From an optimization exercise on the open Yosys and OpenROAD flow, aimed at small area; shortcuts taken in it are not production practice.
The RTL was checked by simulation tests, not by an equivalence proof against the original design.
Not every run is shown, and edits may drop behaviour that the tests do not exercise.
No activity file was given, so power comes from the tool's default toggle rates.

===== flow/flow/run.sh =====
#!/bin/bash
# Standard ORFS flow (standard.sh, unchanged synthesis) with smaller port buffers
# and a clock tree of fewer, mid-size buffers.
set -euo pipefail
bash standard.sh \
  BUFFER_PORTS_ARGS="-buffer_cell sky130_fd_sc_hd__buf_1" \
  CTS_ARGS="-sink_clustering_enable -repair_clock_nets -buf_list sky130_fd_sc_hd__clkbuf_8 -sink_clustering_size 16 -sink_clustering_max_diameter 60 -dont_use_dummy_load" \
  finish > standard_flow.log 2>&1

===== flow/standard.sh =====
#!/bin/bash
# synth_recipe.tcl (not shown) runs the flow's synth.tcl, then flattens the netlist and writes it again
# the make line also repeats each setting of config.mk as NAME=value (left out here)
make -C /OpenROAD-flow-scripts/flow DESIGN_CONFIG=/design/flow/config.mk WORK_HOME=/design/flow/orfs CLKGATE_MAP_FILE= SYNTH_SCRIPT=/design/flow/synth_recipe.tcl "${@:-finish}"

===== flow/config.mk =====
export PLATFORM = sky130hd
export DESIGN_NAME = vfchd_i2cmux
export DESIGN_NICKNAME = vfchd_i2cmux
export VERILOG_FILES = /design/flow/design.v
export SDC_FILE = /design/flow/constraint.sdc
export NUM_CORES = 4
export LEC_CHECK = 0
export CAP_MARGIN = 20
export CORE_MARGIN = 2
export CORE_UTILIZATION = 60
export SLEW_MARGIN = 20

===== flow/constraint.sdc =====
create_clock -name core_clock -period 10.0 [get_ports {Clk_ik}]
set_input_delay 2.0000 -clock core_clock [delete_from_list [all_inputs] [get_ports {Clk_ik}]]
set_output_delay 2.0000 -clock core_clock [all_outputs]
set_load 0.01 [all_outputs]

===== flow/design.v =====
`timescale 1ns/100ps
module I2cExpAndMuxMaster
#(  parameter g_SclHalfPeriod = 10'd256)
(
    input             Clk_ik,
    input             Rst_irq,
    input             IoExpWrReq_i,
    output            IoExpWrOn_oq,
    input             IoExpRdReq_i,
    output            IoExpRdOn_oq,
    input       [2:0] IoExpAddr_ib3,
    input       [1:0] IoExpRegAddr_ib2,
    input       [7:0] IoExpData_ib8,
    input             I2cSlaveWrReq_i,
    output            I2cSlaveWrOn_o,
    input             I2cSlaveRdReq_i,
    output            I2cSlaveRdOn_o,
    input       [3:0] I2cTarget_ib4,
    input       [7:0] I2cSlaveRegAddr_ib8,
    input       [7:0] I2cSlaveByte_ib8,
    output            Busy_o,
    output            TrnDone_o,         
    output            NewByteRead_op,
    output      [7:0] ByteOut_ob8,
    input             Scl_ioz,
    input             Sda_ioz,
    output reg        SclOe_o,
    output reg        SdaOe_o
);
localparam CW = (g_SclHalfPeriod >= 512) ? 10 : (g_SclHalfPeriod >= 256) ? 9 : (g_SclHalfPeriod >= 128) ? 8 :
                (g_SclHalfPeriod >= 64) ? 7 : (g_SclHalfPeriod >= 32) ? 6 : (g_SclHalfPeriod >= 16) ? 5 :
                (g_SclHalfPeriod >= 8) ? 4 : (g_SclHalfPeriod >= 4) ? 3 : 2;
localparam  s_Idle           = 4'h0,
            s_IdleA          = 4'h1,      
            s_FetchCommand   = 4'h2,
            s_StartExecution = 4'h3,
            s_StartSda1      = 4'h4,
            s_StartScl1      = 4'h5,
            s_StartSda0      = 4'h6,
            s_StartScl0      = 4'h7,
            s_SendScl0       = 4'h8,
            s_SendScl1       = 4'h9,
            s_GetScl0        = 4'ha,
            s_GetScl1        = 4'hb,
            s_StopSda0       = 4'hc,
            s_StopScl1       = 4'hd,
            s_StopSda1       = 4'he,
            s_IdleFirst      = 4'hf;      
localparam  c_IoExpWriteSeq = 2'd0,
            c_IoExpReadSeq  = 2'd1,
            c_I2cSlaveRead  = 2'd2,
            c_I2cSlaveWrite = 2'd3;
localparam  c_GoToIdle     = 3'd0,
            c_SendStartBit = 3'd1,
            c_SendStopBit  = 3'd2,
            c_SendByte     = 3'd3,
            c_GetByte      = 3'd4;
reg  [3:0]    State_qb4, NextState_ab4;
reg  [CW-1:0] SclCounter_c;
reg  [3:0]    BitCounter_c4;
reg  [7:0]    ShReg_b8;               
reg  [1:0]    ActiveSequence_b2;
reg  [3:0]    CommandPointer_c4;      
reg  [3:0]    Target_qb4;             
reg  [7:0]    RegAddr_qb8;
reg  [7:0]    Data_qb8;
wire       Idle = State_qb4 == s_Idle || State_qb4 == s_IdleA;
wire       Accept = Idle && (IoExpWrReq_i || IoExpRdReq_i || I2cSlaveWrReq_i || I2cSlaveRdReq_i);
wire       SlaveAcc = ~IoExpWrReq_i && ~IoExpRdReq_i;
wire       CntDone = SclCounter_c == g_SclHalfPeriod;
assign Busy_o         = ~Idle;
assign TrnDone_o      = State_qb4 == s_IdleA;
assign IoExpWrOn_oq   = Busy_o && ActiveSequence_b2 == c_IoExpWriteSeq;
assign IoExpRdOn_oq   = Busy_o && ActiveSequence_b2 == c_IoExpReadSeq;
assign I2cSlaveRdOn_o = Busy_o && ActiveSequence_b2 == c_I2cSlaveRead;
assign I2cSlaveWrOn_o = Busy_o && ActiveSequence_b2 == c_I2cSlaveWrite;
assign ByteOut_ob8    = ShReg_b8;
assign NewByteRead_op = State_qb4 == s_StartExecution &&
                        ((ActiveSequence_b2 == c_IoExpReadSeq && CommandPointer_c4 == 4'd6) ||
                         (ActiveSequence_b2 == c_I2cSlaveRead && CommandPointer_c4 == 4'ha));
wire [6:0] SlaveAddr_b7 = (Target_qb4[3] && Target_qb4[2:1] == 2'b10) ? 7'h55 :
                          (Target_qb4[3] && Target_qb4[2:1] == 2'b11) ? 7'h40 :
                                                                        {6'b101000, Target_qb4[0]};
wire [7:0] MuxAddrByte = {6'h38, Target_qb4[3], 1'b0};
wire [7:0] IoExpAddrByte = {4'b0100, Target_qb4[2:0], 1'b0};
reg  [2:0] Command_b3;
reg  [7:0] Byte_b8;
always @* begin
    Byte_b8 = 8'h00;
    case (ActiveSequence_b2)
    c_IoExpWriteSeq: case (CommandPointer_c4)
        4'd0: Command_b3 = c_SendStartBit;
        4'd1: begin Command_b3 = c_SendByte; Byte_b8 = IoExpAddrByte; end
        4'd2: begin Command_b3 = c_SendByte; Byte_b8 = RegAddr_qb8; end
        4'd3: begin Command_b3 = c_SendByte; Byte_b8 = Data_qb8; end
        4'd4: Command_b3 = c_SendStopBit;
        default: Command_b3 = c_GoToIdle;
        endcase
    c_IoExpReadSeq: case (CommandPointer_c4)
        4'd0: Command_b3 = c_SendStartBit;
        4'd1: begin Command_b3 = c_SendByte; Byte_b8 = IoExpAddrByte; end
        4'd2: begin Command_b3 = c_SendByte; Byte_b8 = RegAddr_qb8; end
        4'd3: Command_b3 = c_SendStartBit;
        4'd4: begin Command_b3 = c_SendByte; Byte_b8 = IoExpAddrByte | 8'h01; end
        4'd5: Command_b3 = c_GetByte;
        4'd6: Command_b3 = c_SendStopBit;
        default: Command_b3 = c_GoToIdle;
        endcase
    c_I2cSlaveRead: case (CommandPointer_c4)
        4'h0: Command_b3 = c_SendStartBit;
        4'h1: begin Command_b3 = c_SendByte; Byte_b8 = MuxAddrByte; end
        4'h2: begin Command_b3 = c_SendByte; Byte_b8 = {5'b0, 1'b1, Target_qb4[2:1]}; end
        4'h3: Command_b3 = c_SendStopBit;
        4'h4: Command_b3 = c_SendStartBit;
        4'h5: begin Command_b3 = c_SendByte; Byte_b8 = {SlaveAddr_b7, 1'b0}; end
        4'h6: begin Command_b3 = c_SendByte; Byte_b8 = RegAddr_qb8; end
        4'h7: Command_b3 = c_SendStartBit;
        4'h8: begin Command_b3 = c_SendByte; Byte_b8 = {SlaveAddr_b7, 1'b1}; end
        4'h9: Command_b3 = c_GetByte;
        4'ha: Command_b3 = c_SendStopBit;
        4'hb: Command_b3 = c_SendStartBit;
        4'hc: begin Command_b3 = c_SendByte; Byte_b8 = MuxAddrByte; end
        4'hd: Command_b3 = c_SendByte;
        4'he: Command_b3 = c_SendStopBit;
        default: Command_b3 = c_GoToIdle;
        endcase
    default: case (CommandPointer_c4)
        4'h0: Command_b3 = c_SendStartBit;
        4'h1: begin Command_b3 = c_SendByte; Byte_b8 = MuxAddrByte; end
        4'h2: begin Command_b3 = c_SendByte; Byte_b8 = {5'b0, 1'b1, Target_qb4[2:1]}; end
        4'h3: Command_b3 = c_SendStopBit;
        4'h4: Command_b3 = c_SendStartBit;
        4'h5: begin Command_b3 = c_SendByte; Byte_b8 = {SlaveAddr_b7, 1'b0}; end
        4'h6: begin Command_b3 = c_SendByte; Byte_b8 = RegAddr_qb8; end
        4'h7: begin Command_b3 = c_SendByte; Byte_b8 = Data_qb8; end
        4'h8: Command_b3 = c_SendStopBit;
        4'h9: Command_b3 = c_SendStartBit;
        4'ha: begin Command_b3 = c_SendByte; Byte_b8 = MuxAddrByte; end
        4'hb: Command_b3 = c_SendByte;
        4'hc: Command_b3 = c_SendStopBit;
        default: Command_b3 = c_GoToIdle;
        endcase
    endcase
end
always @* begin
    NextState_ab4 = State_qb4;
    case (State_qb4)
    s_Idle:           if (Accept) NextState_ab4 = s_FetchCommand;
    s_IdleA:          NextState_ab4 = Accept ? s_FetchCommand : s_Idle;
    s_IdleFirst:      NextState_ab4 = s_IdleA;
    s_FetchCommand:   NextState_ab4 = s_StartExecution;
    s_StartExecution: case (Command_b3)
                      c_SendStartBit: NextState_ab4 = s_StartSda1;
                      c_SendByte:     NextState_ab4 = s_SendScl0;
                      c_GetByte:      NextState_ab4 = s_GetScl0;
                      c_SendStopBit:  NextState_ab4 = s_StopSda0;
                      default:        NextState_ab4 = s_IdleFirst;
                      endcase
    s_StartSda1: if (CntDone) NextState_ab4 = s_StartScl1;
    s_StartScl1: if (CntDone) NextState_ab4 = s_StartSda0;
    s_StartSda0: if (CntDone) NextState_ab4 = s_StartScl0;
    s_StartScl0: if (CntDone) NextState_ab4 = s_FetchCommand;
    s_SendScl0:  if (CntDone) NextState_ab4 = (BitCounter_c4 == 4'd9) ? s_FetchCommand : s_SendScl1;
    s_SendScl1:  if (CntDone) NextState_ab4 = s_SendScl0;
    s_GetScl0:   if (CntDone) NextState_ab4 = (BitCounter_c4 == 4'd9) ? s_FetchCommand : s_GetScl1;
    s_GetScl1:   if (CntDone) NextState_ab4 = s_GetScl0;
    s_StopSda0:  if (CntDone) NextState_ab4 = s_StopScl1;
    s_StopScl1:  if (CntDone) NextState_ab4 = s_StopSda1;
    s_StopSda1:  if (CntDone) NextState_ab4 = s_FetchCommand;
    endcase
end
always @(posedge Clk_ik) State_qb4 <= Rst_irq ? s_Idle : NextState_ab4;
reg LineOk;
always @* case (State_qb4)
    s_StartSda1, s_StopSda1:                                  LineOk =  Sda_ioz;
    s_StartSda0, s_StopSda0:                                  LineOk = ~Sda_ioz;
    s_StartScl1, s_SendScl1, s_GetScl1, s_StopScl1:           LineOk =  Scl_ioz;
    default:                                                  LineOk = ~Scl_ioz;
endcase
always @(posedge Clk_ik) begin
    if (State_qb4 == s_StartExecution || CntDone || !LineOk) SclCounter_c <= {CW{1'b0}};
    else                                                     SclCounter_c <= SclCounter_c + 1'b1;
    if (State_qb4 == s_StartExecution) BitCounter_c4 <= 4'h0;
    else if ((State_qb4 == s_SendScl1 || State_qb4 == s_GetScl1) && CntDone) BitCounter_c4 <= BitCounter_c4 + 1'b1;
    if (Idle || State_qb4 == s_IdleFirst) CommandPointer_c4 <= 4'hf;
    else if (State_qb4 == s_FetchCommand)                CommandPointer_c4 <= CommandPointer_c4 + 1'b1;
    if (State_qb4 == s_GetScl1 && CntDone && BitCounter_c4 != 4'd8) ShReg_b8 <= {ShReg_b8[6:0], Sda_ioz};
    if (Accept) begin
        ActiveSequence_b2 <= IoExpWrReq_i ? c_IoExpWriteSeq :
                             IoExpRdReq_i ? c_IoExpReadSeq  :
                             I2cSlaveWrReq_i ? c_I2cSlaveWrite : c_I2cSlaveRead;
        Target_qb4  <= SlaveAcc ? I2cTarget_ib4 : {1'b0, IoExpAddr_ib3};
        RegAddr_qb8 <= SlaveAcc ? I2cSlaveRegAddr_ib8 : {6'b0, IoExpRegAddr_ib2};
        if (IoExpWrReq_i)                      Data_qb8 <= IoExpData_ib8;
        else if (~IoExpRdReq_i && I2cSlaveWrReq_i) Data_qb8 <= I2cSlaveByte_ib8;
    end
end
always @(posedge Clk_ik) begin
    if (Rst_irq) begin
        SclOe_o <= 1'b0;
        SdaOe_o <= 1'b0;
    end else case (State_qb4)
        s_Idle, s_IdleA, s_IdleFirst: begin SclOe_o <= 1'b0; SdaOe_o <= 1'b0; end
        s_StartSda1, s_StopSda1: SdaOe_o <= 1'b0;
        s_StartSda0, s_StopSda0: SdaOe_o <= 1'b1;
        s_StartScl1, s_SendScl1, s_GetScl1, s_StopScl1: SclOe_o <= 1'b0;
        s_StartScl0: SclOe_o <= 1'b1;
        s_SendScl0: begin
            SclOe_o <= 1'b1;
            if (SclCounter_c == g_SclHalfPeriod[9:1]) SdaOe_o <= BitCounter_c4[3] ? 1'b0 : !Byte_b8[~BitCounter_c4[2:0]];
        end
        s_GetScl0: begin SclOe_o <= 1'b1; SdaOe_o <= 1'b0; end
        default: ;
    endcase
end
endmodule
`timescale 1ns/100ps
module I2cExpAndMuxReqArbiter
#(  parameter g_IdWaitWidth   = 24)
(
    input             Clk_ik,
    input             Rst_irq,
    output reg        IoExpWrReq_oq,
    input             IoExpWrOn_i,
    output reg        IoExpRdReq_oq,
    input             IoExpRdOn_i,
    output reg  [2:0] IoExpAddr_oqb3,
    output reg  [1:0] IoExpRegAddr_oqb2,
    output reg  [7:0] IoExpData_oqb8,
    output reg        I2cSlaveWrReq_oq,
    input             I2cSlaveWrOn_i,
    output reg        I2cSlaveRdReq_oq,
    input             I2cSlaveRdOn_i,
    output reg  [3:0] I2cTarget_oqb4,        
    output reg  [7:0] I2cSlaveRegAddr_oqb8,
    output reg  [7:0] I2cSlaveByte_oqb8,
    input             MasterBusy_i,
    input             MasterTrnDone_i,
    input             MasterNewByteRead_ip,
    input       [7:0] MasterByteOut_ib8,
    input             IoExpApp12Int_ian,
    input             IoExpApp34Int_ian,
    input             IoExpBstEthInt_ian,
    input             IoExpLosInt_ian,
    input             IoExpBlmInInt_ian,
    output reg        InitDone_oq,
    output reg  [4:0] VmeGa_onqb5,
    output reg        VmeGaP_onq,
    input       [7:0] Led_ib8,
    output reg  [7:0] StatusLed_ob8,
    input             GpIo1A2B_i,
    input             EnGpIo1Term_i,
    input             GpIo2A2B_i,
    input             EnGpIo2Term_i,
    input             GpIo34A2B_i,
    input             EnGpIo3Term_i,
    input             EnGpIo4Term_i,
    output reg        StatusGpIo1A2B_oq,
    output reg        StatusEnGpIo1Term_oq,
    output reg        StatusGpIo2A2B_oq,
    output reg        StatusEnGpIo2Term_oq,
    output reg        StatusGpIo34A2B_oq,
    output reg        StatusEnGpIo3Term_oq,
    output reg        StatusEnGpIo4Term_oq,
    output reg  [7:0] BlmIn_oqb8,
    output reg        AppSfp1Present_oq,
    output reg [15:0] AppSfp1Id_oq16,
    output reg        AppSfp1TxFault_oq,
    output reg        AppSfp1Los_oq,
    input             AppSfp1TxDisable_i,
    input             AppSfp1RateSelect_i,
    output reg        StatusAppSfp1TxDisable_oq,
    output reg        StatusAppSfp1RateSelect_oq,
    output reg        AppSfp2Present_oq,
    output reg [15:0] AppSfp2Id_oq16,
    output reg        AppSfp2TxFault_oq,
    output reg        AppSfp2Los_oq,
    input             AppSfp2TxDisable_i,
    input             AppSfp2RateSelect_i,
    output reg        StatusAppSfp2TxDisable_oq,
    output reg        StatusAppSfp2RateSelect_oq,
    output reg        AppSfp3Present_oq,
    output reg [15:0] AppSfp3Id_oq16,
    output reg        AppSfp3TxFault_oq,
    output reg        AppSfp3Los_oq,
    input             AppSfp3TxDisable_i,
    input             AppSfp3RateSelect_i,
    output reg        StatusAppSfp3TxDisable_oq,
    output reg        StatusAppSfp3RateSelect_oq,
    output reg        AppSfp4Present_oq,
    output reg [15:0] AppSfp4Id_oq16,
    output reg        AppSfp4TxFault_oq,
    output reg        AppSfp4Los_oq,
    input             AppSfp4TxDisable_i,
    input             AppSfp4RateSelect_i,
    output reg        StatusAppSfp4TxDisable_oq,
    output reg        StatusAppSfp4RateSelect_oq,
    output reg        BstSfpPresent_oq,
    output reg [15:0] BstSfpId_oq16,
    output reg        BstSfpTxFault_oq,
    output reg        BstSfpLos_oq,
    input             BstSfpTxDisable_i,
    input             BstSfpRateSelect_i,
    output reg        StatusBstSfpTxDisable_oq,
    output reg        StatusBstSfpRateSelect_oq,
    output reg        EthSfpPresent_oq,
    output reg [15:0] EthSfpId_oq16,
    output reg        EthSfpTxFault_oq,
    output reg        EthSfpLos_oq,
    input             EthSfpTxDisable_i,
    input             EthSfpRateSelect_i,
    output reg        StatusEthSfpTxDisable_oq,
    output reg        StatusEthSfpRateSelect_oq,
    output reg        CdrLos_oq,
    output reg        CdrLol_oq,
    input              I2cWbCyc_i,
    input              I2cWbStb_i,
    input              I2cWbWe_i,
    input       [11:0] I2cWbAdr_ib12,
    input        [7:0] I2cWbDat_ib8,
    output  reg  [7:0] I2cWbDat_ob8,
    output  reg        I2cWbAck_o,
    input              WbCyc_i,
    input              WbStb_i,
    input              WbWe_i,
    input       [31:0] WbDat_ib32,
    output      [31:0] WbDat_oqb32,
    output  reg        WbAck_oa
);
localparam  s_Idle            = 6'b010000,
            s_GaRead          = 6'b000011,
            s_BlmInRead       = 6'b000110,
            s_LosRead         = 6'b000111,
            s_GpioWrite       = 6'b001100,
            s_GpioSetMode     = 6'b011100,
            s_LedWrite        = 6'b001101,
            s_LedSetMode      = 6'b011101,
            s_BstEthWrite     = 6'b001010,
            s_BstEthSetMode   = 6'b011010,
            s_App1App2Write   = 6'b001000,
            s_App1App2SetMode = 6'b011000,
            s_App3App4Write   = 6'b001001,
            s_App3App4SetMode = 6'b011001,
            s_BstEthRead      = 6'b000010,
            s_App1App2Read    = 6'b000000,
            s_App3App4Read    = 6'b000001,
            s_App1ReadId1     = 6'b100000,
            s_App2ReadId1     = 6'b100001,
            s_App3ReadId1     = 6'b100010,
            s_App4ReadId1     = 6'b100011,
            s_BstReadId1      = 6'b100100,
            s_EthReadId1      = 6'b100101,
            s_App1ReadId2     = 6'b101000,
            s_App2ReadId2     = 6'b101001,
            s_App3ReadId2     = 6'b101010,
            s_App4ReadId2     = 6'b101011,
            s_BstReadId2      = 6'b101100,
            s_EthReadId2      = 6'b101101;
reg [31:0] GlobalConfigReg_q32;
always @(posedge Clk_ik)
    if (Rst_irq) begin
        GlobalConfigReg_q32 <= 32'h0003_D090;
        WbAck_oa            <= 1'b0;
    end else begin
        if (WbCyc_i && WbWe_i && WbStb_i) GlobalConfigReg_q32 <= WbDat_ib32;
        WbAck_oa <= WbStb_i && WbCyc_i;
    end
assign WbDat_oqb32 = GlobalConfigReg_q32;
wire        a_BlmInI2cIntDisable       = GlobalConfigReg_q32[28];
wire        a_LosI2cIntDisable         = GlobalConfigReg_q32[27];
wire        a_BstEthSfpI2cIntDisable   = GlobalConfigReg_q32[26];
wire        a_AppSfp34I2cIntDisable    = GlobalConfigReg_q32[25];
wire        a_AppSfp12I2cIntDisable    = GlobalConfigReg_q32[24];
wire [23:0] a_BlmInMuteOthersTime_b24  = GlobalConfigReg_q32[23:0];
wire        a_BlmInI2cIntTimeOutEnable = |a_BlmInMuteOthersTime_b24;
reg [5:0] State_q, NextState_a;
reg       Enter_q;       
reg AppSfp12ExpWrReqMask, AppSfp34ExpWrReqMask, BstEthSfpExpWrReqMask, GpioExpWrReqMask, LedExpWrReqMask,
    AppSfp12ExpRdReqMask, AppSfp34ExpRdReqMask, BstEthSfpExpRdReqMask, LosExRdReqMask, BlmInRdReqMask;
reg [7:0] I2cAccReqMask_b8;
reg [23:0] BlmInMuteOthersCnt_c24;
reg PreAppSfp1Present_q, PreAppSfp2Present_q, PreAppSfp3Present_q, PreAppSfp4Present_q,
    PreEthSfpPresent_q, PreBstSfpPresent_q;
reg MasterTrnDone_p;
reg [2:0] IoExpApp12Int_x3, IoExpApp34Int_x3, IoExpBstEthInt_x3, IoExpLosInt_x3, IoExpBlmInInt_x3;
reg [g_IdWaitWidth-1:0] WaitCounter_c;
localparam [23:0] c_WaitTaps = (g_IdWaitWidth == 2) ? 24'h000003 :
                                (g_IdWaitWidth == 3) ? 24'h000006 :
                                (g_IdWaitWidth == 4) ? 24'h00000c :
                                (g_IdWaitWidth == 5) ? 24'h000014 :
                                (g_IdWaitWidth == 6) ? 24'h000030 :
                                (g_IdWaitWidth == 7) ? 24'h000060 :
                                (g_IdWaitWidth == 8) ? 24'h0000b8 :
                                (g_IdWaitWidth == 9) ? 24'h000110 :
                                (g_IdWaitWidth == 10) ? 24'h000240 :
                                (g_IdWaitWidth == 11) ? 24'h000500 :
                                (g_IdWaitWidth == 12) ? 24'h000829 :
                                (g_IdWaitWidth == 13) ? 24'h00100d :
                                (g_IdWaitWidth == 14) ? 24'h002015 :
                                (g_IdWaitWidth == 15) ? 24'h006000 :
                                (g_IdWaitWidth == 16) ? 24'h00d008 :
                                (g_IdWaitWidth == 17) ? 24'h012000 :
                                (g_IdWaitWidth == 18) ? 24'h020400 :
                                (g_IdWaitWidth == 19) ? 24'h040023 :
                                (g_IdWaitWidth == 20) ? 24'h090000 :
                                (g_IdWaitWidth == 21) ? 24'h140000 :
                                (g_IdWaitWidth == 22) ? 24'h300000 :
                                (g_IdWaitWidth == 23) ? 24'h420000 :
                                (g_IdWaitWidth == 24) ? 24'he10000 : 24'h000000;
wire WaitZero = ~|WaitCounter_c;
wire WaitLast = &WaitCounter_c;
wire [g_IdWaitWidth-1:0] WaitNext = WaitZero ? {{(g_IdWaitWidth-1){1'b1}}, 1'b0} :
                                    WaitLast ? {g_IdWaitWidth{1'b0}} :
                                    {WaitCounter_c[g_IdWaitWidth-2:0], ^(WaitCounter_c & c_WaitTaps[g_IdWaitWidth-1:0])};
always @(posedge Clk_ik) begin
    IoExpApp12Int_x3  <= {IoExpApp12Int_x3 [1:0], IoExpApp12Int_ian};
    IoExpApp34Int_x3  <= {IoExpApp34Int_x3 [1:0], IoExpApp34Int_ian};
    IoExpBstEthInt_x3 <= {IoExpBstEthInt_x3[1:0], IoExpBstEthInt_ian};
    IoExpLosInt_x3    <= {IoExpLosInt_x3   [1:0], IoExpLosInt_ian};
    IoExpBlmInInt_x3  <= {IoExpBlmInInt_x3 [1:0], IoExpBlmInInt_ian};
end
wire BlmInRdReq        = ~BlmInRdReqMask        && ~(IoExpBlmInInt_x3[2]  || a_BlmInI2cIntDisable);
wire AppSfp12ExpRdReq  = ~AppSfp12ExpRdReqMask  && ~(IoExpApp12Int_x3[2]  || a_AppSfp12I2cIntDisable);
wire AppSfp34ExpRdReq  = ~AppSfp34ExpRdReqMask  && ~(IoExpApp34Int_x3[2]  || a_AppSfp34I2cIntDisable);
wire BstEthSfpExpRdReq = ~BstEthSfpExpRdReqMask && ~(IoExpBstEthInt_x3[2] || a_BstEthSfpI2cIntDisable);
wire LosExRdReq        = ~LosExRdReqMask        && ~(IoExpLosInt_x3[2]    || a_LosI2cIntDisable);
wire AppSfp12ExpWrReq  = ~AppSfp12ExpWrReqMask  && (AppSfp1TxDisable_i^StatusAppSfp1TxDisable_oq) || (AppSfp1RateSelect_i^StatusAppSfp1RateSelect_oq) || (AppSfp2TxDisable_i^StatusAppSfp2TxDisable_oq) || (AppSfp2RateSelect_i^StatusAppSfp2RateSelect_oq);
wire AppSfp34ExpWrReq  = ~AppSfp34ExpWrReqMask  && (AppSfp3TxDisable_i^StatusAppSfp3TxDisable_oq) || (AppSfp3RateSelect_i^StatusAppSfp3RateSelect_oq) || (AppSfp4TxDisable_i^StatusAppSfp4TxDisable_oq) || (AppSfp4RateSelect_i^StatusAppSfp4RateSelect_oq);
wire BstEthSfpExpWrReq = ~BstEthSfpExpWrReqMask && (BstSfpTxDisable_i^StatusBstSfpTxDisable_oq) || (BstSfpRateSelect_i^StatusBstSfpRateSelect_oq) || (EthSfpTxDisable_i^StatusEthSfpTxDisable_oq) || (EthSfpRateSelect_i^StatusEthSfpRateSelect_oq);
wire GpioExpWrReq      = ~GpioExpWrReqMask      && (GpIo1A2B_i^StatusGpIo1A2B_oq || EnGpIo1Term_i^StatusEnGpIo1Term_oq || GpIo2A2B_i^StatusGpIo2A2B_oq || EnGpIo2Term_i^StatusEnGpIo2Term_oq || GpIo34A2B_i^StatusGpIo34A2B_oq || EnGpIo3Term_i^StatusEnGpIo3Term_oq || EnGpIo4Term_i^StatusEnGpIo4Term_oq);
wire LedExpWrReq       = ~LedExpWrReqMask       && (Led_ib8 != StatusLed_ob8);
wire       WbReq = I2cWbCyc_i && I2cWbStb_i && ~I2cWbAck_o &&
                   ~(I2cWbAdr_ib12[11:10] == 2'b11 && I2cWbAdr_ib12[8]);
wire [2:0] WbIface = (I2cWbAdr_ib12[11:10] == 2'b11) ? {2'b11, ~I2cWbAdr_ib12[9]} : I2cWbAdr_ib12[11:9];
wire [7:0] I2cAccReq_b8 = {8{WbReq}} & (8'b1 << WbIface) & ~I2cAccReqMask_b8;    
wire AnyReq = BlmInRdReq || AppSfp12ExpRdReq || AppSfp34ExpRdReq || BstEthSfpExpRdReq || LosExRdReq ||
              AppSfp12ExpWrReq || AppSfp34ExpWrReq || BstEthSfpExpWrReq || GpioExpWrReq || LedExpWrReq ||
              |I2cAccReq_b8;
always @(posedge Clk_ik) MasterTrnDone_p <= MasterTrnDone_i;
wire StIoExp = ~State_q[5];
wire StId    = State_q[5] & ~State_q[4];
wire StWb    = State_q[5] &  State_q[4];
wire StIdle  = State_q == s_Idle;
wire [2:0] Iface = State_q[2:0];
always @* begin
    NextState_a = State_q;
    if (StWb) begin
        if (~(I2cWbCyc_i && I2cWbStb_i)) NextState_a = s_Idle;
    end else if (StIdle) begin
        if (~MasterBusy_i) begin
            if (~InitDone_oq) NextState_a = s_GaRead;
            else if (|BlmInMuteOthersCnt_c24) begin
                if ((BlmInMuteOthersCnt_c24 == a_BlmInMuteOthersTime_b24) && BlmInRdReq) NextState_a = s_BlmInRead;
            end else begin
                if (BlmInRdReq && ~a_BlmInI2cIntTimeOutEnable) NextState_a = s_BlmInRead;
                else if (AppSfp12ExpRdReq ) NextState_a = s_App1App2Read;
                else if (AppSfp34ExpRdReq ) NextState_a = s_App3App4Read;
                else if (BstEthSfpExpRdReq) NextState_a = s_BstEthRead;
                else if (LosExRdReq       ) NextState_a = s_LosRead;
                else if (AppSfp12ExpWrReq ) NextState_a = s_App1App2Write;
                else if (AppSfp34ExpWrReq ) NextState_a = s_App3App4Write;
                else if (BstEthSfpExpWrReq) NextState_a = s_BstEthWrite;
                else if (GpioExpWrReq     ) NextState_a = s_GpioWrite;
                else if (LedExpWrReq      ) NextState_a = s_LedWrite;
                else if (|I2cAccReq_b8    ) NextState_a = {2'b11, I2cWbWe_i, WbIface};
            end
        end
    end else if (MasterTrnDone_p) case (State_q)
        s_GaRead          : NextState_a = s_BlmInRead;
        s_BlmInRead       : NextState_a = InitDone_oq ? s_Idle : s_LosRead;
        s_LosRead         : NextState_a = InitDone_oq ? s_Idle : s_GpioWrite;
        s_GpioWrite       : NextState_a = InitDone_oq ? s_Idle : s_GpioSetMode;
        s_GpioSetMode     : NextState_a = InitDone_oq ? s_Idle : s_LedWrite;
        s_LedWrite        : NextState_a = InitDone_oq ? s_Idle : s_LedSetMode;
        s_LedSetMode      : NextState_a = InitDone_oq ? s_Idle : s_BstEthWrite;
        s_BstEthWrite     : NextState_a = InitDone_oq ? s_Idle : s_BstEthSetMode;
        s_BstEthSetMode   : NextState_a = InitDone_oq ? s_Idle : s_App1App2Write;
        s_App1App2Write   : NextState_a = InitDone_oq ? s_Idle : s_App1App2SetMode;
        s_App1App2SetMode : NextState_a = InitDone_oq ? s_Idle : s_App3App4Write;
        s_App3App4Write   : NextState_a = InitDone_oq ? s_Idle : s_App3App4SetMode;
        s_App3App4SetMode : NextState_a = InitDone_oq ? s_Idle : s_BstEthRead;
        s_BstEthRead      : if      (PreBstSfpPresent_q && ~BstSfpPresent_oq) NextState_a = s_BstReadId1;
                            else if (PreEthSfpPresent_q && ~EthSfpPresent_oq) NextState_a = s_EthReadId1;
                            else NextState_a = InitDone_oq ? s_Idle : s_App1App2Read;
        s_BstReadId1      : NextState_a = s_BstReadId2;
        s_BstReadId2      : if (PreEthSfpPresent_q && ~EthSfpPresent_oq) NextState_a = s_EthReadId1;
                            else NextState_a = InitDone_oq ? s_Idle : s_App1App2Read;
        s_EthReadId1      : NextState_a = s_EthReadId2;
        s_EthReadId2      : NextState_a = InitDone_oq ? s_Idle : s_App1App2Read;
        s_App1App2Read    : if      (PreAppSfp1Present_q && ~AppSfp1Present_oq) NextState_a = s_App1ReadId1;
                            else if (PreAppSfp2Present_q && ~AppSfp2Present_oq) NextState_a = s_App2ReadId1;
                            else NextState_a = InitDone_oq ? s_Idle : s_App3App4Read;
        s_App1ReadId1     : NextState_a = s_App1ReadId2;
        s_App1ReadId2     : if (PreAppSfp2Present_q && ~AppSfp2Present_oq) NextState_a = s_App2ReadId1;
                            else NextState_a = InitDone_oq ? s_Idle : s_App3App4Read;
        s_App2ReadId1     : NextState_a = s_App2ReadId2;
        s_App2ReadId2     : NextState_a = InitDone_oq ? s_Idle : s_App3App4Read;
        s_App3App4Read    : if      (PreAppSfp3Present_q && ~AppSfp3Present_oq) NextState_a = s_App3ReadId1;
                            else if (PreAppSfp4Present_q && ~AppSfp4Present_oq) NextState_a = s_App4ReadId1;
                            else NextState_a = s_Idle;
        s_App3ReadId1     : NextState_a = s_App3ReadId2;
        s_App3ReadId2     : if (PreAppSfp4Present_q && ~AppSfp4Present_oq) NextState_a = s_App4ReadId1;
                            else NextState_a = s_Idle;
        s_App4ReadId1     : NextState_a = s_App4ReadId2;
        s_App4ReadId2     : NextState_a = s_Idle;
        default           : ;
    endcase
end
always @(posedge Clk_ik) State_q <= Rst_irq ? s_Idle : NextState_a;
wire MuteActive = |BlmInMuteOthersCnt_c24;
wire GoReq = (BlmInRdReq && ~a_BlmInI2cIntTimeOutEnable) || AppSfp12ExpRdReq || AppSfp34ExpRdReq ||
             BstEthSfpExpRdReq || LosExRdReq || AppSfp12ExpWrReq || AppSfp34ExpWrReq ||
             BstEthSfpExpWrReq || GpioExpWrReq || LedExpWrReq || |I2cAccReq_b8;
wire IdleGo = ~MasterBusy_i && (~InitDone_oq ||
              (MuteActive ? (BlmInMuteOthersCnt_c24 == a_BlmInMuteOthersTime_b24) && BlmInRdReq : GoReq));
always @(posedge Clk_ik) Enter_q <= StIdle ? IdleGo : StWb ? ~(I2cWbCyc_i && I2cWbStb_i) : MasterTrnDone_p;
always @(posedge Clk_ik) begin
        if (StIoExp && ~StIdle) begin
            IoExpAddr_oqb3    <= State_q[2:0];
            IoExpRegAddr_oqb2 <= State_q[4:3];
        end
        if (StIoSm && State_q[2:1] != 2'b10) IoExpData_oqb8 <= 8'b10011001;    
        if (Enter_q) case (State_q)
            s_GpioWrite:     IoExpData_oqb8 <= {1'b0, EnGpIo4Term_i, EnGpIo3Term_i, EnGpIo2Term_i, EnGpIo1Term_i, GpIo34A2B_i, GpIo2A2B_i, GpIo1A2B_i};
            s_GpioSetMode,
            s_LedSetMode:    IoExpData_oqb8 <= 8'b0;
            s_LedWrite:      IoExpData_oqb8 <= ~Led_ib8;
            s_BstEthWrite:   IoExpData_oqb8 <= {1'b0, EthSfpRateSelect_i, EthSfpTxDisable_i, 2'b0, BstSfpRateSelect_i, BstSfpTxDisable_i, 1'b0};
            s_App1App2Write: IoExpData_oqb8 <= {1'b0, AppSfp2RateSelect_i, AppSfp2TxDisable_i, 2'b0, AppSfp1RateSelect_i, AppSfp1TxDisable_i, 1'b0};
            s_App3App4Write: IoExpData_oqb8 <= {1'b0, AppSfp4RateSelect_i, AppSfp4TxDisable_i, 2'b0, AppSfp3RateSelect_i, AppSfp3TxDisable_i, 1'b0};
            default: ;
        endcase
        if (StId) begin
            I2cTarget_oqb4       <= {Iface[2], Iface[2] ? {1'b0, Iface[0]} : Iface[1:0], 1'b0};
            I2cSlaveRegAddr_oqb8 <= {7'b0, State_q[3]};
        end
        if (StWb) begin
            I2cTarget_oqb4       <= {Iface, I2cWbAdr_ib12[8]};
            I2cSlaveRegAddr_oqb8 <= I2cWbAdr_ib12[7:0];
        end
        if (StWbWr) I2cSlaveByte_oqb8 <= I2cWbDat_ib8;
end
wire NBR = MasterNewByteRead_ip;
wire [7:0] B = MasterByteOut_ib8;
wire Done     = MasterTrnDone_p;
wire StIoRd   = StIoExp && State_q[4:3] == 2'b00;
wire StIoWr   = StIoExp && State_q[4:3] == 2'b01;
wire StIoSm   = StIoExp && State_q[4:3] == 2'b11;
wire StId1    = StId && ~State_q[3];
wire StId2    = StId &&  State_q[3];
wire StWbRd   = StWb && ~State_q[3];
wire StWbWr   = StWb &&  State_q[3];
wire [7:0] Br = B & {8{~Rst_irq}};                   
wire [7:0] Bz = B & {8{~(Rst_irq | StIoRd)}};        
wire       Pz = ~(Rst_irq | StIoRd);                 
wire [7:0] Dr = IoExpData_oqb8 & {8{~Rst_irq}};
wire RdApp12  = State_q == s_App1App2Read && NBR;
wire RdApp34  = State_q == s_App3App4Read && NBR;
wire RdBstEth = State_q == s_BstEthRead   && NBR;
wire ClrApp1 = RdApp12  && B[3];
wire ClrApp2 = RdApp12  && B[7];
wire ClrApp3 = RdApp34  && B[3];
wire ClrApp4 = RdApp34  && B[7];
wire ClrBst  = RdBstEth && B[3];
wire ClrEth  = RdBstEth && B[7];
wire [5:0] LdId1 = {6{StId1 && NBR}} & (6'b1 << Iface);    
wire [5:0] LdId2 = {6{StId2 && NBR}} & (6'b1 << Iface);
always @(posedge Clk_ik) begin
    if (Rst_irq || ClrApp1 || LdId1[0]) AppSfp1Id_oq16[7:0]  <= Bz;
    if (Rst_irq || ClrApp2 || LdId1[1]) AppSfp2Id_oq16[7:0]  <= Bz;
    if (Rst_irq || ClrApp3 || LdId1[2]) AppSfp3Id_oq16[7:0]  <= Bz;
    if (Rst_irq || ClrApp4 || LdId1[3]) AppSfp4Id_oq16[7:0]  <= Bz;
    if (Rst_irq || ClrBst  || LdId1[4]) BstSfpId_oq16[7:0]   <= Bz;
    if (Rst_irq || ClrEth  || LdId1[5]) EthSfpId_oq16[7:0]   <= Bz;
    if (Rst_irq || ClrApp1 || LdId2[0]) begin AppSfp1Id_oq16[15:8] <= Bz; AppSfp1Present_oq <= Pz; end
    if (Rst_irq || ClrApp2 || LdId2[1]) begin AppSfp2Id_oq16[15:8] <= Bz; AppSfp2Present_oq <= Pz; end
    if (Rst_irq || ClrApp3 || LdId2[2]) begin AppSfp3Id_oq16[15:8] <= Bz; AppSfp3Present_oq <= Pz; end
    if (Rst_irq || ClrApp4 || LdId2[3]) begin AppSfp4Id_oq16[15:8] <= Bz; AppSfp4Present_oq <= Pz; end
    if (Rst_irq || ClrBst  || LdId2[4]) begin BstSfpId_oq16[15:8]  <= Bz; BstSfpPresent_oq  <= Pz; end
    if (Rst_irq || ClrEth  || LdId2[5]) begin EthSfpId_oq16[15:8]  <= Bz; EthSfpPresent_oq  <= Pz; end
    if (Rst_irq || RdApp12) begin
        AppSfp1TxFault_oq <= Br[0]; PreAppSfp1Present_q <= ~B[3] & ~Rst_irq;
        AppSfp2TxFault_oq <= Br[4]; PreAppSfp2Present_q <= ~B[7] & ~Rst_irq;
    end
    if (Rst_irq || RdApp34) begin
        AppSfp3TxFault_oq <= Br[0]; PreAppSfp3Present_q <= ~B[3] & ~Rst_irq;
        AppSfp4TxFault_oq <= Br[4]; PreAppSfp4Present_q <= ~B[7] & ~Rst_irq;
    end
    if (Rst_irq || RdBstEth) begin
        BstSfpTxFault_oq <= Br[0]; PreBstSfpPresent_q <= ~B[3] & ~Rst_irq;
        EthSfpTxFault_oq <= Br[4]; PreEthSfpPresent_q <= ~B[7] & ~Rst_irq;
    end
    if (Rst_irq || (State_q == s_GaRead && NBR)) {VmeGaP_onq, VmeGa_onqb5} <= Br[5:0];
    if (Rst_irq || (State_q == s_BlmInRead && NBR)) BlmIn_oqb8 <= Br;
    if (Rst_irq || (State_q == s_LosRead && NBR))
        {CdrLol_oq, CdrLos_oq, EthSfpLos_oq, BstSfpLos_oq, AppSfp4Los_oq, AppSfp3Los_oq, AppSfp2Los_oq, AppSfp1Los_oq} <= {B[7] | Rst_irq, Br[6:0]};
    if (Rst_irq || (State_q == s_GpioWrite && Done))
        {StatusEnGpIo4Term_oq, StatusEnGpIo3Term_oq, StatusEnGpIo2Term_oq, StatusEnGpIo1Term_oq, StatusGpIo34A2B_oq, StatusGpIo2A2B_oq, StatusGpIo1A2B_oq} <= Dr[6:0];
    if (Rst_irq || (State_q == s_LedWrite && Done)) StatusLed_ob8 <= ~IoExpData_oqb8 & {8{~Rst_irq}};
    if (Rst_irq || (State_q == s_BstEthWrite && Done))
        {StatusEthSfpRateSelect_oq, StatusEthSfpTxDisable_oq, StatusBstSfpRateSelect_oq, StatusBstSfpTxDisable_oq} <= {Dr[6:5], Dr[2:1]};
    if (Rst_irq || (State_q == s_App1App2Write && Done))
        {StatusAppSfp2RateSelect_oq, StatusAppSfp2TxDisable_oq, StatusAppSfp1RateSelect_oq, StatusAppSfp1TxDisable_oq} <= {Dr[6:5], Dr[2:1]};
    if (Rst_irq || State_q == s_App3App4Write)
        {StatusAppSfp4RateSelect_oq, StatusAppSfp4TxDisable_oq, StatusAppSfp3RateSelect_oq, StatusAppSfp3TxDisable_oq} <= {Dr[6:5], Dr[2:1]};
    if (StWbRd && NBR) I2cWbDat_ob8 <= B;
end
wire App4IdPending = PreAppSfp4Present_q && ~AppSfp4Present_oq;
wire App3IdPending = PreAppSfp3Present_q && ~AppSfp3Present_oq;
wire InitEnd = Done && ((State_q == s_App3App4Read && ~App3IdPending && ~App4IdPending) ||
                        (State_q == s_App3ReadId2  && ~App4IdPending) ||
                         State_q == s_App4ReadId2);
always @(posedge Clk_ik) begin
    if (Rst_irq) begin
        InitDone_oq                <= 1'b0;
        IoExpWrReq_oq              <= 1'b0;
        IoExpRdReq_oq              <= 1'b0;
        I2cSlaveWrReq_oq           <= 1'b0;
        I2cSlaveRdReq_oq           <= 1'b0;
        BlmInRdReqMask             <= 1'b0;
        AppSfp12ExpRdReqMask       <= 1'b0;
        AppSfp34ExpRdReqMask       <= 1'b0;
        BstEthSfpExpRdReqMask      <= 1'b0;
        LosExRdReqMask             <= 1'b0;
        AppSfp12ExpWrReqMask       <= 1'b0;
        AppSfp34ExpWrReqMask       <= 1'b0;
        BstEthSfpExpWrReqMask      <= 1'b0;
        GpioExpWrReqMask           <= 1'b0;
        LedExpWrReqMask            <= 1'b0;
        I2cAccReqMask_b8           <= 8'b0;
        BlmInMuteOthersCnt_c24     <= 24'h0;
        I2cWbAck_o                 <= 1'b0;
        WaitCounter_c              <= {g_IdWaitWidth{1'b0}};
    end else begin
        if (InitEnd) InitDone_oq <= 1'b1;
        if (State_q == s_BlmInRead || ~InitDone_oq || ~a_BlmInI2cIntTimeOutEnable) BlmInMuteOthersCnt_c24 <= 24'h0;
        else if (|BlmInMuteOthersCnt_c24 || BlmInRdReq) BlmInMuteOthersCnt_c24 <= BlmInMuteOthersCnt_c24 + 1'b1;
        if (StIdle) begin
            I2cWbAck_o    <= 1'b0;
            WaitCounter_c <= {g_IdWaitWidth{1'b0}};
            if (~AnyReq) begin
                BlmInRdReqMask        <= 1'b0;
                AppSfp12ExpRdReqMask  <= 1'b0;
                AppSfp34ExpRdReqMask  <= 1'b0;
                BstEthSfpExpRdReqMask <= 1'b0;
                LosExRdReqMask        <= 1'b0;
                AppSfp12ExpWrReqMask  <= 1'b0;
                AppSfp34ExpWrReqMask  <= 1'b0;
                BstEthSfpExpWrReqMask <= 1'b0;
                GpioExpWrReqMask      <= 1'b0;
                LedExpWrReqMask       <= 1'b0;
                I2cAccReqMask_b8      <= 8'b0;
            end
        end
        case (State_q)
        s_BlmInRead:     BlmInRdReqMask        <= ~a_BlmInI2cIntTimeOutEnable;
        s_LosRead:       LosExRdReqMask        <= 1'b1;
        s_GpioWrite:     GpioExpWrReqMask      <= 1'b1;
        s_LedWrite:      LedExpWrReqMask       <= 1'b1;
        s_BstEthWrite:   BstEthSfpExpWrReqMask <= 1'b1;
        s_App1App2Write: AppSfp12ExpWrReqMask  <= 1'b1;
        s_App3App4Write: AppSfp34ExpWrReqMask  <= 1'b1;
        s_BstEthRead:    BstEthSfpExpRdReqMask <= 1'b1;
        s_App1App2Read:  AppSfp12ExpRdReqMask  <= 1'b1;
        s_App3App4Read:  AppSfp34ExpRdReqMask  <= 1'b1;
        default: ;
        endcase
        if (StIoRd) begin
            if (Enter_q) IoExpRdReq_oq <= 1'b1;
            else if (IoExpRdOn_i) IoExpRdReq_oq <= 1'b0;
        end
        if (StIoWr || StIoSm) begin
            if (Enter_q) IoExpWrReq_oq <= 1'b1;
            else if (IoExpWrOn_i) IoExpWrReq_oq <= 1'b0;
        end
        if (StId1 && (Enter_q || ~WaitZero)) WaitCounter_c <= WaitNext;
        if (StId1) begin
            if (WaitLast) I2cSlaveRdReq_oq <= 1'b1;
            else if (I2cSlaveRdOn_i) I2cSlaveRdReq_oq <= 1'b0;
        end
        if (StWb) begin
            I2cAccReqMask_b8[Iface] <= 1'b1;
            if (Done) I2cWbAck_o <= 1'b1;
        end
        if (StWbWr) begin
            if (Enter_q) I2cSlaveWrReq_oq <= 1'b1;
            else if (I2cSlaveWrOn_i) I2cSlaveWrReq_oq <= 1'b0;
        end
        if (StId2 || StWbRd) begin
            if (Enter_q) I2cSlaveRdReq_oq <= 1'b1;
            else if (I2cSlaveRdOn_i) I2cSlaveRdReq_oq <= 1'b0;
        end
    end
end
endmodule
`timescale 1ns/100ps
module vfchd_i2cmux (
    input           Clk_ik,
    input           Rst_irq,
    input           IoExpApp12Int_ian,
    input           IoExpApp34Int_ian,
    input           IoExpBstEthInt_ian,
    input           IoExpLosInt_ian,
    input           IoExpBlmInInt_ian,
    output          InitDone_oq,
    output [4:0]    VmeGa_onqb5,
    output          VmeGaP_onq,
    input  [7:0]    Led_ib8,
    output [7:0]    StatusLed_ob8,
    input           GpIo1A2B_i,
    input           EnGpIo1Term_i,
    input           GpIo2A2B_i,
    input           EnGpIo2Term_i,
    input           GpIo34A2B_i,
    input           EnGpIo3Term_i,
    input           EnGpIo4Term_i,
    output          StatusGpIo1A2B_oq,
    output          StatusEnGpIo1Term_oq,
    output          StatusGpIo2A2B_oq,
    output          StatusEnGpIo2Term_oq,
    output          StatusGpIo34A2B_oq,
    output          StatusEnGpIo3Term_oq,
    output          StatusEnGpIo4Term_oq,
    output [7:0]    BlmIn_oqb8,
    output          AppSfp1Present_oq,
    output [15:0]   AppSfp1Id_oq16,
    output          AppSfp1TxFault_oq,
    output          AppSfp1Los_oq,
    input           AppSfp1TxDisable_i,
    input           AppSfp1RateSelect_i,
    output          StatusAppSfp1TxDisable_oq,
    output          StatusAppSfp1RateSelect_oq,
    output          AppSfp2Present_oq,
    output [15:0]   AppSfp2Id_oq16,
    output          AppSfp2TxFault_oq,
    output          AppSfp2Los_oq,
    input           AppSfp2TxDisable_i,
    input           AppSfp2RateSelect_i,
    output          StatusAppSfp2TxDisable_oq,
    output          StatusAppSfp2RateSelect_oq,
    output          AppSfp3Present_oq,
    output [15:0]   AppSfp3Id_oq16,
    output          AppSfp3TxFault_oq,
    output          AppSfp3Los_oq,
    input           AppSfp3TxDisable_i,
    input           AppSfp3RateSelect_i,
    output          StatusAppSfp3TxDisable_oq,
    output          StatusAppSfp3RateSelect_oq,
    output          AppSfp4Present_oq,
    output [15:0]   AppSfp4Id_oq16,
    output          AppSfp4TxFault_oq,
    output          AppSfp4Los_oq,
    input           AppSfp4TxDisable_i,
    input           AppSfp4RateSelect_i,
    output          StatusAppSfp4TxDisable_oq,
    output          StatusAppSfp4RateSelect_oq,
    output          BstSfpPresent_oq,
    output [15:0]   BstSfpId_oq16,
    output          BstSfpTxFault_oq,
    output          BstSfpLos_oq,
    input           BstSfpTxDisable_i,
    input           BstSfpRateSelect_i,
    output          StatusBstSfpTxDisable_oq,
    output          StatusBstSfpRateSelect_oq,
    output          EthSfpPresent_oq,
    output [15:0]   EthSfpId_oq16,
    output          EthSfpTxFault_oq,
    output          EthSfpLos_oq,
    input           EthSfpTxDisable_i,
    input           EthSfpRateSelect_i,
    output          StatusEthSfpTxDisable_oq,
    output          StatusEthSfpRateSelect_oq,
    output          CdrLos_oq,
    output          CdrLol_oq,
    input           I2cWbCyc_i,
    input           I2cWbStb_i,
    input           I2cWbWe_i,
    input  [11:0]   I2cWbAdr_ib12,
    input  [7:0]    I2cWbDat_ib8,
    output [7:0]    I2cWbDat_ob8,
    output          I2cWbAck_o,
    input           WbCyc_i,
    input           WbStb_i,
    input           WbWe_i,
    input  [31:0]   WbDat_ib32,
    output [31:0]   WbDat_oqb32,
    output          WbAck_oa,
    input           Scl_i,
    input           Sda_i,
    output          SclOe_o,
    output          SdaOe_o
);
wire       IoExpWrReq, IoExpWrOn, IoExpRdReq, IoExpRdOn;
wire [2:0] IoExpAddr;
wire [1:0] IoExpRegAddr;
wire [7:0] IoExpData;
wire       I2cSlaveWrReq, I2cSlaveWrOn, I2cSlaveRdReq, I2cSlaveRdOn;
wire [3:0] I2cTarget;
wire [7:0] I2cSlaveRegAddr, I2cSlaveByte;
wire       MasterBusy, MasterTrnDone, MasterNewByteRead;
wire [7:0] MasterByteOut;
I2cExpAndMuxReqArbiter #(.g_IdWaitWidth(12)) i_Arbiter (
    .Clk_ik                      (Clk_ik),
    .Rst_irq                     (Rst_irq),
    .IoExpWrReq_oq               (IoExpWrReq),
    .IoExpWrOn_i                 (IoExpWrOn),
    .IoExpRdReq_oq               (IoExpRdReq),
    .IoExpRdOn_i                 (IoExpRdOn),
    .IoExpAddr_oqb3              (IoExpAddr),
    .IoExpRegAddr_oqb2           (IoExpRegAddr),
    .IoExpData_oqb8              (IoExpData),
    .I2cSlaveWrReq_oq            (I2cSlaveWrReq),
    .I2cSlaveWrOn_i              (I2cSlaveWrOn),
    .I2cSlaveRdReq_oq            (I2cSlaveRdReq),
    .I2cSlaveRdOn_i              (I2cSlaveRdOn),
    .I2cTarget_oqb4              (I2cTarget),
    .I2cSlaveRegAddr_oqb8        (I2cSlaveRegAddr),
    .I2cSlaveByte_oqb8           (I2cSlaveByte),
    .MasterBusy_i                (MasterBusy),
    .MasterTrnDone_i             (MasterTrnDone),
    .MasterNewByteRead_ip        (MasterNewByteRead),
    .MasterByteOut_ib8           (MasterByteOut),
    .IoExpApp12Int_ian           (IoExpApp12Int_ian),
    .IoExpApp34Int_ian           (IoExpApp34Int_ian),
    .IoExpBstEthInt_ian          (IoExpBstEthInt_ian),
    .IoExpLosInt_ian             (IoExpLosInt_ian),
    .IoExpBlmInInt_ian           (IoExpBlmInInt_ian),
    .InitDone_oq                 (InitDone_oq),
    .VmeGa_onqb5                 (VmeGa_onqb5),
    .VmeGaP_onq                  (VmeGaP_onq),
    .Led_ib8                     (Led_ib8),
    .StatusLed_ob8               (StatusLed_ob8),
    .GpIo1A2B_i                  (GpIo1A2B_i),
    .EnGpIo1Term_i               (EnGpIo1Term_i),
    .GpIo2A2B_i                  (GpIo2A2B_i),
    .EnGpIo2Term_i               (EnGpIo2Term_i),
    .GpIo34A2B_i                 (GpIo34A2B_i),
    .EnGpIo3Term_i               (EnGpIo3Term_i),
    .EnGpIo4Term_i               (EnGpIo4Term_i),
    .StatusGpIo1A2B_oq           (StatusGpIo1A2B_oq),
    .StatusEnGpIo1Term_oq        (StatusEnGpIo1Term_oq),
    .StatusGpIo2A2B_oq           (StatusGpIo2A2B_oq),
    .StatusEnGpIo2Term_oq        (StatusEnGpIo2Term_oq),
    .StatusGpIo34A2B_oq          (StatusGpIo34A2B_oq),
    .StatusEnGpIo3Term_oq        (StatusEnGpIo3Term_oq),
    .StatusEnGpIo4Term_oq        (StatusEnGpIo4Term_oq),
    .BlmIn_oqb8                  (BlmIn_oqb8),
    .AppSfp1Present_oq           (AppSfp1Present_oq),
    .AppSfp1Id_oq16              (AppSfp1Id_oq16),
    .AppSfp1TxFault_oq           (AppSfp1TxFault_oq),
    .AppSfp1Los_oq               (AppSfp1Los_oq),
    .AppSfp1TxDisable_i          (AppSfp1TxDisable_i),
    .AppSfp1RateSelect_i         (AppSfp1RateSelect_i),
    .StatusAppSfp1TxDisable_oq   (StatusAppSfp1TxDisable_oq),
    .StatusAppSfp1RateSelect_oq  (StatusAppSfp1RateSelect_oq),
    .AppSfp2Present_oq           (AppSfp2Present_oq),
    .AppSfp2Id_oq16              (AppSfp2Id_oq16),
    .AppSfp2TxFault_oq           (AppSfp2TxFault_oq),
    .AppSfp2Los_oq               (AppSfp2Los_oq),
    .AppSfp2TxDisable_i          (AppSfp2TxDisable_i),
    .AppSfp2RateSelect_i         (AppSfp2RateSelect_i),
    .StatusAppSfp2TxDisable_oq   (StatusAppSfp2TxDisable_oq),
    .StatusAppSfp2RateSelect_oq  (StatusAppSfp2RateSelect_oq),
    .AppSfp3Present_oq           (AppSfp3Present_oq),
    .AppSfp3Id_oq16              (AppSfp3Id_oq16),
    .AppSfp3TxFault_oq           (AppSfp3TxFault_oq),
    .AppSfp3Los_oq               (AppSfp3Los_oq),
    .AppSfp3TxDisable_i          (AppSfp3TxDisable_i),
    .AppSfp3RateSelect_i         (AppSfp3RateSelect_i),
    .StatusAppSfp3TxDisable_oq   (StatusAppSfp3TxDisable_oq),
    .StatusAppSfp3RateSelect_oq  (StatusAppSfp3RateSelect_oq),
    .AppSfp4Present_oq           (AppSfp4Present_oq),
    .AppSfp4Id_oq16              (AppSfp4Id_oq16),
    .AppSfp4TxFault_oq           (AppSfp4TxFault_oq),
    .AppSfp4Los_oq               (AppSfp4Los_oq),
    .AppSfp4TxDisable_i          (AppSfp4TxDisable_i),
    .AppSfp4RateSelect_i         (AppSfp4RateSelect_i),
    .StatusAppSfp4TxDisable_oq   (StatusAppSfp4TxDisable_oq),
    .StatusAppSfp4RateSelect_oq  (StatusAppSfp4RateSelect_oq),
    .BstSfpPresent_oq            (BstSfpPresent_oq),
    .BstSfpId_oq16               (BstSfpId_oq16),
    .BstSfpTxFault_oq            (BstSfpTxFault_oq),
    .BstSfpLos_oq                (BstSfpLos_oq),
    .BstSfpTxDisable_i           (BstSfpTxDisable_i),
    .BstSfpRateSelect_i          (BstSfpRateSelect_i),
    .StatusBstSfpTxDisable_oq    (StatusBstSfpTxDisable_oq),
    .StatusBstSfpRateSelect_oq   (StatusBstSfpRateSelect_oq),
    .EthSfpPresent_oq            (EthSfpPresent_oq),
    .EthSfpId_oq16               (EthSfpId_oq16),
    .EthSfpTxFault_oq            (EthSfpTxFault_oq),
    .EthSfpLos_oq                (EthSfpLos_oq),
    .EthSfpTxDisable_i           (EthSfpTxDisable_i),
    .EthSfpRateSelect_i          (EthSfpRateSelect_i),
    .StatusEthSfpTxDisable_oq    (StatusEthSfpTxDisable_oq),
    .StatusEthSfpRateSelect_oq   (StatusEthSfpRateSelect_oq),
    .CdrLos_oq                   (CdrLos_oq),
    .CdrLol_oq                   (CdrLol_oq),
    .I2cWbCyc_i                  (I2cWbCyc_i),
    .I2cWbStb_i                  (I2cWbStb_i),
    .I2cWbWe_i                   (I2cWbWe_i),
    .I2cWbAdr_ib12               (I2cWbAdr_ib12),
    .I2cWbDat_ib8                (I2cWbDat_ib8),
    .I2cWbDat_ob8                (I2cWbDat_ob8),
    .I2cWbAck_o                  (I2cWbAck_o),
    .WbCyc_i                     (WbCyc_i),
    .WbStb_i                     (WbStb_i),
    .WbWe_i                      (WbWe_i),
    .WbDat_ib32                  (WbDat_ib32),
    .WbDat_oqb32                 (WbDat_oqb32),
    .WbAck_oa                    (WbAck_oa)
);
I2cExpAndMuxMaster #(.g_SclHalfPeriod(10'd160)) i_Master (
    .Clk_ik             (Clk_ik),
    .Rst_irq            (Rst_irq),
    .IoExpWrReq_i       (IoExpWrReq),
    .IoExpWrOn_oq       (IoExpWrOn),
    .IoExpRdReq_i       (IoExpRdReq),
    .IoExpRdOn_oq       (IoExpRdOn),
    .IoExpAddr_ib3      (IoExpAddr),
    .IoExpRegAddr_ib2   (IoExpRegAddr),
    .IoExpData_ib8      (IoExpData),
    .I2cSlaveWrReq_i    (I2cSlaveWrReq),
    .I2cSlaveWrOn_o     (I2cSlaveWrOn),
    .I2cSlaveRdReq_i    (I2cSlaveRdReq),
    .I2cSlaveRdOn_o     (I2cSlaveRdOn),
    .I2cTarget_ib4      (I2cTarget),
    .I2cSlaveRegAddr_ib8(I2cSlaveRegAddr),
    .I2cSlaveByte_ib8   (I2cSlaveByte),
    .Busy_o             (MasterBusy),
    .TrnDone_o          (MasterTrnDone),
    .NewByteRead_op     (MasterNewByteRead),
    .ByteOut_ob8        (MasterByteOut),
    .Scl_ioz            (Scl_i),
    .Sda_ioz            (Sda_i),
    .SclOe_o            (SclOe_o),
    .SdaOe_o            (SdaOe_o));
endmodule

Figure 1. Cell classes on the final placement (run 1).
Scale bar: 50 µm.
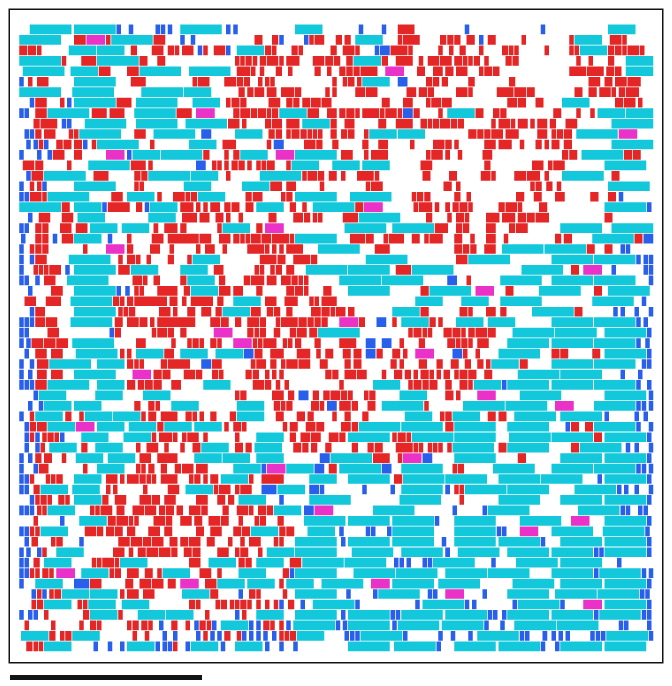
| class | colour | cells | share of their area |
|---|---|---|---|
| clock-net drivers | magenta | 29 | 2.2% |
| registers | cyan | 372 | 55% |
| remaining buffers and delay cells | blue | 319 | 7.3% |
| remaining logic cells | red | 1080 | 36% |
Core Region: 27000 µm²
Final Util: 0.676
sequential cell area share: 0.533
fin area: 18200 µm²

Figure 2. Drive-strength map (run 1).
Scale bar: 50 µm.
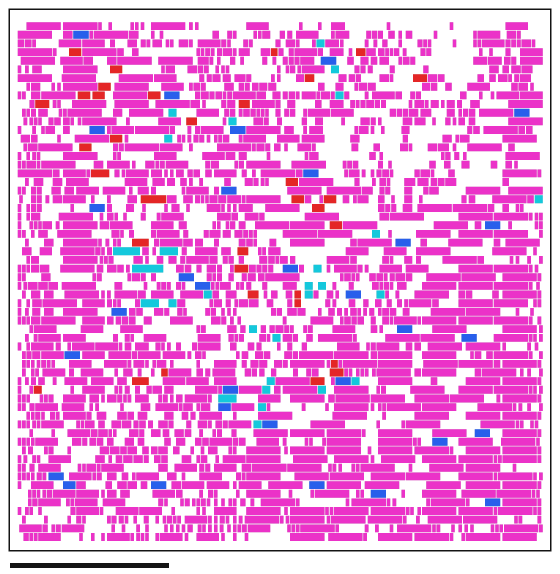
| size | colour | cells | share | most used |
|---|---|---|---|---|
| x3 and x4 | cyan | 28 | 1.6% | buf_4 |
| x1 and smaller | magenta | 1707 | 95% | buf_1 |
| x6 and larger | blue | 31 | 1.7% | clkbuf_8 |
| x2 | red | 34 | 1.9% | mux2_2 |
non-clock buffer count: 319
post-route setup slack: 6.23 ns
area grow syn2layout: 10.8%

==> impl_metrics.env, run 1 <==
export IMPL_cts_tree="built"
export IMPL_final_cell_mix="buf_1 (294), edfxtp_1 (226), nand2_1 (186), dfxtp_1 (146), nor2_1 (144)"
export IMPL_cts_hold_buf=0
export IMPL_clk_latency_ns=0.60
export IMPL_hold_viol=0
export IMPL_end_kind="flip-flop"
export IMPL_p_per_area_nw_per_um2=194
export IMPL_min_path_cells=0
export IMPL_drtAntennaViolNets=0
export IMPL_htreeDepth=1
export IMPL_postCtsSetupBuffers=0
export IMPL_root_buffer="clkbuf_8"
export IMPL_synthMuxAreaShare=0.0141
export IMPL_p_int_mw=2.35
export IMPL_seq_cells=372
export IMPL_synth_nets=1654
export IMPL_yosysWarnings=2
export IMPL_antennaDiodeCount=0
export IMPL_crit_arrival_ns=4.21
export IMPL_clkPwrFrac=0.199
export IMPL_rsz0062_at_grt="no"
export IMPL_worst_path_stages=8
export IMPL_multi_input_area_share=0.345
export IMPL_post_cts_resized=0
export IMPL_grt_pass1_vias=12000
export IMPL_relSlewSlack=0.275
export IMPL_dieArea_um2=28800
export IMPL_outcome="complete, no violations"
export IMPL_yosysTopAreaCellShare=0.412
export IMPL_slew_viol_final=0
export IMPL_synth_most_common_cell="edfxtp_1"
export IMPL_worstMarginPinSlew_ns=1.08
export IMPL_layout_min_cycle_time_ns=3.77
export IMPL_drive_above_1_share=0.0517
export IMPL_hpwl_um=32100
export IMPL_comb_power_share=0.262
export IMPL_grt_max_degree=85
export IMPL_critical_path_class="input port to flip-flop"
export IMPL_clkCellAreaFrac=0.0219
export IMPL_n_tap_cell=341
export IMPL_hold_path_class="flip-flop to flip-flop"
export IMPL_synth_compound_area_frac=0.139
Figure 3. Clock wiring as the flow saved it (run 1).
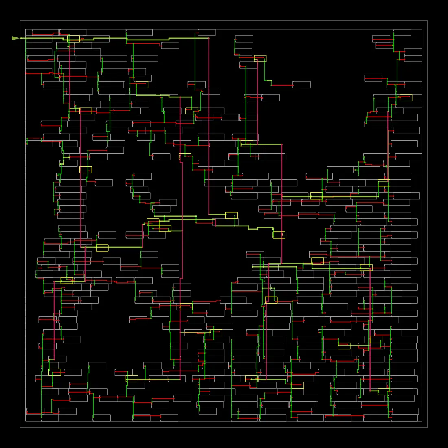
CTS Buf Count: 29
clock skew: 0.0548 ns
clock sinks: 372
clk pwr: 705 µW
Layout clock buffers: 29

Figure 4. Layout detail (run 1).
Scale bar: 20 µm. Region (17, 17) to (67, 67) µm. Cells in grey, sequential cells in the stronger grey; small squares are vias.
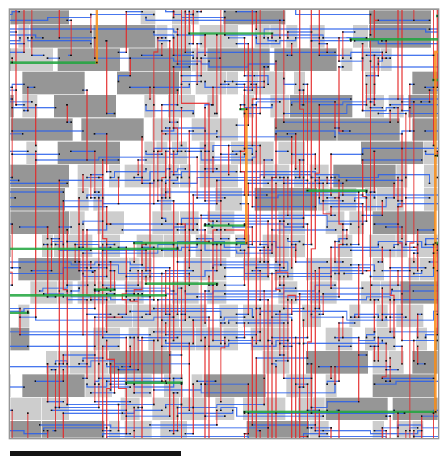
| layer | colour |
|---|---|
| M2 | red |
| M4 | orange |
| M3 | green |
| M1 | blue |
sequential cells in the window: 38
netlist names of flops here include: `i_Arbiter.BlmInMuteOthersCnt_c24` (20), `i_Arbiter.GlobalConfigReg_q32` (8), `i_Arbiter.IoExpApp12Int_x3` (3)
most frequent: dfxtp_1 (38), nor2_1 (29), xnor2_1 (24)
cells with their middle in the window: 201

## run 1: per-layer routing
metal | global-route usage | wire, µm
met5 | 0 | 0
met4 | 0.0717 | 933
met3 | 0.0448 | 3920
met2 | 0.471 | 20000
met1 | 0.451 | 19700
## run 1: stage by stage
| stage | util | total power, mW | area (µm²) | hold slack [ns] | cells |
|---|---|---|---|---|---|
| floorplan | - | 2.53 | 16500 | 0.310 | 1541 |
| global placement | 0.660 | 2.83 | 17800 | 0.310 | 2110 |
| detailed placement | 0.661 | 2.84 | 17800 | 0.313 | 2111 |
| CTS | 0.676 | 3.53 | 18200 | 0.334 | 2140 |
| global route | 0.676 | 3.69 | 18200 | 0.339 | 2141 |
| finish | 0.676 | 3.54 | 18200 | 0.334 | 2141 |
## run 1: final timing paths
| check | startpoint | slack, ns | to |
|---|---|---|---|
| hold reg to reg | i_Arbiter.IoExpApp12Int_x3[0] | 0.33 | i_Arbiter.IoExpApp12Int_x3[1] |
| setup / recovery | Led_ib8[6] | 6.23 | i_Arbiter.I2cAccReqMask_b8[0] |
| setup reg to reg | i_Arbiter.State_q[0] | 6.38 | i_Arbiter.AppSfp1Id_oq16[12] |
| hold / removal | i_Arbiter.IoExpApp12Int_x3[0] | 0.33 | i_Arbiter.IoExpApp12Int_x3[1] |
## run 1: registers in the layout, summed over array words and instances (netlist names), 5 cells and up
name                              count
i_Arbiter.AppSfp1Id_oq16             16
i_Arbiter.AppSfp2Id_oq16             16
i_Arbiter.AppSfp3Id_oq16             16
i_Arbiter.AppSfp4Id_oq16             16
i_Arbiter.BlmInMuteOthersCnt_c24     24
i_Arbiter.BlmIn_oqb8                  8
i_Arbiter.BstSfpId_oq16              16
i_Arbiter.EthSfpId_oq16              16
i_Arbiter.GlobalConfigReg_q32        32
i_Arbiter.I2cAccReqMask_b8            8
i_Arbiter.I2cSlaveByte_oqb8           8
i_Arbiter.I2cSlaveRegAddr_oqb8        8
i_Arbiter.I2cWbDat_ob8                8
i_Arbiter.IoExpData_oqb8              8
i_Arbiter.State_q                     6
i_Arbiter.StatusLed_ob8               8
i_Arbiter.VmeGa_onqb5                 5
i_Arbiter.WaitCounter_c              12
i_Master.Data_qb8                     8
i_Master.RegAddr_qb8                  8
i_Master.SclCounter_c                 8
i_Master.ShReg_b8                     8
==> inputs of run 2 (changes only) <==
==> flow/flow/run.sh (replaced) <==
#!/bin/bash
# Standard ORFS flow (standard.sh, unchanged synthesis) with smaller port buffers
# and a clock tree of fewer, mid-size buffers.
set -euo pipefail
bash standard.sh \
  BUFFER_PORTS_ARGS="-buffer_cell sky130_fd_sc_hd__buf_1" \
  CTS_ARGS="-sink_clustering_enable -repair_clock_nets -buf_list sky130_fd_sc_hd__clkbuf_8 -sink_clustering_size 20 -sink_clustering_max_diameter 50 -dont_use_dummy_load" \
  finish > standard_flow.log 2>&1
==> run 2 against run 1 <==
Against the previous run:
- synthesized cell count unchanged
- worst setup slack got worse by 0.0057 ns
- maximum frequency is 0.15% lower
- global-route usage barely moved
- critical path depth is the same
- design area grew 0.17%
- routed wire length decreased by 0.26%
- sequential cell count unchanged
- combinational power about the same
- critical endpoint unchanged
==> impl_metrics.env, run 2 <==
export IMPL_post_cts_resized=0
export IMPL_finalSetupViolations=0
export IMPL_slew_viol_final=0
export IMPL_outcome="complete, no violations"
export IMPL_cp_num_buf_inv=1
export IMPL_top_regs="i_Arbiter.GlobalConfigReg_q32 x32, i_Arbiter.BlmInMuteOthersCnt_c24 x24"
export IMPL_met2_usage=0.470
export IMPL_clk_latency_ns=0.62
export IMPL_startpoint_type="input port"
export IMPL_yosysTopAreaCellShare=0.412
export IMPL_cts_inserted_buffers=31
export IMPL_synthToLayoutAreaGrowth_pct=11.0
export IMPL_layout_min_cycle_time_ns=3.78
export IMPL_root_buffer="clkbuf_8"
export IMPL_drtAntennaViolNets=0
export IMPL_htreeDepth=1
export IMPL_use_met1=0.451
export IMPL_start_util=0.611
export IMPL_yosysWarnings=2
export IMPL_hpwl_um=32100
export IMPL_p_per_area_nw_per_um2=195
export IMPL_synth_edf_count=226
export IMPL_synth_common_cells="edfxtp_1 (226), nand2_1 (186), dfxtp_1 (146)"
export IMPL_power_mw=3.55
export IMPL_fin_ws_ns=6.22
export IMPL_fin_crit_sh=0.378
export IMPL_fin_cells=2144
export IMPL_relSlewSlack=0.296
export IMPL_final_common_cell="buf_1"
export IMPL_postCtsSetupBuffers=0
export IMPL_power_leakage_nw=6.24
export IMPL_synth_most_common_cell="edfxtp_1"
export IMPL_largest_reg_flops=32
export IMPL_dp_worst_setup_slack_ns=5.60
export IMPL_worst_path_stages=8
export IMPL_clock_sinks=372
export IMPL_dp_cells=2111
export IMPL_dieArea_um2=28800
export IMPL_worstMarginPinSlew_ns=1.05
export IMPL_gr_total_overflow=0
export IMPL_fin_nets=1917
export IMPL_grt_pass1_wl_um=68000
export IMPL_crit_arrival_ns=4.21
export IMPL_synth_nets=1654
export IMPL_hold_viol=0
export IMPL_rsz0062_at_grt="no"
export IMPL_busiest_layer="met2"
export IMPL_max_freq_ghz=0.265
export IMPL_grt_max_degree=85
export IMPL_utilization=0.678
export IMPL_clock_skew_ns=0.0546
export IMPL_end_kind="flip-flop"
export IMPL_netlist_instances=1541
export IMPL_finalWirelength_um=44500
export IMPL_drive_above_1_share=0.0527
export IMPL_min_path_cells=0
export IMPL_hold_path_class="flip-flop to flip-flop"
export IMPL_grt_pass1_vias=12000
export IMPL_crit_chain="buf_1 -> xor2_1 -> nor4_1 -> a21oi_1 -> nor4b_4 -> nand4b_2 -> a32oi_1 -> nor2_1"
export IMPL_largest_register="i_Arbiter.GlobalConfigReg_q32"
export IMPL_dr_pass1_iters=8
export IMPL_drtIter0Drc=1305
export IMPL_coreArea_um2=27000
export IMPL_routed_via_count=13100
export IMPL_cts_tree="built"
export IMPL_gp_congestion=0.928
export IMPL_whs_ns=0.292
export IMPL_final_cell_mix="buf_1 (294), edfxtp_1 (226), nand2_1 (186), dfxtp_1 (146), nor2_1 (144)"
export IMPL_rrSetupSlack_ns=6.38
export IMPL_cts_hold_buf=0
export IMPL_max_clock_path_buffers=3
export IMPL_cp_slowest_cell="nand4b_2"
export IMPL_critical_path_class="input port to flip-flop"
export IMPL_placed_area_um2=17800
export IMPL_grt_use_met3=0.0513
## run 2: cell counts after synthesis
No cell type changed its count.
## run 2: path summary, 6_finish.rpt
| path | from | end |
|---|---|---|
| worst max register to register | i_Master.State_qb4[0] | i_Arbiter.BstSfpId_oq16[10] |
| worst max-delay path | Led_ib8[1] | i_Arbiter.I2cAccReqMask_b8[0] |
| worst min-delay path | i_Arbiter.IoExpApp34Int_x3[0] | i_Arbiter.IoExpApp34Int_x3[1] |
| worst min register to register | i_Arbiter.IoExpApp34Int_x3[0] | i_Arbiter.IoExpApp34Int_x3[1] |
## run 2: logic make-up (layout without fill, tap and decap cells)
family / after synthesis / in the layout / share of synthesized area
and+or+nand+nor: 575 / 575 / 0.169
DFF: 372 / 372 / 0.590
AOI/OAI and AO/OA: 353 / 353 / 0.139
buffers and inverters: 118 / 379 / 0.0287
xor gates and xnor gates: 84 / 84 / 0.0447
muxes: 20 / 20 / 0.0141
adders and majority gates: 19 / 19 / 0.0144
other: 0 / 1 / 0
## run 2: layout make-up
type / count / share of cell area
tap: 341 / 0.0234
sequential: 372 / 0.532
inverter: 29 / 0.00596
antenna: 1 / 0.000137
clock buffer: 31 / 0.0234
multi-input combinational: 1051 / 0.344
timing repair buffer: 319 / 0.0711
## run 2: metal layers
layer	up-vias	share of wire
met5	-	0
met1	6272	0.44
met4	0	0.016
li1	6122	-
met2	663	0.45
met3	59	0.088
## run 2: report_power, final
group          switching, mW  total (mW)  internal [mW]
Sequential             0.117        1.91           1.79
Combinational          0.627       0.925          0.297
Clock                  0.446       0.721          0.275
Figure 5. Cell classes on the final placement (run 2).
Scale bar: 50 µm.
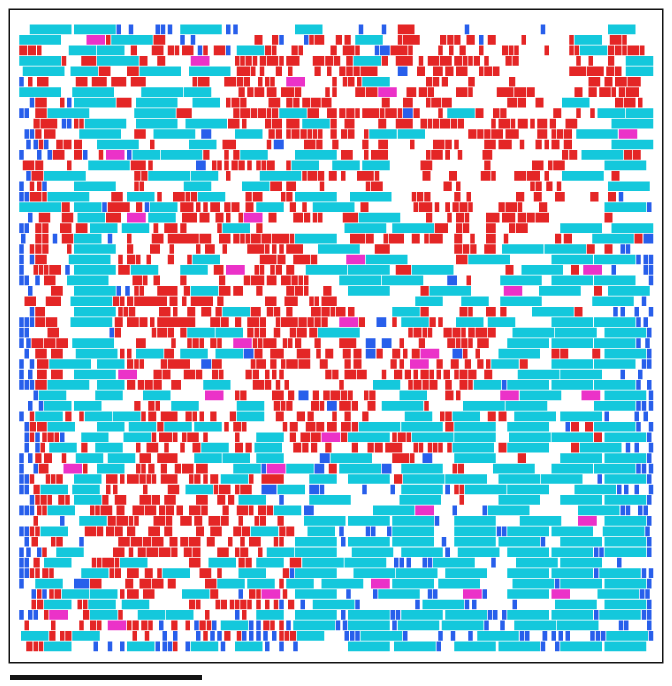
placement row count: 60
fin area: 18300 µm²

Figure 6. Layout detail (run 2).
Scale bar: 20 µm. Region (17, 17) to (67, 67) µm. Cells in grey, sequential cells in the stronger grey; small squares are vias.
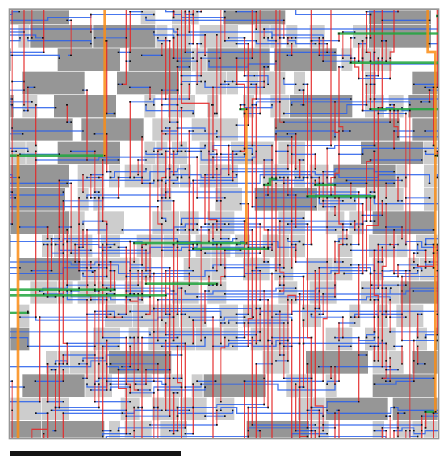

Figure 7. Clock network drawn from the DEF (run 2).
Scale bar: 50 µm.
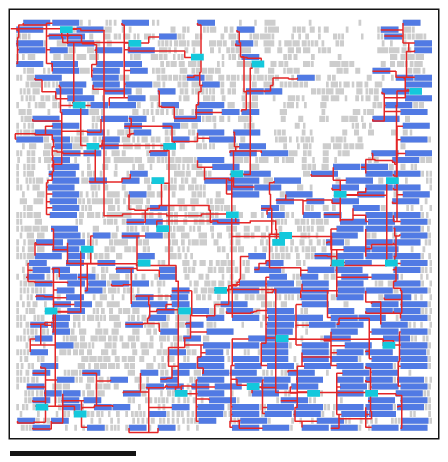
[clock-net drivers] cyan | count: 31
[flip-flops] blue | count: 372
[clock wires] red | length: 3700 µm
flops lie: widely spread

==> inputs of run 3 (changes only) <==
==> flow/flow/run.sh (replaced) <==
#!/bin/bash
# Standard ORFS flow (standard.sh, unchanged synthesis) with smaller port buffers
# and a clock tree of fewer, mid-size buffers.
set -euo pipefail
bash standard.sh \
  BUFFER_PORTS_ARGS="-buffer_cell sky130_fd_sc_hd__buf_1" \
  CTS_ARGS="-sink_clustering_enable -repair_clock_nets -buf_list sky130_fd_sc_hd__clkbuf_16 -sink_clustering_size 24 -sink_clustering_max_diameter 50 -dont_use_dummy_load" \
  finish > standard_flow.log 2>&1
==> run 3 against run 2 <==
Against the previous run:
- synthesized cell count unchanged
- via count grew 0.75%
- critical path depth unchanged
- die area stayed put
- clock skew is 0.011 ns lower
- clock power increased by 43%
- sequential share of layout area down 1.0 points
- sequential power barely moved
==> impl_metrics.env, run 3 <==
export IMPL_gp_congestion=0.928
export IMPL_fin_ws_ns=6.18
export IMPL_min_path_cells=0
export IMPL_synth_area_leaders="edfxtp_1 (41%), dfxtp_1 (18%), nand2_1 (4.2%)"
export IMPL_tns_ns=0
export IMPL_grt_use_total=0.304
export IMPL_drc=0
export IMPL_post_cts_resized=0
export IMPL_drive_above_1_share=0.0533
export IMPL_pin_count=296
export IMPL_coreArea_um2=27000
export IMPL_hold_path_class="flip-flop to flip-flop"
export IMPL_fin_nets=1917
export IMPL_yosysWarnings=2
export IMPL_p_per_area_nw_per_um2=208
export IMPL_dp_cells=2111
export IMPL_fin_cells=2143
export IMPL_hp_start="i_Arbiter.IoExpApp34Int_x3[0]"
export IMPL_start_util=0.611
export IMPL_max_clock_path_buffers=3
export IMPL_seq_area_frac_synth=0.590
export IMPL_syn_area_um2=16500
export IMPL_finalWirelength_um=44600
export IMPL_root_buffer="clkbuf_16"
export IMPL_max_freq_ghz=0.262
export IMPL_final_common_cell="buf_1"
export IMPL_slew_viol_final=0
export IMPL_largest_reg_flops=32
export IMPL_critical_path_class="input port to flip-flop"
export IMPL_finalSetupViolations=0
export IMPL_gr_total_overflow=0
export IMPL_path_max_fanout=18
export IMPL_numPortBuffers=295
export IMPL_hold_end="i_Arbiter.IoExpApp34Int_x3[1]"
export IMPL_power_mw=3.86
export IMPL_layout_min_cycle_time_ns=3.82
export IMPL_startpoint_type="input port"
export IMPL_worstMarginPinSlew_ns=1.06
export IMPL_end_kind="flip-flop"
export IMPL_clock_sinks=372
export IMPL_antennaDiodeCount=0
export IMPL_drtAntennaViolNets=0
export IMPL_vdd_drop_max_mv=0.129
export IMPL_synth_seq_cells=372
export IMPL_routed_via_count=13200
export IMPL_grt_max_degree=85
export IMPL_dieArea_um2=28800
export IMPL_synth_edf_count=226
export IMPL_whs_ns=0.303
export IMPL_cts_tree="built"
export IMPL_rows=60
export IMPL_rsz0062_at_grt="no"
export IMPL_synth_cell_type_count=81
export IMPL_fin_crit_sh=0.382
export IMPL_outcome="complete, no violations"
export IMPL_crit_arrival_ns=4.21
export IMPL_num_fill_cells=2091
export IMPL_yosysTopAreaCellShare=0.412
export IMPL_grt_pass1_wl_um=68200
export IMPL_hold_viol=0
export IMPL_relSlewSlack=0.295
export IMPL_synth_most_common_cell="edfxtp_1"
export IMPL_synth_common_cells="edfxtp_1 (226), nand2_1 (186), dfxtp_1 (146)"
export IMPL_wl_per_cell_um=20.8
export IMPL_power_leakage_nw=6.40
export IMPL_final_cell_mix="buf_1 (294), edfxtp_1 (226), nand2_1 (186), dfxtp_1 (146), nor2_1 (143)"
export IMPL_r2r_start="i_Master.State_qb4[0]"
export IMPL_die_y_um=170
export IMPL_dr_pass1_iters=5
export IMPL_grt_pass1_vias=12100
export IMPL_synth_nets=1654
export IMPL_dp_worst_setup_slack_ns=5.60
export IMPL_hpwl_um=32100
export IMPL_drtIter0Drc=1303
export IMPL_largest_register="i_Arbiter.GlobalConfigReg_q32"
export IMPL_async_reset_ff_frac=0
export IMPL_rrSetupSlack_ns=6.35
export IMPL_max_cap_violations=0
export IMPL_top_regs="i_Arbiter.GlobalConfigReg_q32 x32, i_Arbiter.BlmInMuteOthersCnt_c24 x24"
export IMPL_r2r_end="i_Arbiter.BstSfpId_oq16[10]"
export IMPL_htreeDepth=1
export IMPL_placed_area_um2=17800
export IMPL_netlist_instances=1541
export IMPL_cts_hold_buf=0
export IMPL_vias_per_cell=6.17
export IMPL_synthToLayoutAreaGrowth_pct=13.1
export IMPL_postCtsSetupBuffers=0
-- run 3: cell counts after synthesis --
Identical to the previous run, type by type.
-- run 3: cell families (layout without fill, tap and decap cells) --
| kind of cell | Yosys count | count (layout) | share of synthesized area |
|---|---|---|---|
| AO/OA/AOI/OAI | 353 | 353 | 0.139 |
| XOR/XNOR | 84 | 84 | 0.0447 |
| adder cells (fa/ha/maj) | 19 | 19 | 0.0144 |
| buffers and inverters | 118 | 379 | 0.0287 |
| flip-flops | 372 | 372 | 0.590 |
| multiplexers | 20 | 20 | 0.0141 |
| AND/OR/NAND/NOR | 575 | 575 | 0.169 |
-- run 3: critical path: stages --
cell and delay [ns]:
buf_1 0.11, xor2_1 0.16, nor4_1 0.41, a21oi_1 0.25, nor4b_4 0.43, nand4b_2 0.47, a32oi_1 0.33, nor2_1 0.06
-- run 3: worst max-delay path by stage --
stage	startpoint	end	slack (ns)	cells after the start
after global placement	Led_ib8[1]	i_Arbiter.I2cAccReqMask_b8[2]	5.61	8
after floorplan	GpIo34A2B_i	i_Arbiter.State_q[4]	6.19	8
after global routing	i_Master.State_qb4[0]	i_Arbiter.BstSfpId_oq16[10]	5.99	7
after CTS	Led_ib8[1]	i_Arbiter.I2cAccReqMask_b8[2]	6.17	8
after detailed placement	Led_ib8[1]	i_Arbiter.I2cAccReqMask_b8[1]	5.60	8
final	Led_ib8[1]	i_Arbiter.I2cAccReqMask_b8[0]	6.18	8
-- run 3: per-layer routing --
layer  routed length, µm  vias up  GRT usage
met2               20200      701      0.473
li1                    -     6116          -
met4                 773        0     0.0676
met5                   0        -          0
met1               19700     6335      0.450
met3                4000       63     0.0534
-- run 3: area by class of cell --
class	instances	area (µm²)	share of cell area
Tap cell	341	427	0.0229
Multi-Input combinational cell	1051	6290	0.338
Clock buffer	31	776	0.0417
Inverter	29	109	0.00585
Timing Repair Buffer	319	1300	0.0698
Sequential cell	372	9710	0.522
-- run 3: power by group --
group,leakage (nW),internal [mW],switching (mW)
Sequential,3.41,1.79,0.117
Clock,0.382,0.540,0.486
Combinational,2.60,0.297,0.630
Figure 8. Layout detail (run 3).
Scale bar: 20 µm. Region (17, 17) to (67, 67) µm. Cells in grey, sequential cells in the stronger grey; small squares are vias.
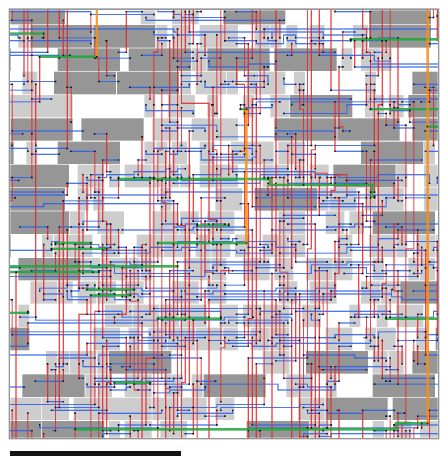

Figure 9. Clock wiring as the flow saved it (run 3).
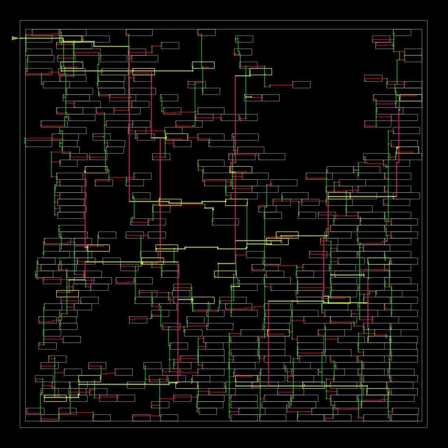
clk pwr: 1.03 mW
CTS Buf Count: 31
Clock Latency Late Sink: 0.58 ns
clock skew: 0.0434 ns

Figure 10. Cell classes on the final placement (run 3).
Scale bar: 50 µm.
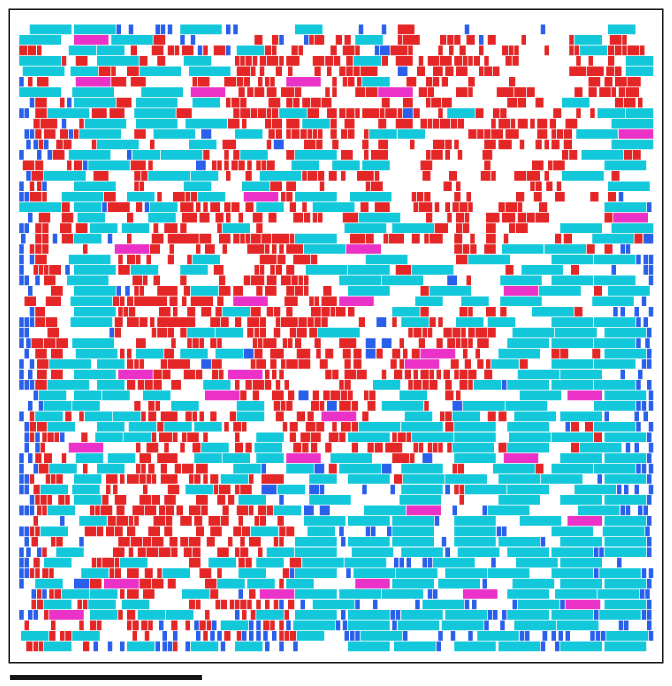
fin area: 18600 µm²
Final Util: 0.691
sequential cell area share: 0.522

==> inputs of run 4 (changes only) <==
--- a/flow/design.v
+++ b/flow/design.v
@@ -52,7 +52,2 @@
             c_I2cSlaveWrite = 2'd3;
-localparam  c_GoToIdle     = 3'd0,
-            c_SendStartBit = 3'd1,
-            c_SendStopBit  = 3'd2,
-            c_SendByte     = 3'd3,
-            c_GetByte      = 3'd4;
 reg  [3:0]    State_qb4, NextState_ab4;
@@ -80,66 +75,37 @@
                          (ActiveSequence_b2 == c_I2cSlaveRead && CommandPointer_c4 == 4'ha));
-wire [6:0] SlaveAddr_b7 = (Target_qb4[3] && Target_qb4[2:1] == 2'b10) ? 7'h55 :
-                          (Target_qb4[3] && Target_qb4[2:1] == 2'b11) ? 7'h40 :
-                                                                        {6'b101000, Target_qb4[0]};
+wire [3:0] Cp  = CommandPointer_c4;
+wire SeqIoW  = ActiveSequence_b2 == c_IoExpWriteSeq;
+wire SeqIoR  = ActiveSequence_b2 == c_IoExpReadSeq;
+wire SeqMuxR = ActiveSequence_b2 == c_I2cSlaveRead;
+wire SeqMuxW = ActiveSequence_b2 == c_I2cSlaveWrite;
+wire CmdStart = Cp == 4'd0 || (SeqIoR && Cp == 4'd3) ||
+                ((SeqMuxR || SeqMuxW) && Cp == 4'd4) || (SeqMuxR && (Cp == 4'd7 || Cp == 4'hb)) ||
+                (SeqMuxW && Cp == 4'd9);
+wire CmdStop  = (SeqIoW && Cp == 4'd4) || (SeqIoR && Cp == 4'd6) ||
+                ((SeqMuxR || SeqMuxW) && Cp == 4'd3) || (SeqMuxR && (Cp == 4'ha || Cp == 4'he)) ||
+                (SeqMuxW && (Cp == 4'd8 || Cp == 4'hc));
+wire CmdGet   = (SeqIoR && Cp == 4'd5) || (SeqMuxR && Cp == 4'd9);
+wire CmdSend  = (Cp == 4'd1 || Cp == 4'd2) || (SeqIoW && Cp == 4'd3) || (SeqIoR && Cp == 4'd4) ||
+                ((SeqMuxR || SeqMuxW) && (Cp == 4'd5 || Cp == 4'd6)) ||
+                (SeqMuxR && (Cp == 4'd8 || Cp == 4'hc || Cp == 4'hd)) ||
+                (SeqMuxW && (Cp == 4'd7 || Cp == 4'ha || Cp == 4'hb));
+wire SeqIo  = ~ActiveSequence_b2[1];
+wire SeqMux =  ActiveSequence_b2[1];
+wire KIoAddr  = SeqIo && (Cp == 4'd1 || (ActiveSequence_b2[0] && Cp == 4'd4));
+wire KRegAddr = (SeqIo && Cp == 4'd2) || (SeqMux && Cp == 4'd6);
+wire KData    = (ActiveSequence_b2 == c_IoExpWriteSeq && Cp == 4'd3) || (ActiveSequence_b2 == c_I2cSlaveWrite && Cp == 4'd7);
+wire KMuxAddr = SeqMux && (Cp == 4'd1 || (ActiveSequence_b2[0] ? Cp == 4'ha : Cp == 4'hc));
+wire KChannel = SeqMux && Cp == 4'd2;
+wire KSlave   = SeqMux && (Cp == 4'd5 || (~ActiveSequence_b2[0] && Cp == 4'd8));
+wire Rw       = SeqIo ? Cp[2] : Cp[3];        
+wire [2:0] Bi = ~BitCounter_c4[2:0];
+wire Si57x = Target_qb4[3] && Target_qb4[2:1] == 2'b10;
+wire Cdr   = Target_qb4[3] && Target_qb4[2:1] == 2'b11;
+wire [7:0] IoAddrByte  = {4'b0100, Target_qb4[2:0], Rw};
 wire [7:0] MuxAddrByte = {6'h38, Target_qb4[3], 1'b0};
-wire [7:0] IoExpAddrByte = {4'b0100, Target_qb4[2:0], 1'b0};
-reg  [2:0] Command_b3;
-reg  [7:0] Byte_b8;
-always @* begin
-    Byte_b8 = 8'h00;
-    case (ActiveSequence_b2)
-    c_IoExpWriteSeq: case (CommandPointer_c4)
-        4'd0: Command_b3 = c_SendStartBit;
-        4'd1: begin Command_b3 = c_SendByte; Byte_b8 = IoExpAddrByte; end
-        4'd2: begin Command_b3 = c_SendByte; Byte_b8 = RegAddr_qb8; end
-        4'd3: begin Command_b3 = c_SendByte; Byte_b8 = Data_qb8; end
-        4'd4: Command_b3 = c_SendStopBit;
-        default: Command_b3 = c_GoToIdle;
-        endcase
-    c_IoExpReadSeq: case (CommandPointer_c4)
-        4'd0: Command_b3 = c_SendStartBit;
-        4'd1: begin Command_b3 = c_SendByte; Byte_b8 = IoExpAddrByte; end
-        4'd2: begin Command_b3 = c_SendByte; Byte_b8 = RegAddr_qb8; end
-        4'd3: Command_b3 = c_SendStartBit;
-        4'd4: begin Command_b3 = c_SendByte; Byte_b8 = IoExpAddrByte | 8'h01; end
-        4'd5: Command_b3 = c_GetByte;
-        4'd6: Command_b3 = c_SendStopBit;
-        default: Command_b3 = c_GoToIdle;
-        endcase
-    c_I2cSlaveRead: case (CommandPointer_c4)
-        4'h0: Command_b3 = c_SendStartBit;
-        4'h1: begin Command_b3 = c_SendByte; Byte_b8 = MuxAddrByte; end
-        4'h2: begin Command_b3 = c_SendByte; Byte_b8 = {5'b0, 1'b1, Target_qb4[2:1]}; end
-        4'h3: Command_b3 = c_SendStopBit;
-        4'h4: Command_b3 = c_SendStartBit;
-        4'h5: begin Command_b3 = c_SendByte; Byte_b8 = {SlaveAddr_b7, 1'b0}; end
-        4'h6: begin Command_b3 = c_SendByte; Byte_b8 = RegAddr_qb8; end
-        4'h7: Command_b3 = c_SendStartBit;
-        4'h8: begin Command_b3 = c_SendByte; Byte_b8 = {SlaveAddr_b7, 1'b1}; end
-        4'h9: Command_b3 = c_GetByte;
-        4'ha: Command_b3 = c_SendStopBit;
-        4'hb: Command_b3 = c_SendStartBit;
-        4'hc: begin Command_b3 = c_SendByte; Byte_b8 = MuxAddrByte; end
-        4'hd: Command_b3 = c_SendByte;
-        4'he: Command_b3 = c_SendStopBit;
-        default: Command_b3 = c_GoToIdle;
-        endcase
-    default: case (CommandPointer_c4)
-        4'h0: Command_b3 = c_SendStartBit;
-        4'h1: begin Command_b3 = c_SendByte; Byte_b8 = MuxAddrByte; end
-        4'h2: begin Command_b3 = c_SendByte; Byte_b8 = {5'b0, 1'b1, Target_qb4[2:1]}; end
-        4'h3: Command_b3 = c_SendStopBit;
-        4'h4: Command_b3 = c_SendStartBit;
-        4'h5: begin Command_b3 = c_SendByte; Byte_b8 = {SlaveAddr_b7, 1'b0}; end
-        4'h6: begin Command_b3 = c_SendByte; Byte_b8 = RegAddr_qb8; end
-        4'h7: begin Command_b3 = c_SendByte; Byte_b8 = Data_qb8; end
-        4'h8: Command_b3 = c_SendStopBit;
-        4'h9: Command_b3 = c_SendStartBit;
-        4'ha: begin Command_b3 = c_SendByte; Byte_b8 = MuxAddrByte; end
-        4'hb: Command_b3 = c_SendByte;
-        4'hc: Command_b3 = c_SendStopBit;
-        default: Command_b3 = c_GoToIdle;
-        endcase
-    endcase
-end
+wire [7:0] ChannelByte = {5'b0, 1'b1, Target_qb4[2:1]};
+wire [7:0] SlaveByte   = {1'b1, 1'b0, ~Cdr, 1'b0, Si57x, 1'b0, Si57x || (~Cdr && Target_qb4[0]), Rw};
+wire SendBit = (KIoAddr  && IoAddrByte[Bi])  || (KRegAddr && RegAddr_qb8[Bi]) ||
+               (KData    && Data_qb8[Bi])    || (KMuxAddr && MuxAddrByte[Bi]) ||
+               (KChannel && ChannelByte[Bi]) || (KSlave   && SlaveByte[Bi]);
 always @* begin
@@ -151,9 +117,4 @@
     s_FetchCommand:   NextState_ab4 = s_StartExecution;
-    s_StartExecution: case (Command_b3)
-                      c_SendStartBit: NextState_ab4 = s_StartSda1;
-                      c_SendByte:     NextState_ab4 = s_SendScl0;
-                      c_GetByte:      NextState_ab4 = s_GetScl0;
-                      c_SendStopBit:  NextState_ab4 = s_StopSda0;
-                      default:        NextState_ab4 = s_IdleFirst;
-                      endcase
+    s_StartExecution: NextState_ab4 = CmdStart ? s_StartSda1 : CmdSend ? s_SendScl0 : CmdGet ? s_GetScl0 :
+                                      CmdStop ? s_StopSda0 : s_IdleFirst;
     s_StartSda1: if (CntDone) NextState_ab4 = s_StartScl1;
@@ -209,3 +170,3 @@
             SclOe_o <= 1'b1;
-            if (SclCounter_c == g_SclHalfPeriod[9:1]) SdaOe_o <= BitCounter_c4[3] ? 1'b0 : !Byte_b8[~BitCounter_c4[2:0]];
+            if (SclCounter_c == g_SclHalfPeriod[9:1]) SdaOe_o <= BitCounter_c4[3] ? 1'b0 : !SendBit;
         end
==> flow/flow/run.sh (replaced) <==
#!/bin/bash
# Standard ORFS flow (standard.sh, unchanged synthesis) with smaller port buffers
# and a clock tree of fewer, mid-size buffers.
set -euo pipefail
bash standard.sh \
  BUFFER_PORTS_ARGS="-buffer_cell sky130_fd_sc_hd__buf_1" \
  CTS_ARGS="-sink_clustering_enable -repair_clock_nets -buf_list sky130_fd_sc_hd__clkbuf_8 -sink_clustering_size 16 -sink_clustering_max_diameter 60 -dont_use_dummy_load" \
  finish > standard_flow.log 2>&1
==> run 4 against run 3 <==
Against the previous run:
- still clean
- power decreased by 7.5%
- clock skew up 0.0097 ns
- synthesized area down 3.1%
- first-iteration DRC count shrank 3.4%
- via count shrank 6.0%
- clock power down 31%
- design area decreased by 5.2%
- maximum frequency decreased by 4.2%
- non-clock buffer count fell by 9
- clock-buffer cell count shrank 2
- largest power group unchanged
==> impl_metrics.env, run 4 <==
export IMPL_final_cell_mix="buf_1 (294), edfxtp_1 (226), nand2_1 (152), dfxtp_1 (146), nor2_1 (122)"
export IMPL_tns_ns=0
export IMPL_crit_arrival_ns=4.46
export IMPL_synth_edf_count=226
export IMPL_crit_chain="buf_1 -> xor2_1 -> nor4_1 -> a41o_1 -> o2111ai_1 -> or4_1 -> a22oi_1 -> nor2_1"
export IMPL_synth_seq_cells=372
export IMPL_whs_ns=0.326
export IMPL_postCtsSetupBuffers=0
export IMPL_layout_min_cycle_time_ns=3.99
export IMPL_hpwl_um=30600
export IMPL_max_freq_ghz=0.250
export IMPL_synth_simple_area_share=0.153
export IMPL_rsz0062_at_grt="no"
export IMPL_htreeDepth=1
export IMPL_busiest_layer="met2"
export IMPL_vias_per_cell=6.12
export IMPL_fin_crit_sh=0.399
export IMPL_yosysWarnings=2
export IMPL_synthMuxAreaShare=0.0226
export IMPL_grt_use_met3=0.0492
export IMPL_grt_pass1_wl_um=65500
export IMPL_placed_area_um2=17200
export IMPL_start_util=0.612
export IMPL_coreArea_um2=26100
export IMPL_finalWirelength_um=42300
export IMPL_syn_area_um2=16000
export IMPL_num_fill_cells=2071
export IMPL_synthAdderAreaFrac=0.0141
export IMPL_vdd_drop_max_mv=0.123
export IMPL_regArea_um2=9710
export IMPL_yosysTopAreaCellShare=0.425
export IMPL_grt_max_degree=62
export IMPL_synth_nets=1554
export IMPL_rows=59
export IMPL_outcome="complete, no violations"
export IMPL_path_max_fanout=18
export IMPL_power_leakage_nw=6.03
export IMPL_utilization=0.677
export IMPL_cp_slowest_cell="or4_1"
export IMPL_drtIter0Drc=1259
[run 4: cell count changes after synthesis, sizes merged, moves of 9 or more]
cell / before / now
o22ai: 4 / 19
o21ai: 81 / 52
a22oi: 26 / 11
nand2: 186 / 152
and3: 21 / 30
nor2: 145 / 123
xnor2: 43 / 53
[run 4: worst max-delay path, delay by kind of cell]
| kind | cells | cell delay [ns] |
|---|---|---|
| AOI/OAI and AO/OA | 3 | 0.81 |
| and+or+nand+nor | 3 | 1.40 |
| buffers and inverters | 1 | 0.10 |
| xor gates and xnor gates | 1 | 0.15 |
[run 4: final timing paths]
| check | startpoint | to | slack [ns] | cells after the start |
|---|---|---|---|---|
| max | EnGpIo1Term_i | i_Arbiter.I2cAccReqMask_b8[0] | 6.01 | 8 |
| min | i_Arbiter.IoExpLosInt_x3[0] | i_Arbiter.IoExpLosInt_x3[1] | 0.33 | 0 |
| max reg2reg | i_Master.State_qb4[0] | i_Arbiter.EthSfpId_oq16[11] | 6.05 | 5 |
| min reg2reg | i_Arbiter.IoExpLosInt_x3[0] | i_Arbiter.IoExpLosInt_x3[1] | 0.33 | 0 |
[run 4: cell type report]
class / instances / share of cell area
flip-flops and latches: 372 / 0.550
multi-input cells: 947 / 0.326
repair buffers: 310 / 0.0693
well taps: 335 / 0.0238
clock buffers: 29 / 0.0226
inverters: 37 / 0.00787
[run 4: cell families (layout without fill, tap and decap cells)]
logic type	after synthesis	after routing
simple gates	508	508
fa+ha+maj	18	18
xor+xnor	88	88
mux	28	28
buf+inv	123	376
compound gates	305	305
flops	372	372
[run 4: per-layer routing]
| metal | wire length, µm | part of all wire |
|---|---|---|
| met1 | 18100 | 0.43 |
| met2 | 18900 | 0.45 |
| met3 | 4230 | 0.10 |
| met4 | 1020 | 0.024 |
| met5 | 0 | 0 |
[run 4: where the power goes]
group / internal (mW) / leakage [nW] / switching (mW)
Combinational: 0.311 / 2.41 / 0.574
Sequential: 1.82 / 3.40 / 0.161
Clock: 0.259 / 0.209 / 0.450
Figure 11. Clock wiring as the flow saved it (run 4).
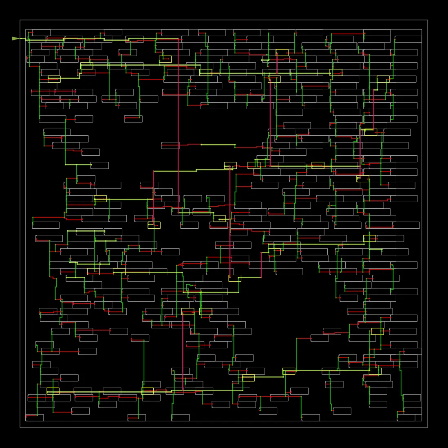
Clock Latency Late Sink: 0.60 ns
clk pwr: 708 µW
clock skew: 0.0532 ns

Figure 12. Clock network drawn from the DEF (run 4).
Scale bar: 50 µm.
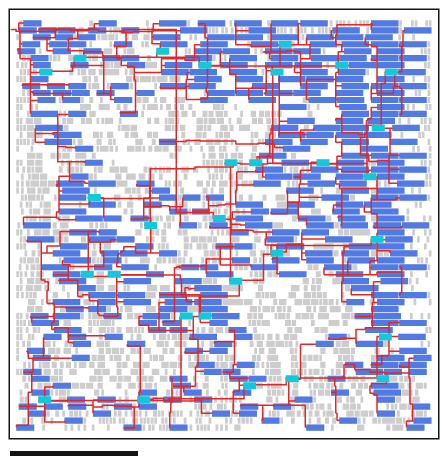
[clock-net drivers] cyan | count: 29
[flip-flops] blue | count: 372
[clock wires] red | length: 3800 µm
flops lie: widely spread

Figure 13. Drive-strength map (run 4).
Scale bar: 50 µm.
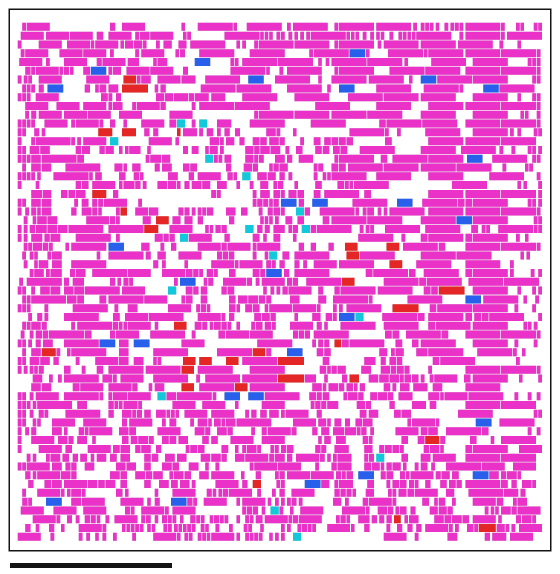
post-route setup slack: 6.01 ns
non-clock buffer count: 310
area grow syn2layout: 10.6%

==> inputs of run 5 (changes only) <==
--- a/flow/design.v
+++ b/flow/design.v
@@ -405,2 +405,14 @@
 wire [2:0] Iface = State_q[2:0];
+wire MuteActive = |BlmInMuteOthersCnt_c24;
+wire GoReq = (BlmInRdReq && ~a_BlmInI2cIntTimeOutEnable) || AppSfp12ExpRdReq || AppSfp34ExpRdReq ||
+             BstEthSfpExpRdReq || LosExRdReq || AppSfp12ExpWrReq || AppSfp34ExpWrReq ||
+             BstEthSfpExpWrReq || GpioExpWrReq || LedExpWrReq || |I2cAccReq_b8;
+wire IdleGo = ~MasterBusy_i && (~InitDone_oq ||
+              (MuteActive ? (BlmInMuteOthersCnt_c24 == a_BlmInMuteOthersTime_b24) && BlmInRdReq : GoReq));
+wire [5:0] Pend = {PreEthSfpPresent_q  && ~EthSfpPresent_oq,  PreBstSfpPresent_q  && ~BstSfpPresent_oq,
+                   PreAppSfp4Present_q && ~AppSfp4Present_oq, PreAppSfp3Present_q && ~AppSfp3Present_oq,
+                   PreAppSfp2Present_q && ~AppSfp2Present_oq, PreAppSfp1Present_q && ~AppSfp1Present_oq};
+wire       PairFirst = ~State_q[5];                          
+wire [2:0] PairBase  = StId ? {Iface[2:1], 1'b0} :
+                       (State_q[1] ? 3'd4 : {1'b0, State_q[0], 1'b0});    
 always @* begin
@@ -410,68 +422,41 @@
     end else if (StIdle) begin
-        if (~MasterBusy_i) begin
+        if (IdleGo) begin
             if (~InitDone_oq) NextState_a = s_GaRead;
-            else if (|BlmInMuteOthersCnt_c24) begin
-                if ((BlmInMuteOthersCnt_c24 == a_BlmInMuteOthersTime_b24) && BlmInRdReq) NextState_a = s_BlmInRead;
-            end else begin
-                if (BlmInRdReq && ~a_BlmInI2cIntTimeOutEnable) NextState_a = s_BlmInRead;
-                else if (AppSfp12ExpRdReq ) NextState_a = s_App1App2Read;
-                else if (AppSfp34ExpRdReq ) NextState_a = s_App3App4Read;
-                else if (BstEthSfpExpRdReq) NextState_a = s_BstEthRead;
-                else if (LosExRdReq       ) NextState_a = s_LosRead;
-                else if (AppSfp12ExpWrReq ) NextState_a = s_App1App2Write;
-                else if (AppSfp34ExpWrReq ) NextState_a = s_App3App4Write;
-                else if (BstEthSfpExpWrReq) NextState_a = s_BstEthWrite;
-                else if (GpioExpWrReq     ) NextState_a = s_GpioWrite;
-                else if (LedExpWrReq      ) NextState_a = s_LedWrite;
-                else if (|I2cAccReq_b8    ) NextState_a = {2'b11, I2cWbWe_i, WbIface};
-            end
+            else if (MuteActive || (BlmInRdReq && ~a_BlmInI2cIntTimeOutEnable)) NextState_a = s_BlmInRead;
+            else if (AppSfp12ExpRdReq ) NextState_a = s_App1App2Read;
+            else if (AppSfp34ExpRdReq ) NextState_a = s_App3App4Read;
+            else if (BstEthSfpExpRdReq) NextState_a = s_BstEthRead;
+            else if (LosExRdReq       ) NextState_a = s_LosRead;
+            else if (AppSfp12ExpWrReq ) NextState_a = s_App1App2Write;
+            else if (AppSfp34ExpWrReq ) NextState_a = s_App3App4Write;
+            else if (BstEthSfpExpWrReq) NextState_a = s_BstEthWrite;
+            else if (GpioExpWrReq     ) NextState_a = s_GpioWrite;
+            else if (LedExpWrReq      ) NextState_a = s_LedWrite;
+            else                        NextState_a = {2'b11, I2cWbWe_i, WbIface};
         end
-    end else if (MasterTrnDone_p) case (State_q)
-        s_GaRead          : NextState_a = s_BlmInRead;
-        s_BlmInRead       : NextState_a = InitDone_oq ? s_Idle : s_LosRead;
-        s_LosRead         : NextState_a = InitDone_oq ? s_Idle : s_GpioWrite;
-        s_GpioWrite       : NextState_a = InitDone_oq ? s_Idle : s_GpioSetMode;
-        s_GpioSetMode     : NextState_a = InitDone_oq ? s_Idle : s_LedWrite;
-        s_LedWrite        : NextState_a = InitDone_oq ? s_Idle : s_LedSetMode;
-        s_LedSetMode      : NextState_a = InitDone_oq ? s_Idle : s_BstEthWrite;
-        s_BstEthWrite     : NextState_a = InitDone_oq ? s_Idle : s_BstEthSetMode;
-        s_BstEthSetMode   : NextState_a = InitDone_oq ? s_Idle : s_App1App2Write;
-        s_App1App2Write   : NextState_a = InitDone_oq ? s_Idle : s_App1App2SetMode;
-        s_App1App2SetMode : NextState_a = InitDone_oq ? s_Idle : s_App3App4Write;
-        s_App3App4Write   : NextState_a = InitDone_oq ? s_Idle : s_App3App4SetMode;
-        s_App3App4SetMode : NextState_a = InitDone_oq ? s_Idle : s_BstEthRead;
-        s_BstEthRead      : if      (PreBstSfpPresent_q && ~BstSfpPresent_oq) NextState_a = s_BstReadId1;
-                            else if (PreEthSfpPresent_q && ~EthSfpPresent_oq) NextState_a = s_EthReadId1;
-                            else NextState_a = InitDone_oq ? s_Idle : s_App1App2Read;
-        s_BstReadId1      : NextState_a = s_BstReadId2;
-        s_BstReadId2      : if (PreEthSfpPresent_q && ~EthSfpPresent_oq) NextState_a = s_EthReadId1;
-                            else NextState_a = InitDone_oq ? s_Idle : s_App1App2Read;
-        s_EthReadId1      : NextState_a = s_EthReadId2;
-        s_EthReadId2      : NextState_a = InitDone_oq ? s_Idle : s_App1App2Read;
-        s_App1App2Read    : if      (PreAppSfp1Present_q && ~AppSfp1Present_oq) NextState_a = s_App1ReadId1;
-                            else if (PreAppSfp2Present_q && ~AppSfp2Present_oq) NextState_a = s_App2ReadId1;
-                            else NextState_a = InitDone_oq ? s_Idle : s_App3App4Read;
-        s_App1ReadId1     : NextState_a = s_App1ReadId2;
-        s_App1ReadId2     : if (PreAppSfp2Present_q && ~AppSfp2Present_oq) NextState_a = s_App2ReadId1;
-                            else NextState_a = InitDone_oq ? s_Idle : s_App3App4Read;
-        s_App2ReadId1     : NextState_a = s_App2ReadId2;
-        s_App2ReadId2     : NextState_a = InitDone_oq ? s_Idle : s_App3App4Read;
-        s_App3App4Read    : if      (PreAppSfp3Present_q && ~AppSfp3Present_oq) NextState_a = s_App3ReadId1;
-                            else if (PreAppSfp4Present_q && ~AppSfp4Present_oq) NextState_a = s_App4ReadId1;
-                            else NextState_a = s_Idle;
-        s_App3ReadId1     : NextState_a = s_App3ReadId2;
-        s_App3ReadId2     : if (PreAppSfp4Present_q && ~AppSfp4Present_oq) NextState_a = s_App4ReadId1;
-                            else NextState_a = s_Idle;
-        s_App4ReadId1     : NextState_a = s_App4ReadId2;
-        s_App4ReadId2     : NextState_a = s_Idle;
-        default           : ;
-    endcase
+    end else if (MasterTrnDone_p) begin
+        if (StId && ~State_q[3]) NextState_a = State_q | 6'b001000;           
+        else if (StId || State_q == s_BstEthRead || State_q == s_App1App2Read || State_q == s_App3App4Read) begin
+            if (PairFirst && Pend[PairBase]) NextState_a = {3'b100, PairBase};
+            else if ((PairFirst || ~Iface[0]) && Pend[PairBase | 3'd1]) NextState_a = {3'b100, PairBase | 3'd1};
+            else NextState_a = (InitDone_oq || PairBase == 3'd2) ? s_Idle : (PairBase[2] ? s_App1App2Read : s_App3App4Read);
+        end else case (State_q)
+            s_GaRead          : NextState_a = s_BlmInRead;
+            s_BlmInRead       : NextState_a = InitDone_oq ? s_Idle : s_LosRead;
+            s_LosRead         : NextState_a = InitDone_oq ? s_Idle : s_GpioWrite;
+            s_GpioWrite       : NextState_a = InitDone_oq ? s_Idle : s_GpioSetMode;
+            s_GpioSetMode     : NextState_a = InitDone_oq ? s_Idle : s_LedWrite;
+            s_LedWrite        : NextState_a = InitDone_oq ? s_Idle : s_LedSetMode;
+            s_LedSetMode      : NextState_a = InitDone_oq ? s_Idle : s_BstEthWrite;
+            s_BstEthWrite     : NextState_a = InitDone_oq ? s_Idle : s_BstEthSetMode;
+            s_BstEthSetMode   : NextState_a = InitDone_oq ? s_Idle : s_App1App2Write;
+            s_App1App2Write   : NextState_a = InitDone_oq ? s_Idle : s_App1App2SetMode;
+            s_App1App2SetMode : NextState_a = InitDone_oq ? s_Idle : s_App3App4Write;
+            s_App3App4Write   : NextState_a = InitDone_oq ? s_Idle : s_App3App4SetMode;
+            s_App3App4SetMode : NextState_a = InitDone_oq ? s_Idle : s_BstEthRead;
+            default           : ;
+        endcase
+    end
 end
 always @(posedge Clk_ik) State_q <= Rst_irq ? s_Idle : NextState_a;
-wire MuteActive = |BlmInMuteOthersCnt_c24;
-wire GoReq = (BlmInRdReq && ~a_BlmInI2cIntTimeOutEnable) || AppSfp12ExpRdReq || AppSfp34ExpRdReq ||
-             BstEthSfpExpRdReq || LosExRdReq || AppSfp12ExpWrReq || AppSfp34ExpWrReq ||
-             BstEthSfpExpWrReq || GpioExpWrReq || LedExpWrReq || |I2cAccReq_b8;
-wire IdleGo = ~MasterBusy_i && (~InitDone_oq ||
-              (MuteActive ? (BlmInMuteOthersCnt_c24 == a_BlmInMuteOthersTime_b24) && BlmInRdReq : GoReq));
 always @(posedge Clk_ik) Enter_q <= StIdle ? IdleGo : StWb ? ~(I2cWbCyc_i && I2cWbStb_i) : MasterTrnDone_p;
==> flow/flow/run.sh (replaced) <==
#!/bin/bash
# Standard ORFS flow (standard.sh, unchanged synthesis) with smaller port buffers
# and a clock tree of fewer, mid-size buffers.
set -euo pipefail
bash standard.sh \
  BUFFER_PORTS_ARGS="-buffer_cell sky130_fd_sc_hd__buf_1" \
  CTS_ARGS="-sink_clustering_enable -repair_clock_nets -buf_list sky130_fd_sc_hd__clkbuf_8 -sink_clustering_size 18 -sink_clustering_max_diameter 60 -dont_use_dummy_load" \
  finish > standard_flow.log 2>&1
--- a/flow/config.mk
+++ b/flow/config.mk
@@ -9,3 +9,3 @@
 export CORE_MARGIN = 2
-export CORE_UTILIZATION = 60
+export CORE_UTILIZATION = 70
 export SLEW_MARGIN = 20
==> run 5 against run 4 <==
Against the previous run:
- synthesized cell count is 1.6% lower
- worst hold slack better by 0.0062 ns
- first-iteration DRC count is 1.5% higher
- power decreased by 4.6%
- largest cell class unchanged
- die area fell by 15%
- final cell count fell by 3.8%
- clock skew increased by 0.040 ns
- utilization is 10 points higher
- routed wire length shrank 7.0%
- worst setup slack worse by 0.16 ns
- global-route usage increased by 2.6 points
==> impl_metrics.env, run 5 <==
export IMPL_drtIter0Drc=1278
export IMPL_dr_pass1_iters=7
export IMPL_startpoint_type="input port"
export IMPL_yosysWarnings=2
export IMPL_p_sw_frac=0.316
export IMPL_yosysTopAreaCellShare=0.429
export IMPL_dp_cells=1925
export IMPL_synth_common_cells="edfxtp_1 (226), nand2_1 (154), dfxtp_1 (146)"
export IMPL_dieArea_um2=23800
export IMPL_synthAdderAreaFrac=0.0149
export IMPL_synth_nets=1531
export IMPL_synth_xor_area_share=0.0476
export IMPL_start_util=0.705
export IMPL_synth_ff_type="edfxtp_1"
export IMPL_syn_area_um2=15800
export IMPL_hpwl_um=28600
export IMPL_critical_path_endpoint="i_Arbiter.AppSfp2Id_oq16[10]"
export IMPL_final_cell_mix="buf_1 (294), edfxtp_1 (226), nand2_1 (154), dfxtp_1 (146), nor2_1 (140)"
export IMPL_async_reset_ff_frac=0
export IMPL_fin_crit_sh=0.415
export IMPL_tns_ns=0
export IMPL_r2r_start="i_Arbiter.State_q[1]"
export IMPL_critical_path_class="input port to flip-flop"
export IMPL_finalWirelength_um=39300
export IMPL_crit_start="Rst_irq"
export IMPL_synth_simple_area_share=0.156
export IMPL_grt_pass1_wl_um=60500
export IMPL_clkPwrFrac=0.199
export IMPL_min_path_cells=0
export IMPL_crit_arrival_ns=4.40
export IMPL_outcome="complete, no violations"
export IMPL_numPortBuffers=295
export IMPL_vias_per_cell=6.19
export IMPL_path_max_fanout=72
export IMPL_seqPwrFrac=0.574
export IMPL_clock_sinks=372
export IMPL_r2r_end="i_Arbiter.BlmInRdReqMask"
export IMPL_cp_num_buf_inv=2
export IMPL_p_int_mw=2.33
export IMPL_layout_min_cycle_time_ns=4.15
export IMPL_crit_chain="clkbuf_4 -> buf_4 -> nor2_1 -> o22ai_1"
export IMPL_clock_skew_ns=0.0935
export IMPL_netSwitchingPower_mw=1.08
export IMPL_max_freq_ghz=0.241
export IMPL_comb_power_share=0.227
export IMPL_worst_path_stages=4
export IMPL_num_fill_cells=1532
export IMPL_synth_edf_count=226
export IMPL_grt_max_degree=73
export IMPL_rrSetupSlack_ns=6.23
export IMPL_synthMuxAreaShare=0.0255
export IMPL_worstMarginPinSlew_ns=1.11
export IMPL_rsz0062_at_grt="no"
export IMPL_fin_cells=1953
export IMPL_hold_end="i_Arbiter.IoExpApp12Int_x3[2]"
export IMPL_vdd_drop_max_mv=0.160
export IMPL_synthToLayoutAreaGrowth_pct=10.2
export IMPL_gp_congestion=0.968
export IMPL_relSlewSlack=0.263
export IMPL_hp_start="i_Arbiter.IoExpApp12Int_x3[1]"
export IMPL_htreeDepth=1
export IMPL_postCtsSetupBuffers=0
export IMPL_rr_worst_depth=7
export IMPL_cp_slowest_cell="o22ai_1"
export IMPL_synth_seq_cells=372
export IMPL_power_leakage_nw=6.01
export IMPL_drive_above_1_share=0.0462
export IMPL_critPathTopFamily="buffers and inverters"
==> run 5: logic make-up after synthesis <==
group	Yosys count
muxes	31
DFF	372
buffers and inverters	112
AOI/OAI and AO/OA	280
xor gates and xnor gates	86
and+or+nand+nor	519
adders and majority gates	19
==> run 5: through the flow <==
step	utilization	cell area, µm²	hold WS [ns]	worst slack, ns	power, mW
2_1_floorplan	-	15800	0.310	6.15	2.51
3_3_place_gp	0.759	17000	0.311	5.41	2.72
3_5_place_dp	0.759	17000	0.312	5.29	2.75
4_1_cts	0.776	17400	0.335	5.94	3.40
5_1_grt	0.777	17400	0.343	5.72	3.56
6_report	0.777	17400	0.332	5.85	3.41
==> run 5: area by class of cell <==
type | count | area [µm²] | share of cell area
Clock buffer | 27 | 372 | 0.0213
Multi-Input combinational cell | 935 | 5700 | 0.327
Tap cell | 285 | 357 | 0.0205
Inverter | 29 | 109 | 0.00624
Sequential cell | 372 | 9710 | 0.557
Timing Repair Buffer | 305 | 1190 | 0.0683
==> run 5: per-layer routing <==
metal | share of wire | track usage | vias to the layer above
met5 | 0 | 0 | -
met4 | 0.029 | 0.101 | 0
met3 | 0.081 | 0.0471 | 100
met2 | 0.49 | 0.545 | 609
met1 | 0.40 | 0.437 | 5746
li1 | - | - | 5636
==> run 5: power groups by stage <==
stage,combinational (mW),clock [mW],sequential (mW)
global placement,0.739,0,1.98
global route,0.846,0.734,1.98
detailed placement,0.757,0,1.99
floorplan,0.575,0,1.93
CTS,0.761,0.684,1.95
finish,0.774,0.678,1.96
==> run 5: worst register-to-register path: cells and delay by family (launching register included) <==
kind / cells / cell delay, ns
and+or+nand+nor: 4 / 1.94
buffers and inverters: 1 / 0.30
AOI/OAI and AO/OA: 1 / 0.40
DFF: 1 / 0.46
adders and majority gates: 1 / 0.47
Figure 14. Cell classes on the final placement (run 5).
Scale bar: 50 µm.
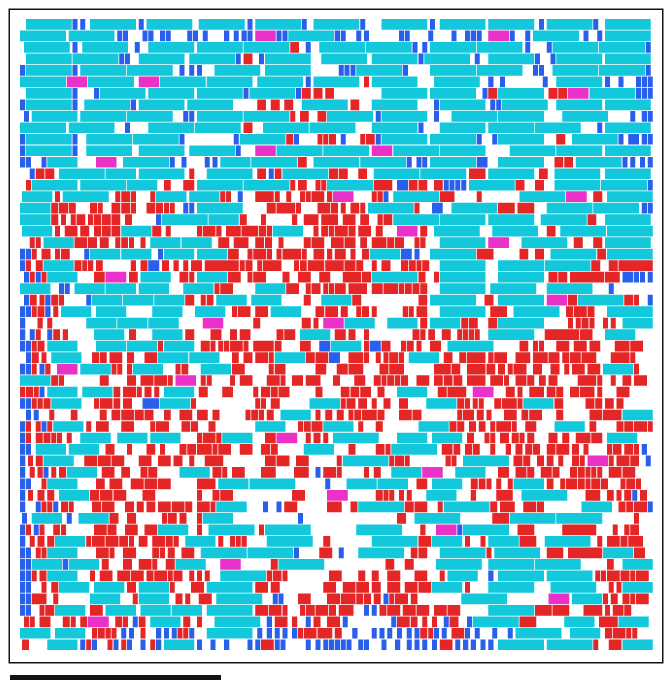
sequential cell area share: 0.557
placement row count: 55
Core Region: 22400 µm²
fin area: 17400 µm²

Figure 15. Layout detail (run 5).
Scale bar: 20 µm. Region (14, 14) to (64, 64) µm. Cells in grey, sequential cells in the stronger grey; small squares are vias.
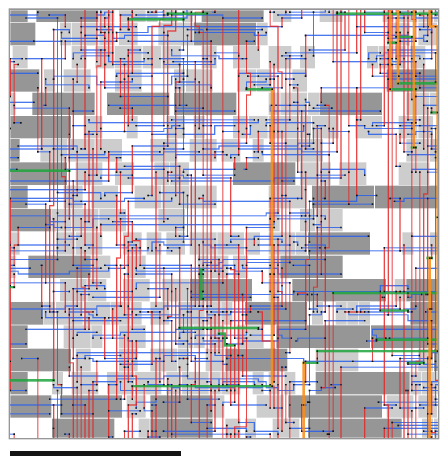
| layer | colour |
|---|---|
| M2 | red |
| M4 | orange |
| M1 | blue |
| M3 | green |
sequential cells in the window: 33
netlist names of flops here include: `i_Arbiter.BlmInMuteOthersCnt_c24` (18), `i_Arbiter.GlobalConfigReg_q32` (7)
most frequent: xor2_1 (28), nor2_1 (26), dfxtp_1 (26)
cells with their middle in the window: 197

Figure 16. Clock wiring as the flow saved it (run 5).
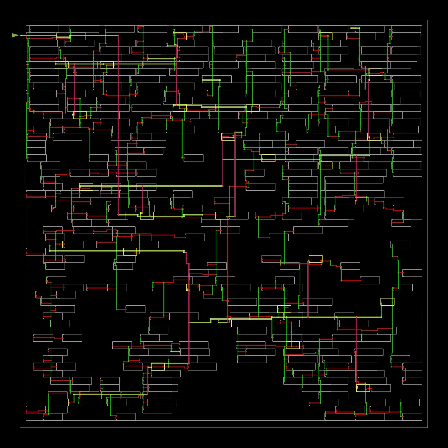
Clock Latency Late Sink: 0.63 ns
Seq cells: 372

==> inputs of run 6 (changes only) <==
==> flow/flow/run.sh (replaced) <==
#!/bin/bash
# Standard ORFS flow (standard.sh, unchanged synthesis) with smaller port buffers
# and a clock tree of fewer, mid-size buffers.
set -euo pipefail
bash standard.sh \
  BUFFER_PORTS_ARGS="-buffer_cell sky130_fd_sc_hd__buf_1" \
  CTS_ARGS="-sink_clustering_enable -repair_clock_nets -buf_list sky130_fd_sc_hd__clkbuf_8 -sink_clustering_size 16 -sink_clustering_max_diameter 60 -dont_use_dummy_load" \
  finish > standard_flow.log 2>&1
--- a/flow/config.mk
+++ b/flow/config.mk
@@ -9,3 +9,3 @@
 export CORE_MARGIN = 2
-export CORE_UTILIZATION = 70
+export CORE_UTILIZATION = 80
 export SLEW_MARGIN = 20
==> run 6 against run 5 <==
Against the previous run:
- routed wire length grew 24%
- critical path depth unchanged
- utilization is 12 points higher
- maximum frequency decreased by 2.7%
- synthesized cell count unchanged
- global-route usage grew 15 points
- combinational power grew about 10%
- clock skew down 0.020 ns
- via count is 13% higher
- synthesized area did not move
- sequential cell count did not move
- critical path type unchanged
- largest cell class unchanged
- largest power group unchanged
==> impl_metrics.env, run 6 <==
export IMPL_dr_pass1_iters=9
export IMPL_end_kind="flip-flop"
export IMPL_drive_above_1_share=0.0473
export IMPL_power_leakage_nw=6.02
export IMPL_synthToLayoutAreaGrowth_pct=10.1
export IMPL_drtIter0Drc=2211
export IMPL_synth_common_cells="edfxtp_1 (226), nand2_1 (154), dfxtp_1 (146)"
export IMPL_gr_total_overflow=0
export IMPL_grt_use_total=0.471
export IMPL_critical_path_class="input port to flip-flop"
export IMPL_yosysWarnings=2
export IMPL_worstMarginPinSlew_ns=1.13
export IMPL_vias_per_cell=7.07
export IMPL_outcome="complete, no violations"
export IMPL_postCtsSetupBuffers=0
export IMPL_syn_area_um2=15800
export IMPL_tns_ns=0
export IMPL_start_util=0.813
export IMPL_synth_ff_type="edfxtp_1"
export IMPL_synth_seq_cells=372
export IMPL_clock_sinks=372
export IMPL_coreArea_um2=19500
export IMPL_grt_max_degree=61
export IMPL_gp_congestion=0.975
export IMPL_path_max_fanout=60
export IMPL_utilization=0.895
export IMPL_vdd_drop_max_mv=0.202
export IMPL_relSlewSlack=0.244
export IMPL_async_reset_ff_frac=0
export IMPL_rows=51
export IMPL_post_cts_resized=0
export IMPL_max_freq_ghz=0.234
export IMPL_dieArea_um2=20900
export IMPL_rrSetupSlack_ns=5.97
export IMPL_layout_min_cycle_time_ns=4.27
export IMPL_startpoint_type="input port"
export IMPL_numPortBuffers=295
export IMPL_synth_edf_count=226
export IMPL_crit_arrival_ns=4.49
export IMPL_htreeDepth=1
export IMPL_rsz0062_at_grt="no"
export IMPL_final_cell_mix="buf_1 (294), edfxtp_1 (226), nand2_1 (154), dfxtp_1 (146), nor2_1 (139)"
export IMPL_path_clk_slew_ns=0.10
export IMPL_hpwl_um=32300
export IMPL_fin_crit_sh=0.427
[run 6: changes by cell type in the layout (fill, tap and decap cells not counted), sizes merged]
cell   previous run  this run
diode             0         1
buf             304       306
[run 6: worst paths after layout]
kind / start / to / depth (start not counted)
hold / removal: i_Arbiter.IoExpBlmInInt_x3[1] / i_Arbiter.IoExpBlmInInt_x3[2] / 0
setup reg to reg: i_Master.State_qb4[1] / i_Arbiter.AppSfp1Id_oq16[7] / 6
hold reg to reg: i_Arbiter.IoExpBlmInInt_x3[1] / i_Arbiter.IoExpBlmInInt_x3[2] / 0
setup / recovery: Rst_irq / i_Arbiter.AppSfp1Id_oq16[7] / 4
[run 6: report_power, final]
part / leakage, nW / switching (mW) / internal, mW
clock network: 0.194 / 0.456 / 0.242
registers: 3.40 / 0.178 / 1.81
logic: 2.43 / 0.563 / 0.288
[run 6: logic make-up (layout without fill, tap and decap cells)]
kind of cell    count (synthesis)  count (layout)  synth area share
compound gates                280             280             0.114
xor+xnor                       86              86            0.0476
fa+ha+maj                      19              19            0.0149
buf+inv                       112             363            0.0284
flops                         372             372             0.613
mux                            31              31            0.0255
other cells                     0               1                 0
simple gates                  519             519             0.156
[run 6: routing by layer]
metal | routed length (µm) | track usage | vias to the layer above
li1 | - | - | 5650
met1 | 15400 | 0.551 | 6212
met2 | 23600 | 0.771 | 1431
met3 | 6380 | 0.166 | 385
met4 | 3440 | 0.238 | 0
met5 | 0 | 0.0326 | -
[run 6: cell type report]
type | instances | area [µm²]
antenna | 1 | 2.50
clock buffer | 27 | 372
fill | 836 | 2040
inverter | 29 | 109
multi-input combinational | 935 | 5700
sequential | 372 | 9710
tap | 265 | 332
timing repair buffer | 307 | 1200
[run 6: worst max-delay path: stages]
cell and delay, ns:
clkbuf_4 0.45, buf_4 0.63, nor2_1 0.34, o22ai_1 0.95
[run 6: metrics by stage]
| stage | setup slack (ns) | hold slack, ns | std cells | power, mW | cell area [µm²] |
|---|---|---|---|---|---|
| after floorplan | 6.15 | 0.310 | 1419 | 2.51 | 15800 |
| after global placement | 5.47 | 0.311 | 1907 | 2.71 | 17000 |
| after detailed placement | 5.27 | 0.312 | 1907 | 2.78 | 17000 |
| after CTS | 5.84 | 0.311 | 1934 | 3.45 | 17400 |
| after global routing | 5.67 | 0.301 | 1936 | 3.63 | 17400 |
| final | 5.73 | 0.295 | 1936 | 3.53 | 17400 |
Figure 17. Clock network drawn from the DEF (run 6).
Scale bar: 50 µm.
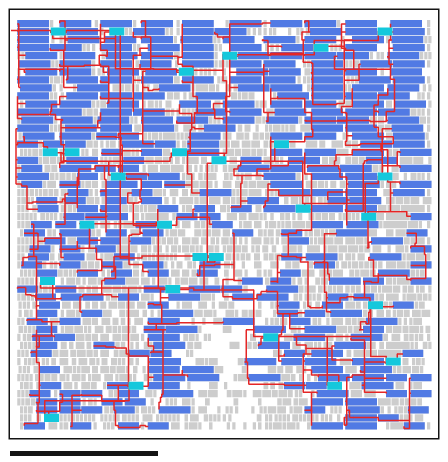
Clk network pwr share: 0.197
clock skew: 0.0732 ns
Clock Latency Late Sink: 0.60 ns
clk pwr: 698 µW

Figure 18. Clock wiring as the flow saved it (run 6).
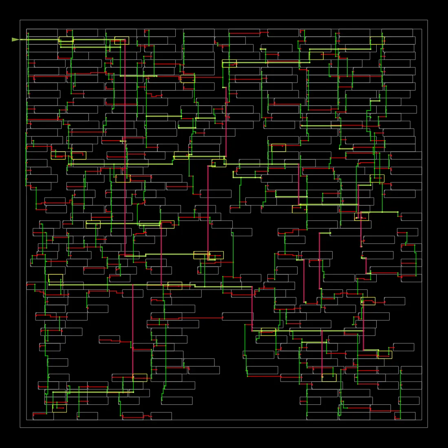
Layout clock buffers: 27
CTS Buf Count: 27

Figure 19. Layout detail (run 6).
Scale bar: 20 µm. Region (11, 11) to (61, 61) µm. Cells in grey, sequential cells in the stronger grey; small squares are vias.
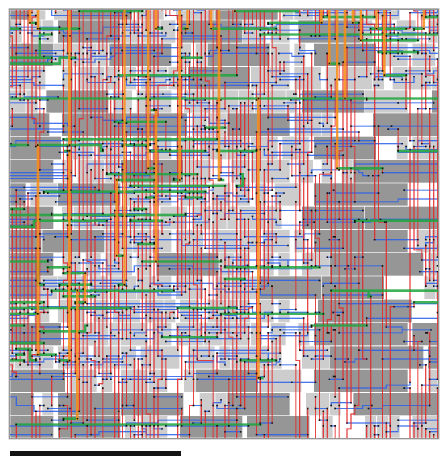
| layer | colour |
|---|---|
| M2 | red |
| M1 | blue |
| M3 | green |
| M4 | orange |
most frequent: dfxtp_1 (37), xor2_1 (29)
cells with their middle in the window: 226
sequential cells in the window: 48
netlist names of flops here include: `i_Arbiter.BlmInMuteOthersCnt_c24` (19), `i_Arbiter.GlobalConfigReg_q32` (14)

==> inputs of run 7 (changes only) <==
--- a/flow/config.mk
+++ b/flow/config.mk
@@ -9,3 +9,3 @@
 export CORE_MARGIN = 2
-export CORE_UTILIZATION = 80
+export CORE_UTILIZATION = 70
 export SLEW_MARGIN = 20
==> run 7 against run 6 <==
Against the previous run:
- critical path type unchanged
- critical endpoint is now i_Arbiter.AppSfp2Id_oq16[13]
- power shrank 2.8%
- routed wire length fell by 19%
- non-clock buffer count down 2
- clock skew up 0.0096 ns
- largest cell class unchanged
- synthesized cell count unchanged
- combinational power shrank 9.2%
- sequential cell count unchanged
- maximum frequency is 3.3% higher
==> impl_metrics.env, run 7 <==
export IMPL_critical_path_class="input port to flip-flop"
export IMPL_hp_start="i_Arbiter.IoExpBstEthInt_x3[1]"
export IMPL_synth_common_cells="edfxtp_1 (226), nand2_1 (154), dfxtp_1 (146)"
export IMPL_drtIter0Drc=1249
export IMPL_hold_end="i_Arbiter.IoExpBstEthInt_x3[2]"
export IMPL_vdd_drop_max_mv=0.133
export IMPL_start_util=0.705
export IMPL_num_fill_cells=1531
export IMPL_rows=55
export IMPL_path_clk_slew_ns=0.09
export IMPL_syn_area_um2=15800
export IMPL_final_cell_mix="buf_1 (294), edfxtp_1 (226), nand2_1 (154), dfxtp_1 (146), nor2_1 (140)"
export IMPL_rsz0062_at_grt="no"
export IMPL_end_kind="flip-flop"
export IMPL_regArea_um2=9710
export IMPL_fin_cells=1955
export IMPL_layout_min_cycle_time_ns=4.13
export IMPL_clock_skew_ns=0.0828
export IMPL_dieArea_um2=23800
export IMPL_grt_use_total=0.322
export IMPL_hpwl_um=28600
export IMPL_htreeDepth=1
export IMPL_r2r_end="i_Arbiter.BlmInRdReqMask"
export IMPL_rrSetupSlack_ns=6.25
export IMPL_cts_inserted_buffers=29
export IMPL_crit_arrival_ns=4.36
export IMPL_gp_congestion=0.968
export IMPL_synth_edf_count=226
export IMPL_dp_cells=1925
export IMPL_rr_worst_depth=7
export IMPL_outcome="complete, no violations"
export IMPL_power_mw=3.43
export IMPL_drive_above_1_share=0.0473
export IMPL_antennaDiodeCount=0
export IMPL_coreArea_um2=22400
export IMPL_clk_latency_ns=0.62
export IMPL_synth_ff_type="edfxtp_1"
export IMPL_numPortBuffers=295
export IMPL_postCtsSetupBuffers=0
export IMPL_max_freq_ghz=0.242
export IMPL_relSlewSlack=0.294
export IMPL_vias_per_cell=6.16
-- run 7: cell counts after synthesis --
No cell type changed its count.
-- run 7: per-layer routing --
layer / wire length (µm) / track usage / vias up
met3: 3030 / 0.0488 / 79
li1: - / - / 5637
met2: 19700 / 0.547 / 545
met4: 915 / 0.0917 / 0
met1: 15800 / 0.439 / 5788
met5: 0 / 0 / -
-- run 7: worst max-delay path by stage --
stage,start,to,slack [ns]
finish,Rst_irq,i_Arbiter.AppSfp2Id_oq16[13],5.87
global route,EnGpIo4Term_i,i_Arbiter.BstEthSfpExpRdReqMask,5.72
CTS,Rst_irq,i_Arbiter.AppSfp2Id_oq16[13],5.92
detailed placement,Rst_irq,i_Arbiter.AppSfp2Id_oq16[12],5.29
global placement,EnGpIo4Term_i,i_Arbiter.I2cAccReqMask_b8[4],5.41
floorplan,AppSfp2TxDisable_i,i_Arbiter.I2cAccReqMask_b8[1],6.15
-- run 7: worst max-delay path, cell delays in order --
cell	delay (ns)
clkbuf_4	0.34
buf_4	0.68
nor2_1	0.37
o22ai_1	0.90
-- run 7: logic make-up (layout without fill, tap and decap cells) --
kind of cell    Yosys count  count (layout)  synth area share
flops                   372             372             0.613
compound gates          280             280             0.114
xor+xnor                 86              86            0.0476
buf+inv                 112             363            0.0284
mux                      31              31            0.0255
fa+ha+maj                19              19            0.0149
simple gates            519             519             0.156
-- run 7: final cells by class --
| class | count | share of cell area |
|---|---|---|
| Multi-Input combinational cell | 935 | 0.326 |
| Inverter | 29 | 0.00623 |
| Clock buffer | 29 | 0.0229 |
| Sequential cell | 372 | 0.556 |
| Tap cell | 285 | 0.0204 |
| Timing Repair Buffer | 305 | 0.0681 |
-- run 7: power by group --
| part | switching [mW] | internal [mW] |
|---|---|---|
| registers | 0.153 | 1.81 |
| clock network | 0.442 | 0.258 |
| logic | 0.489 | 0.284 |
| total | 1.08 | 2.35 |
-- run 7: through the flow --
stage                     worst slack (ns)  hold WS [ns]
after global routing                  5.72         0.340
final                                 5.87         0.332
after detailed placement              5.29         0.312
after floorplan                       6.15         0.310
after CTS                             5.92         0.333
after global placement                5.41         0.311
Figure 20. Layout detail (run 7).
Scale bar: 20 µm. Region (14, 14) to (64, 64) µm. Cells in grey, sequential cells in the stronger grey; small squares are vias.
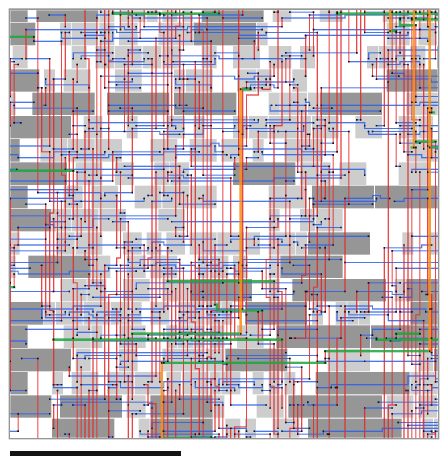
| layer | colour |
|---|---|
| M3 | green |
| M1 | blue |
| M2 | red |
| M4 | orange |
netlist names of flops here include: `i_Arbiter.BlmInMuteOthersCnt_c24` (18), `i_Arbiter.GlobalConfigReg_q32` (7)
most frequent: xor2_1 (28), nor2_1 (26), dfxtp_1 (26)
sequential cells in the window: 33
cells with their middle in the window: 198

Figure 21. Drive-strength map (run 7).
Scale bar: 50 µm.
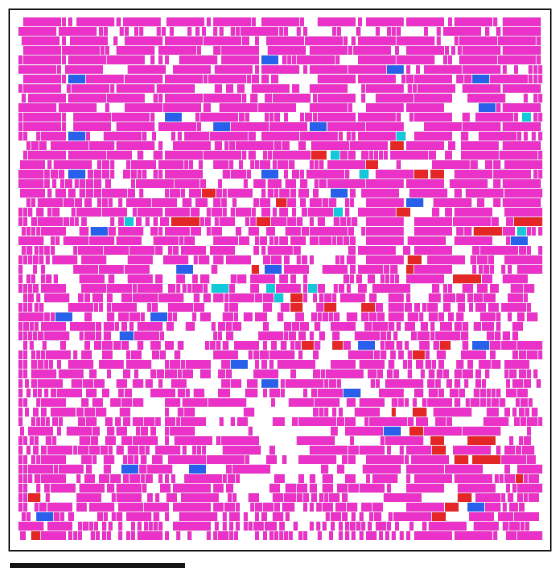
non-clock buffer count: 305
post-route setup slack: 5.87 ns
fin area: 17500 µm²
area grow syn2layout: 10.3%

Figure 22. Cell classes on the final placement (run 7).
Scale bar: 50 µm.
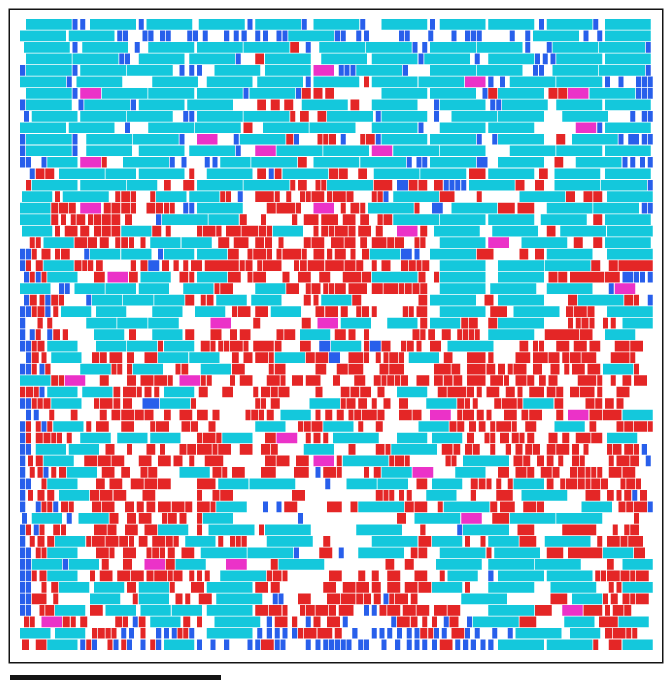
Final Util: 0.778
sequential cell area share: 0.556

==> what the ideal ports hide <==
In the flow no input, the clock included, has a driving cell. The finished layouts below were timed again as built, in two steps.
Step 1 assumes that a clkbuf_16 drives the clock port and a buf_2 every other input.
Step 2 moves the port delays by t, midway between the first and last clock arrival at a register: inputs arrive t later, outputs are due t later. That takes back most of the time a late clock gives input paths.
Slacks: no drivers / after step 1 / after step 2; pairs: no drivers / after step 1.
| run | t, ns | setup WS [ns] | worst data-port slew with drivers (ns) |
|---|---|---|---|
| run 1 | 0.619 | 6.225 / 6.249 / 5.630 | 0.06 |
| run 2 | 0.641 | 6.220 / 6.246 / 5.604 | 0.06 |
| run 3 | 0.605 | 6.176 / 6.205 / 5.599 | 0.06 |
| run 4 | 0.621 | 6.008 / 6.023 / 5.403 | 0.07 |
| run 5 | 0.621 | 5.848 / 5.862 / 5.240 | 0.07 |
| run 6 | 0.615 | 5.734 / 5.733 / 5.118 | 0.07 |
| run 7 | 0.621 | 5.871 / 5.887 / 5.267 | 0.07 |
After both steps every run listed still meets setup and hold.
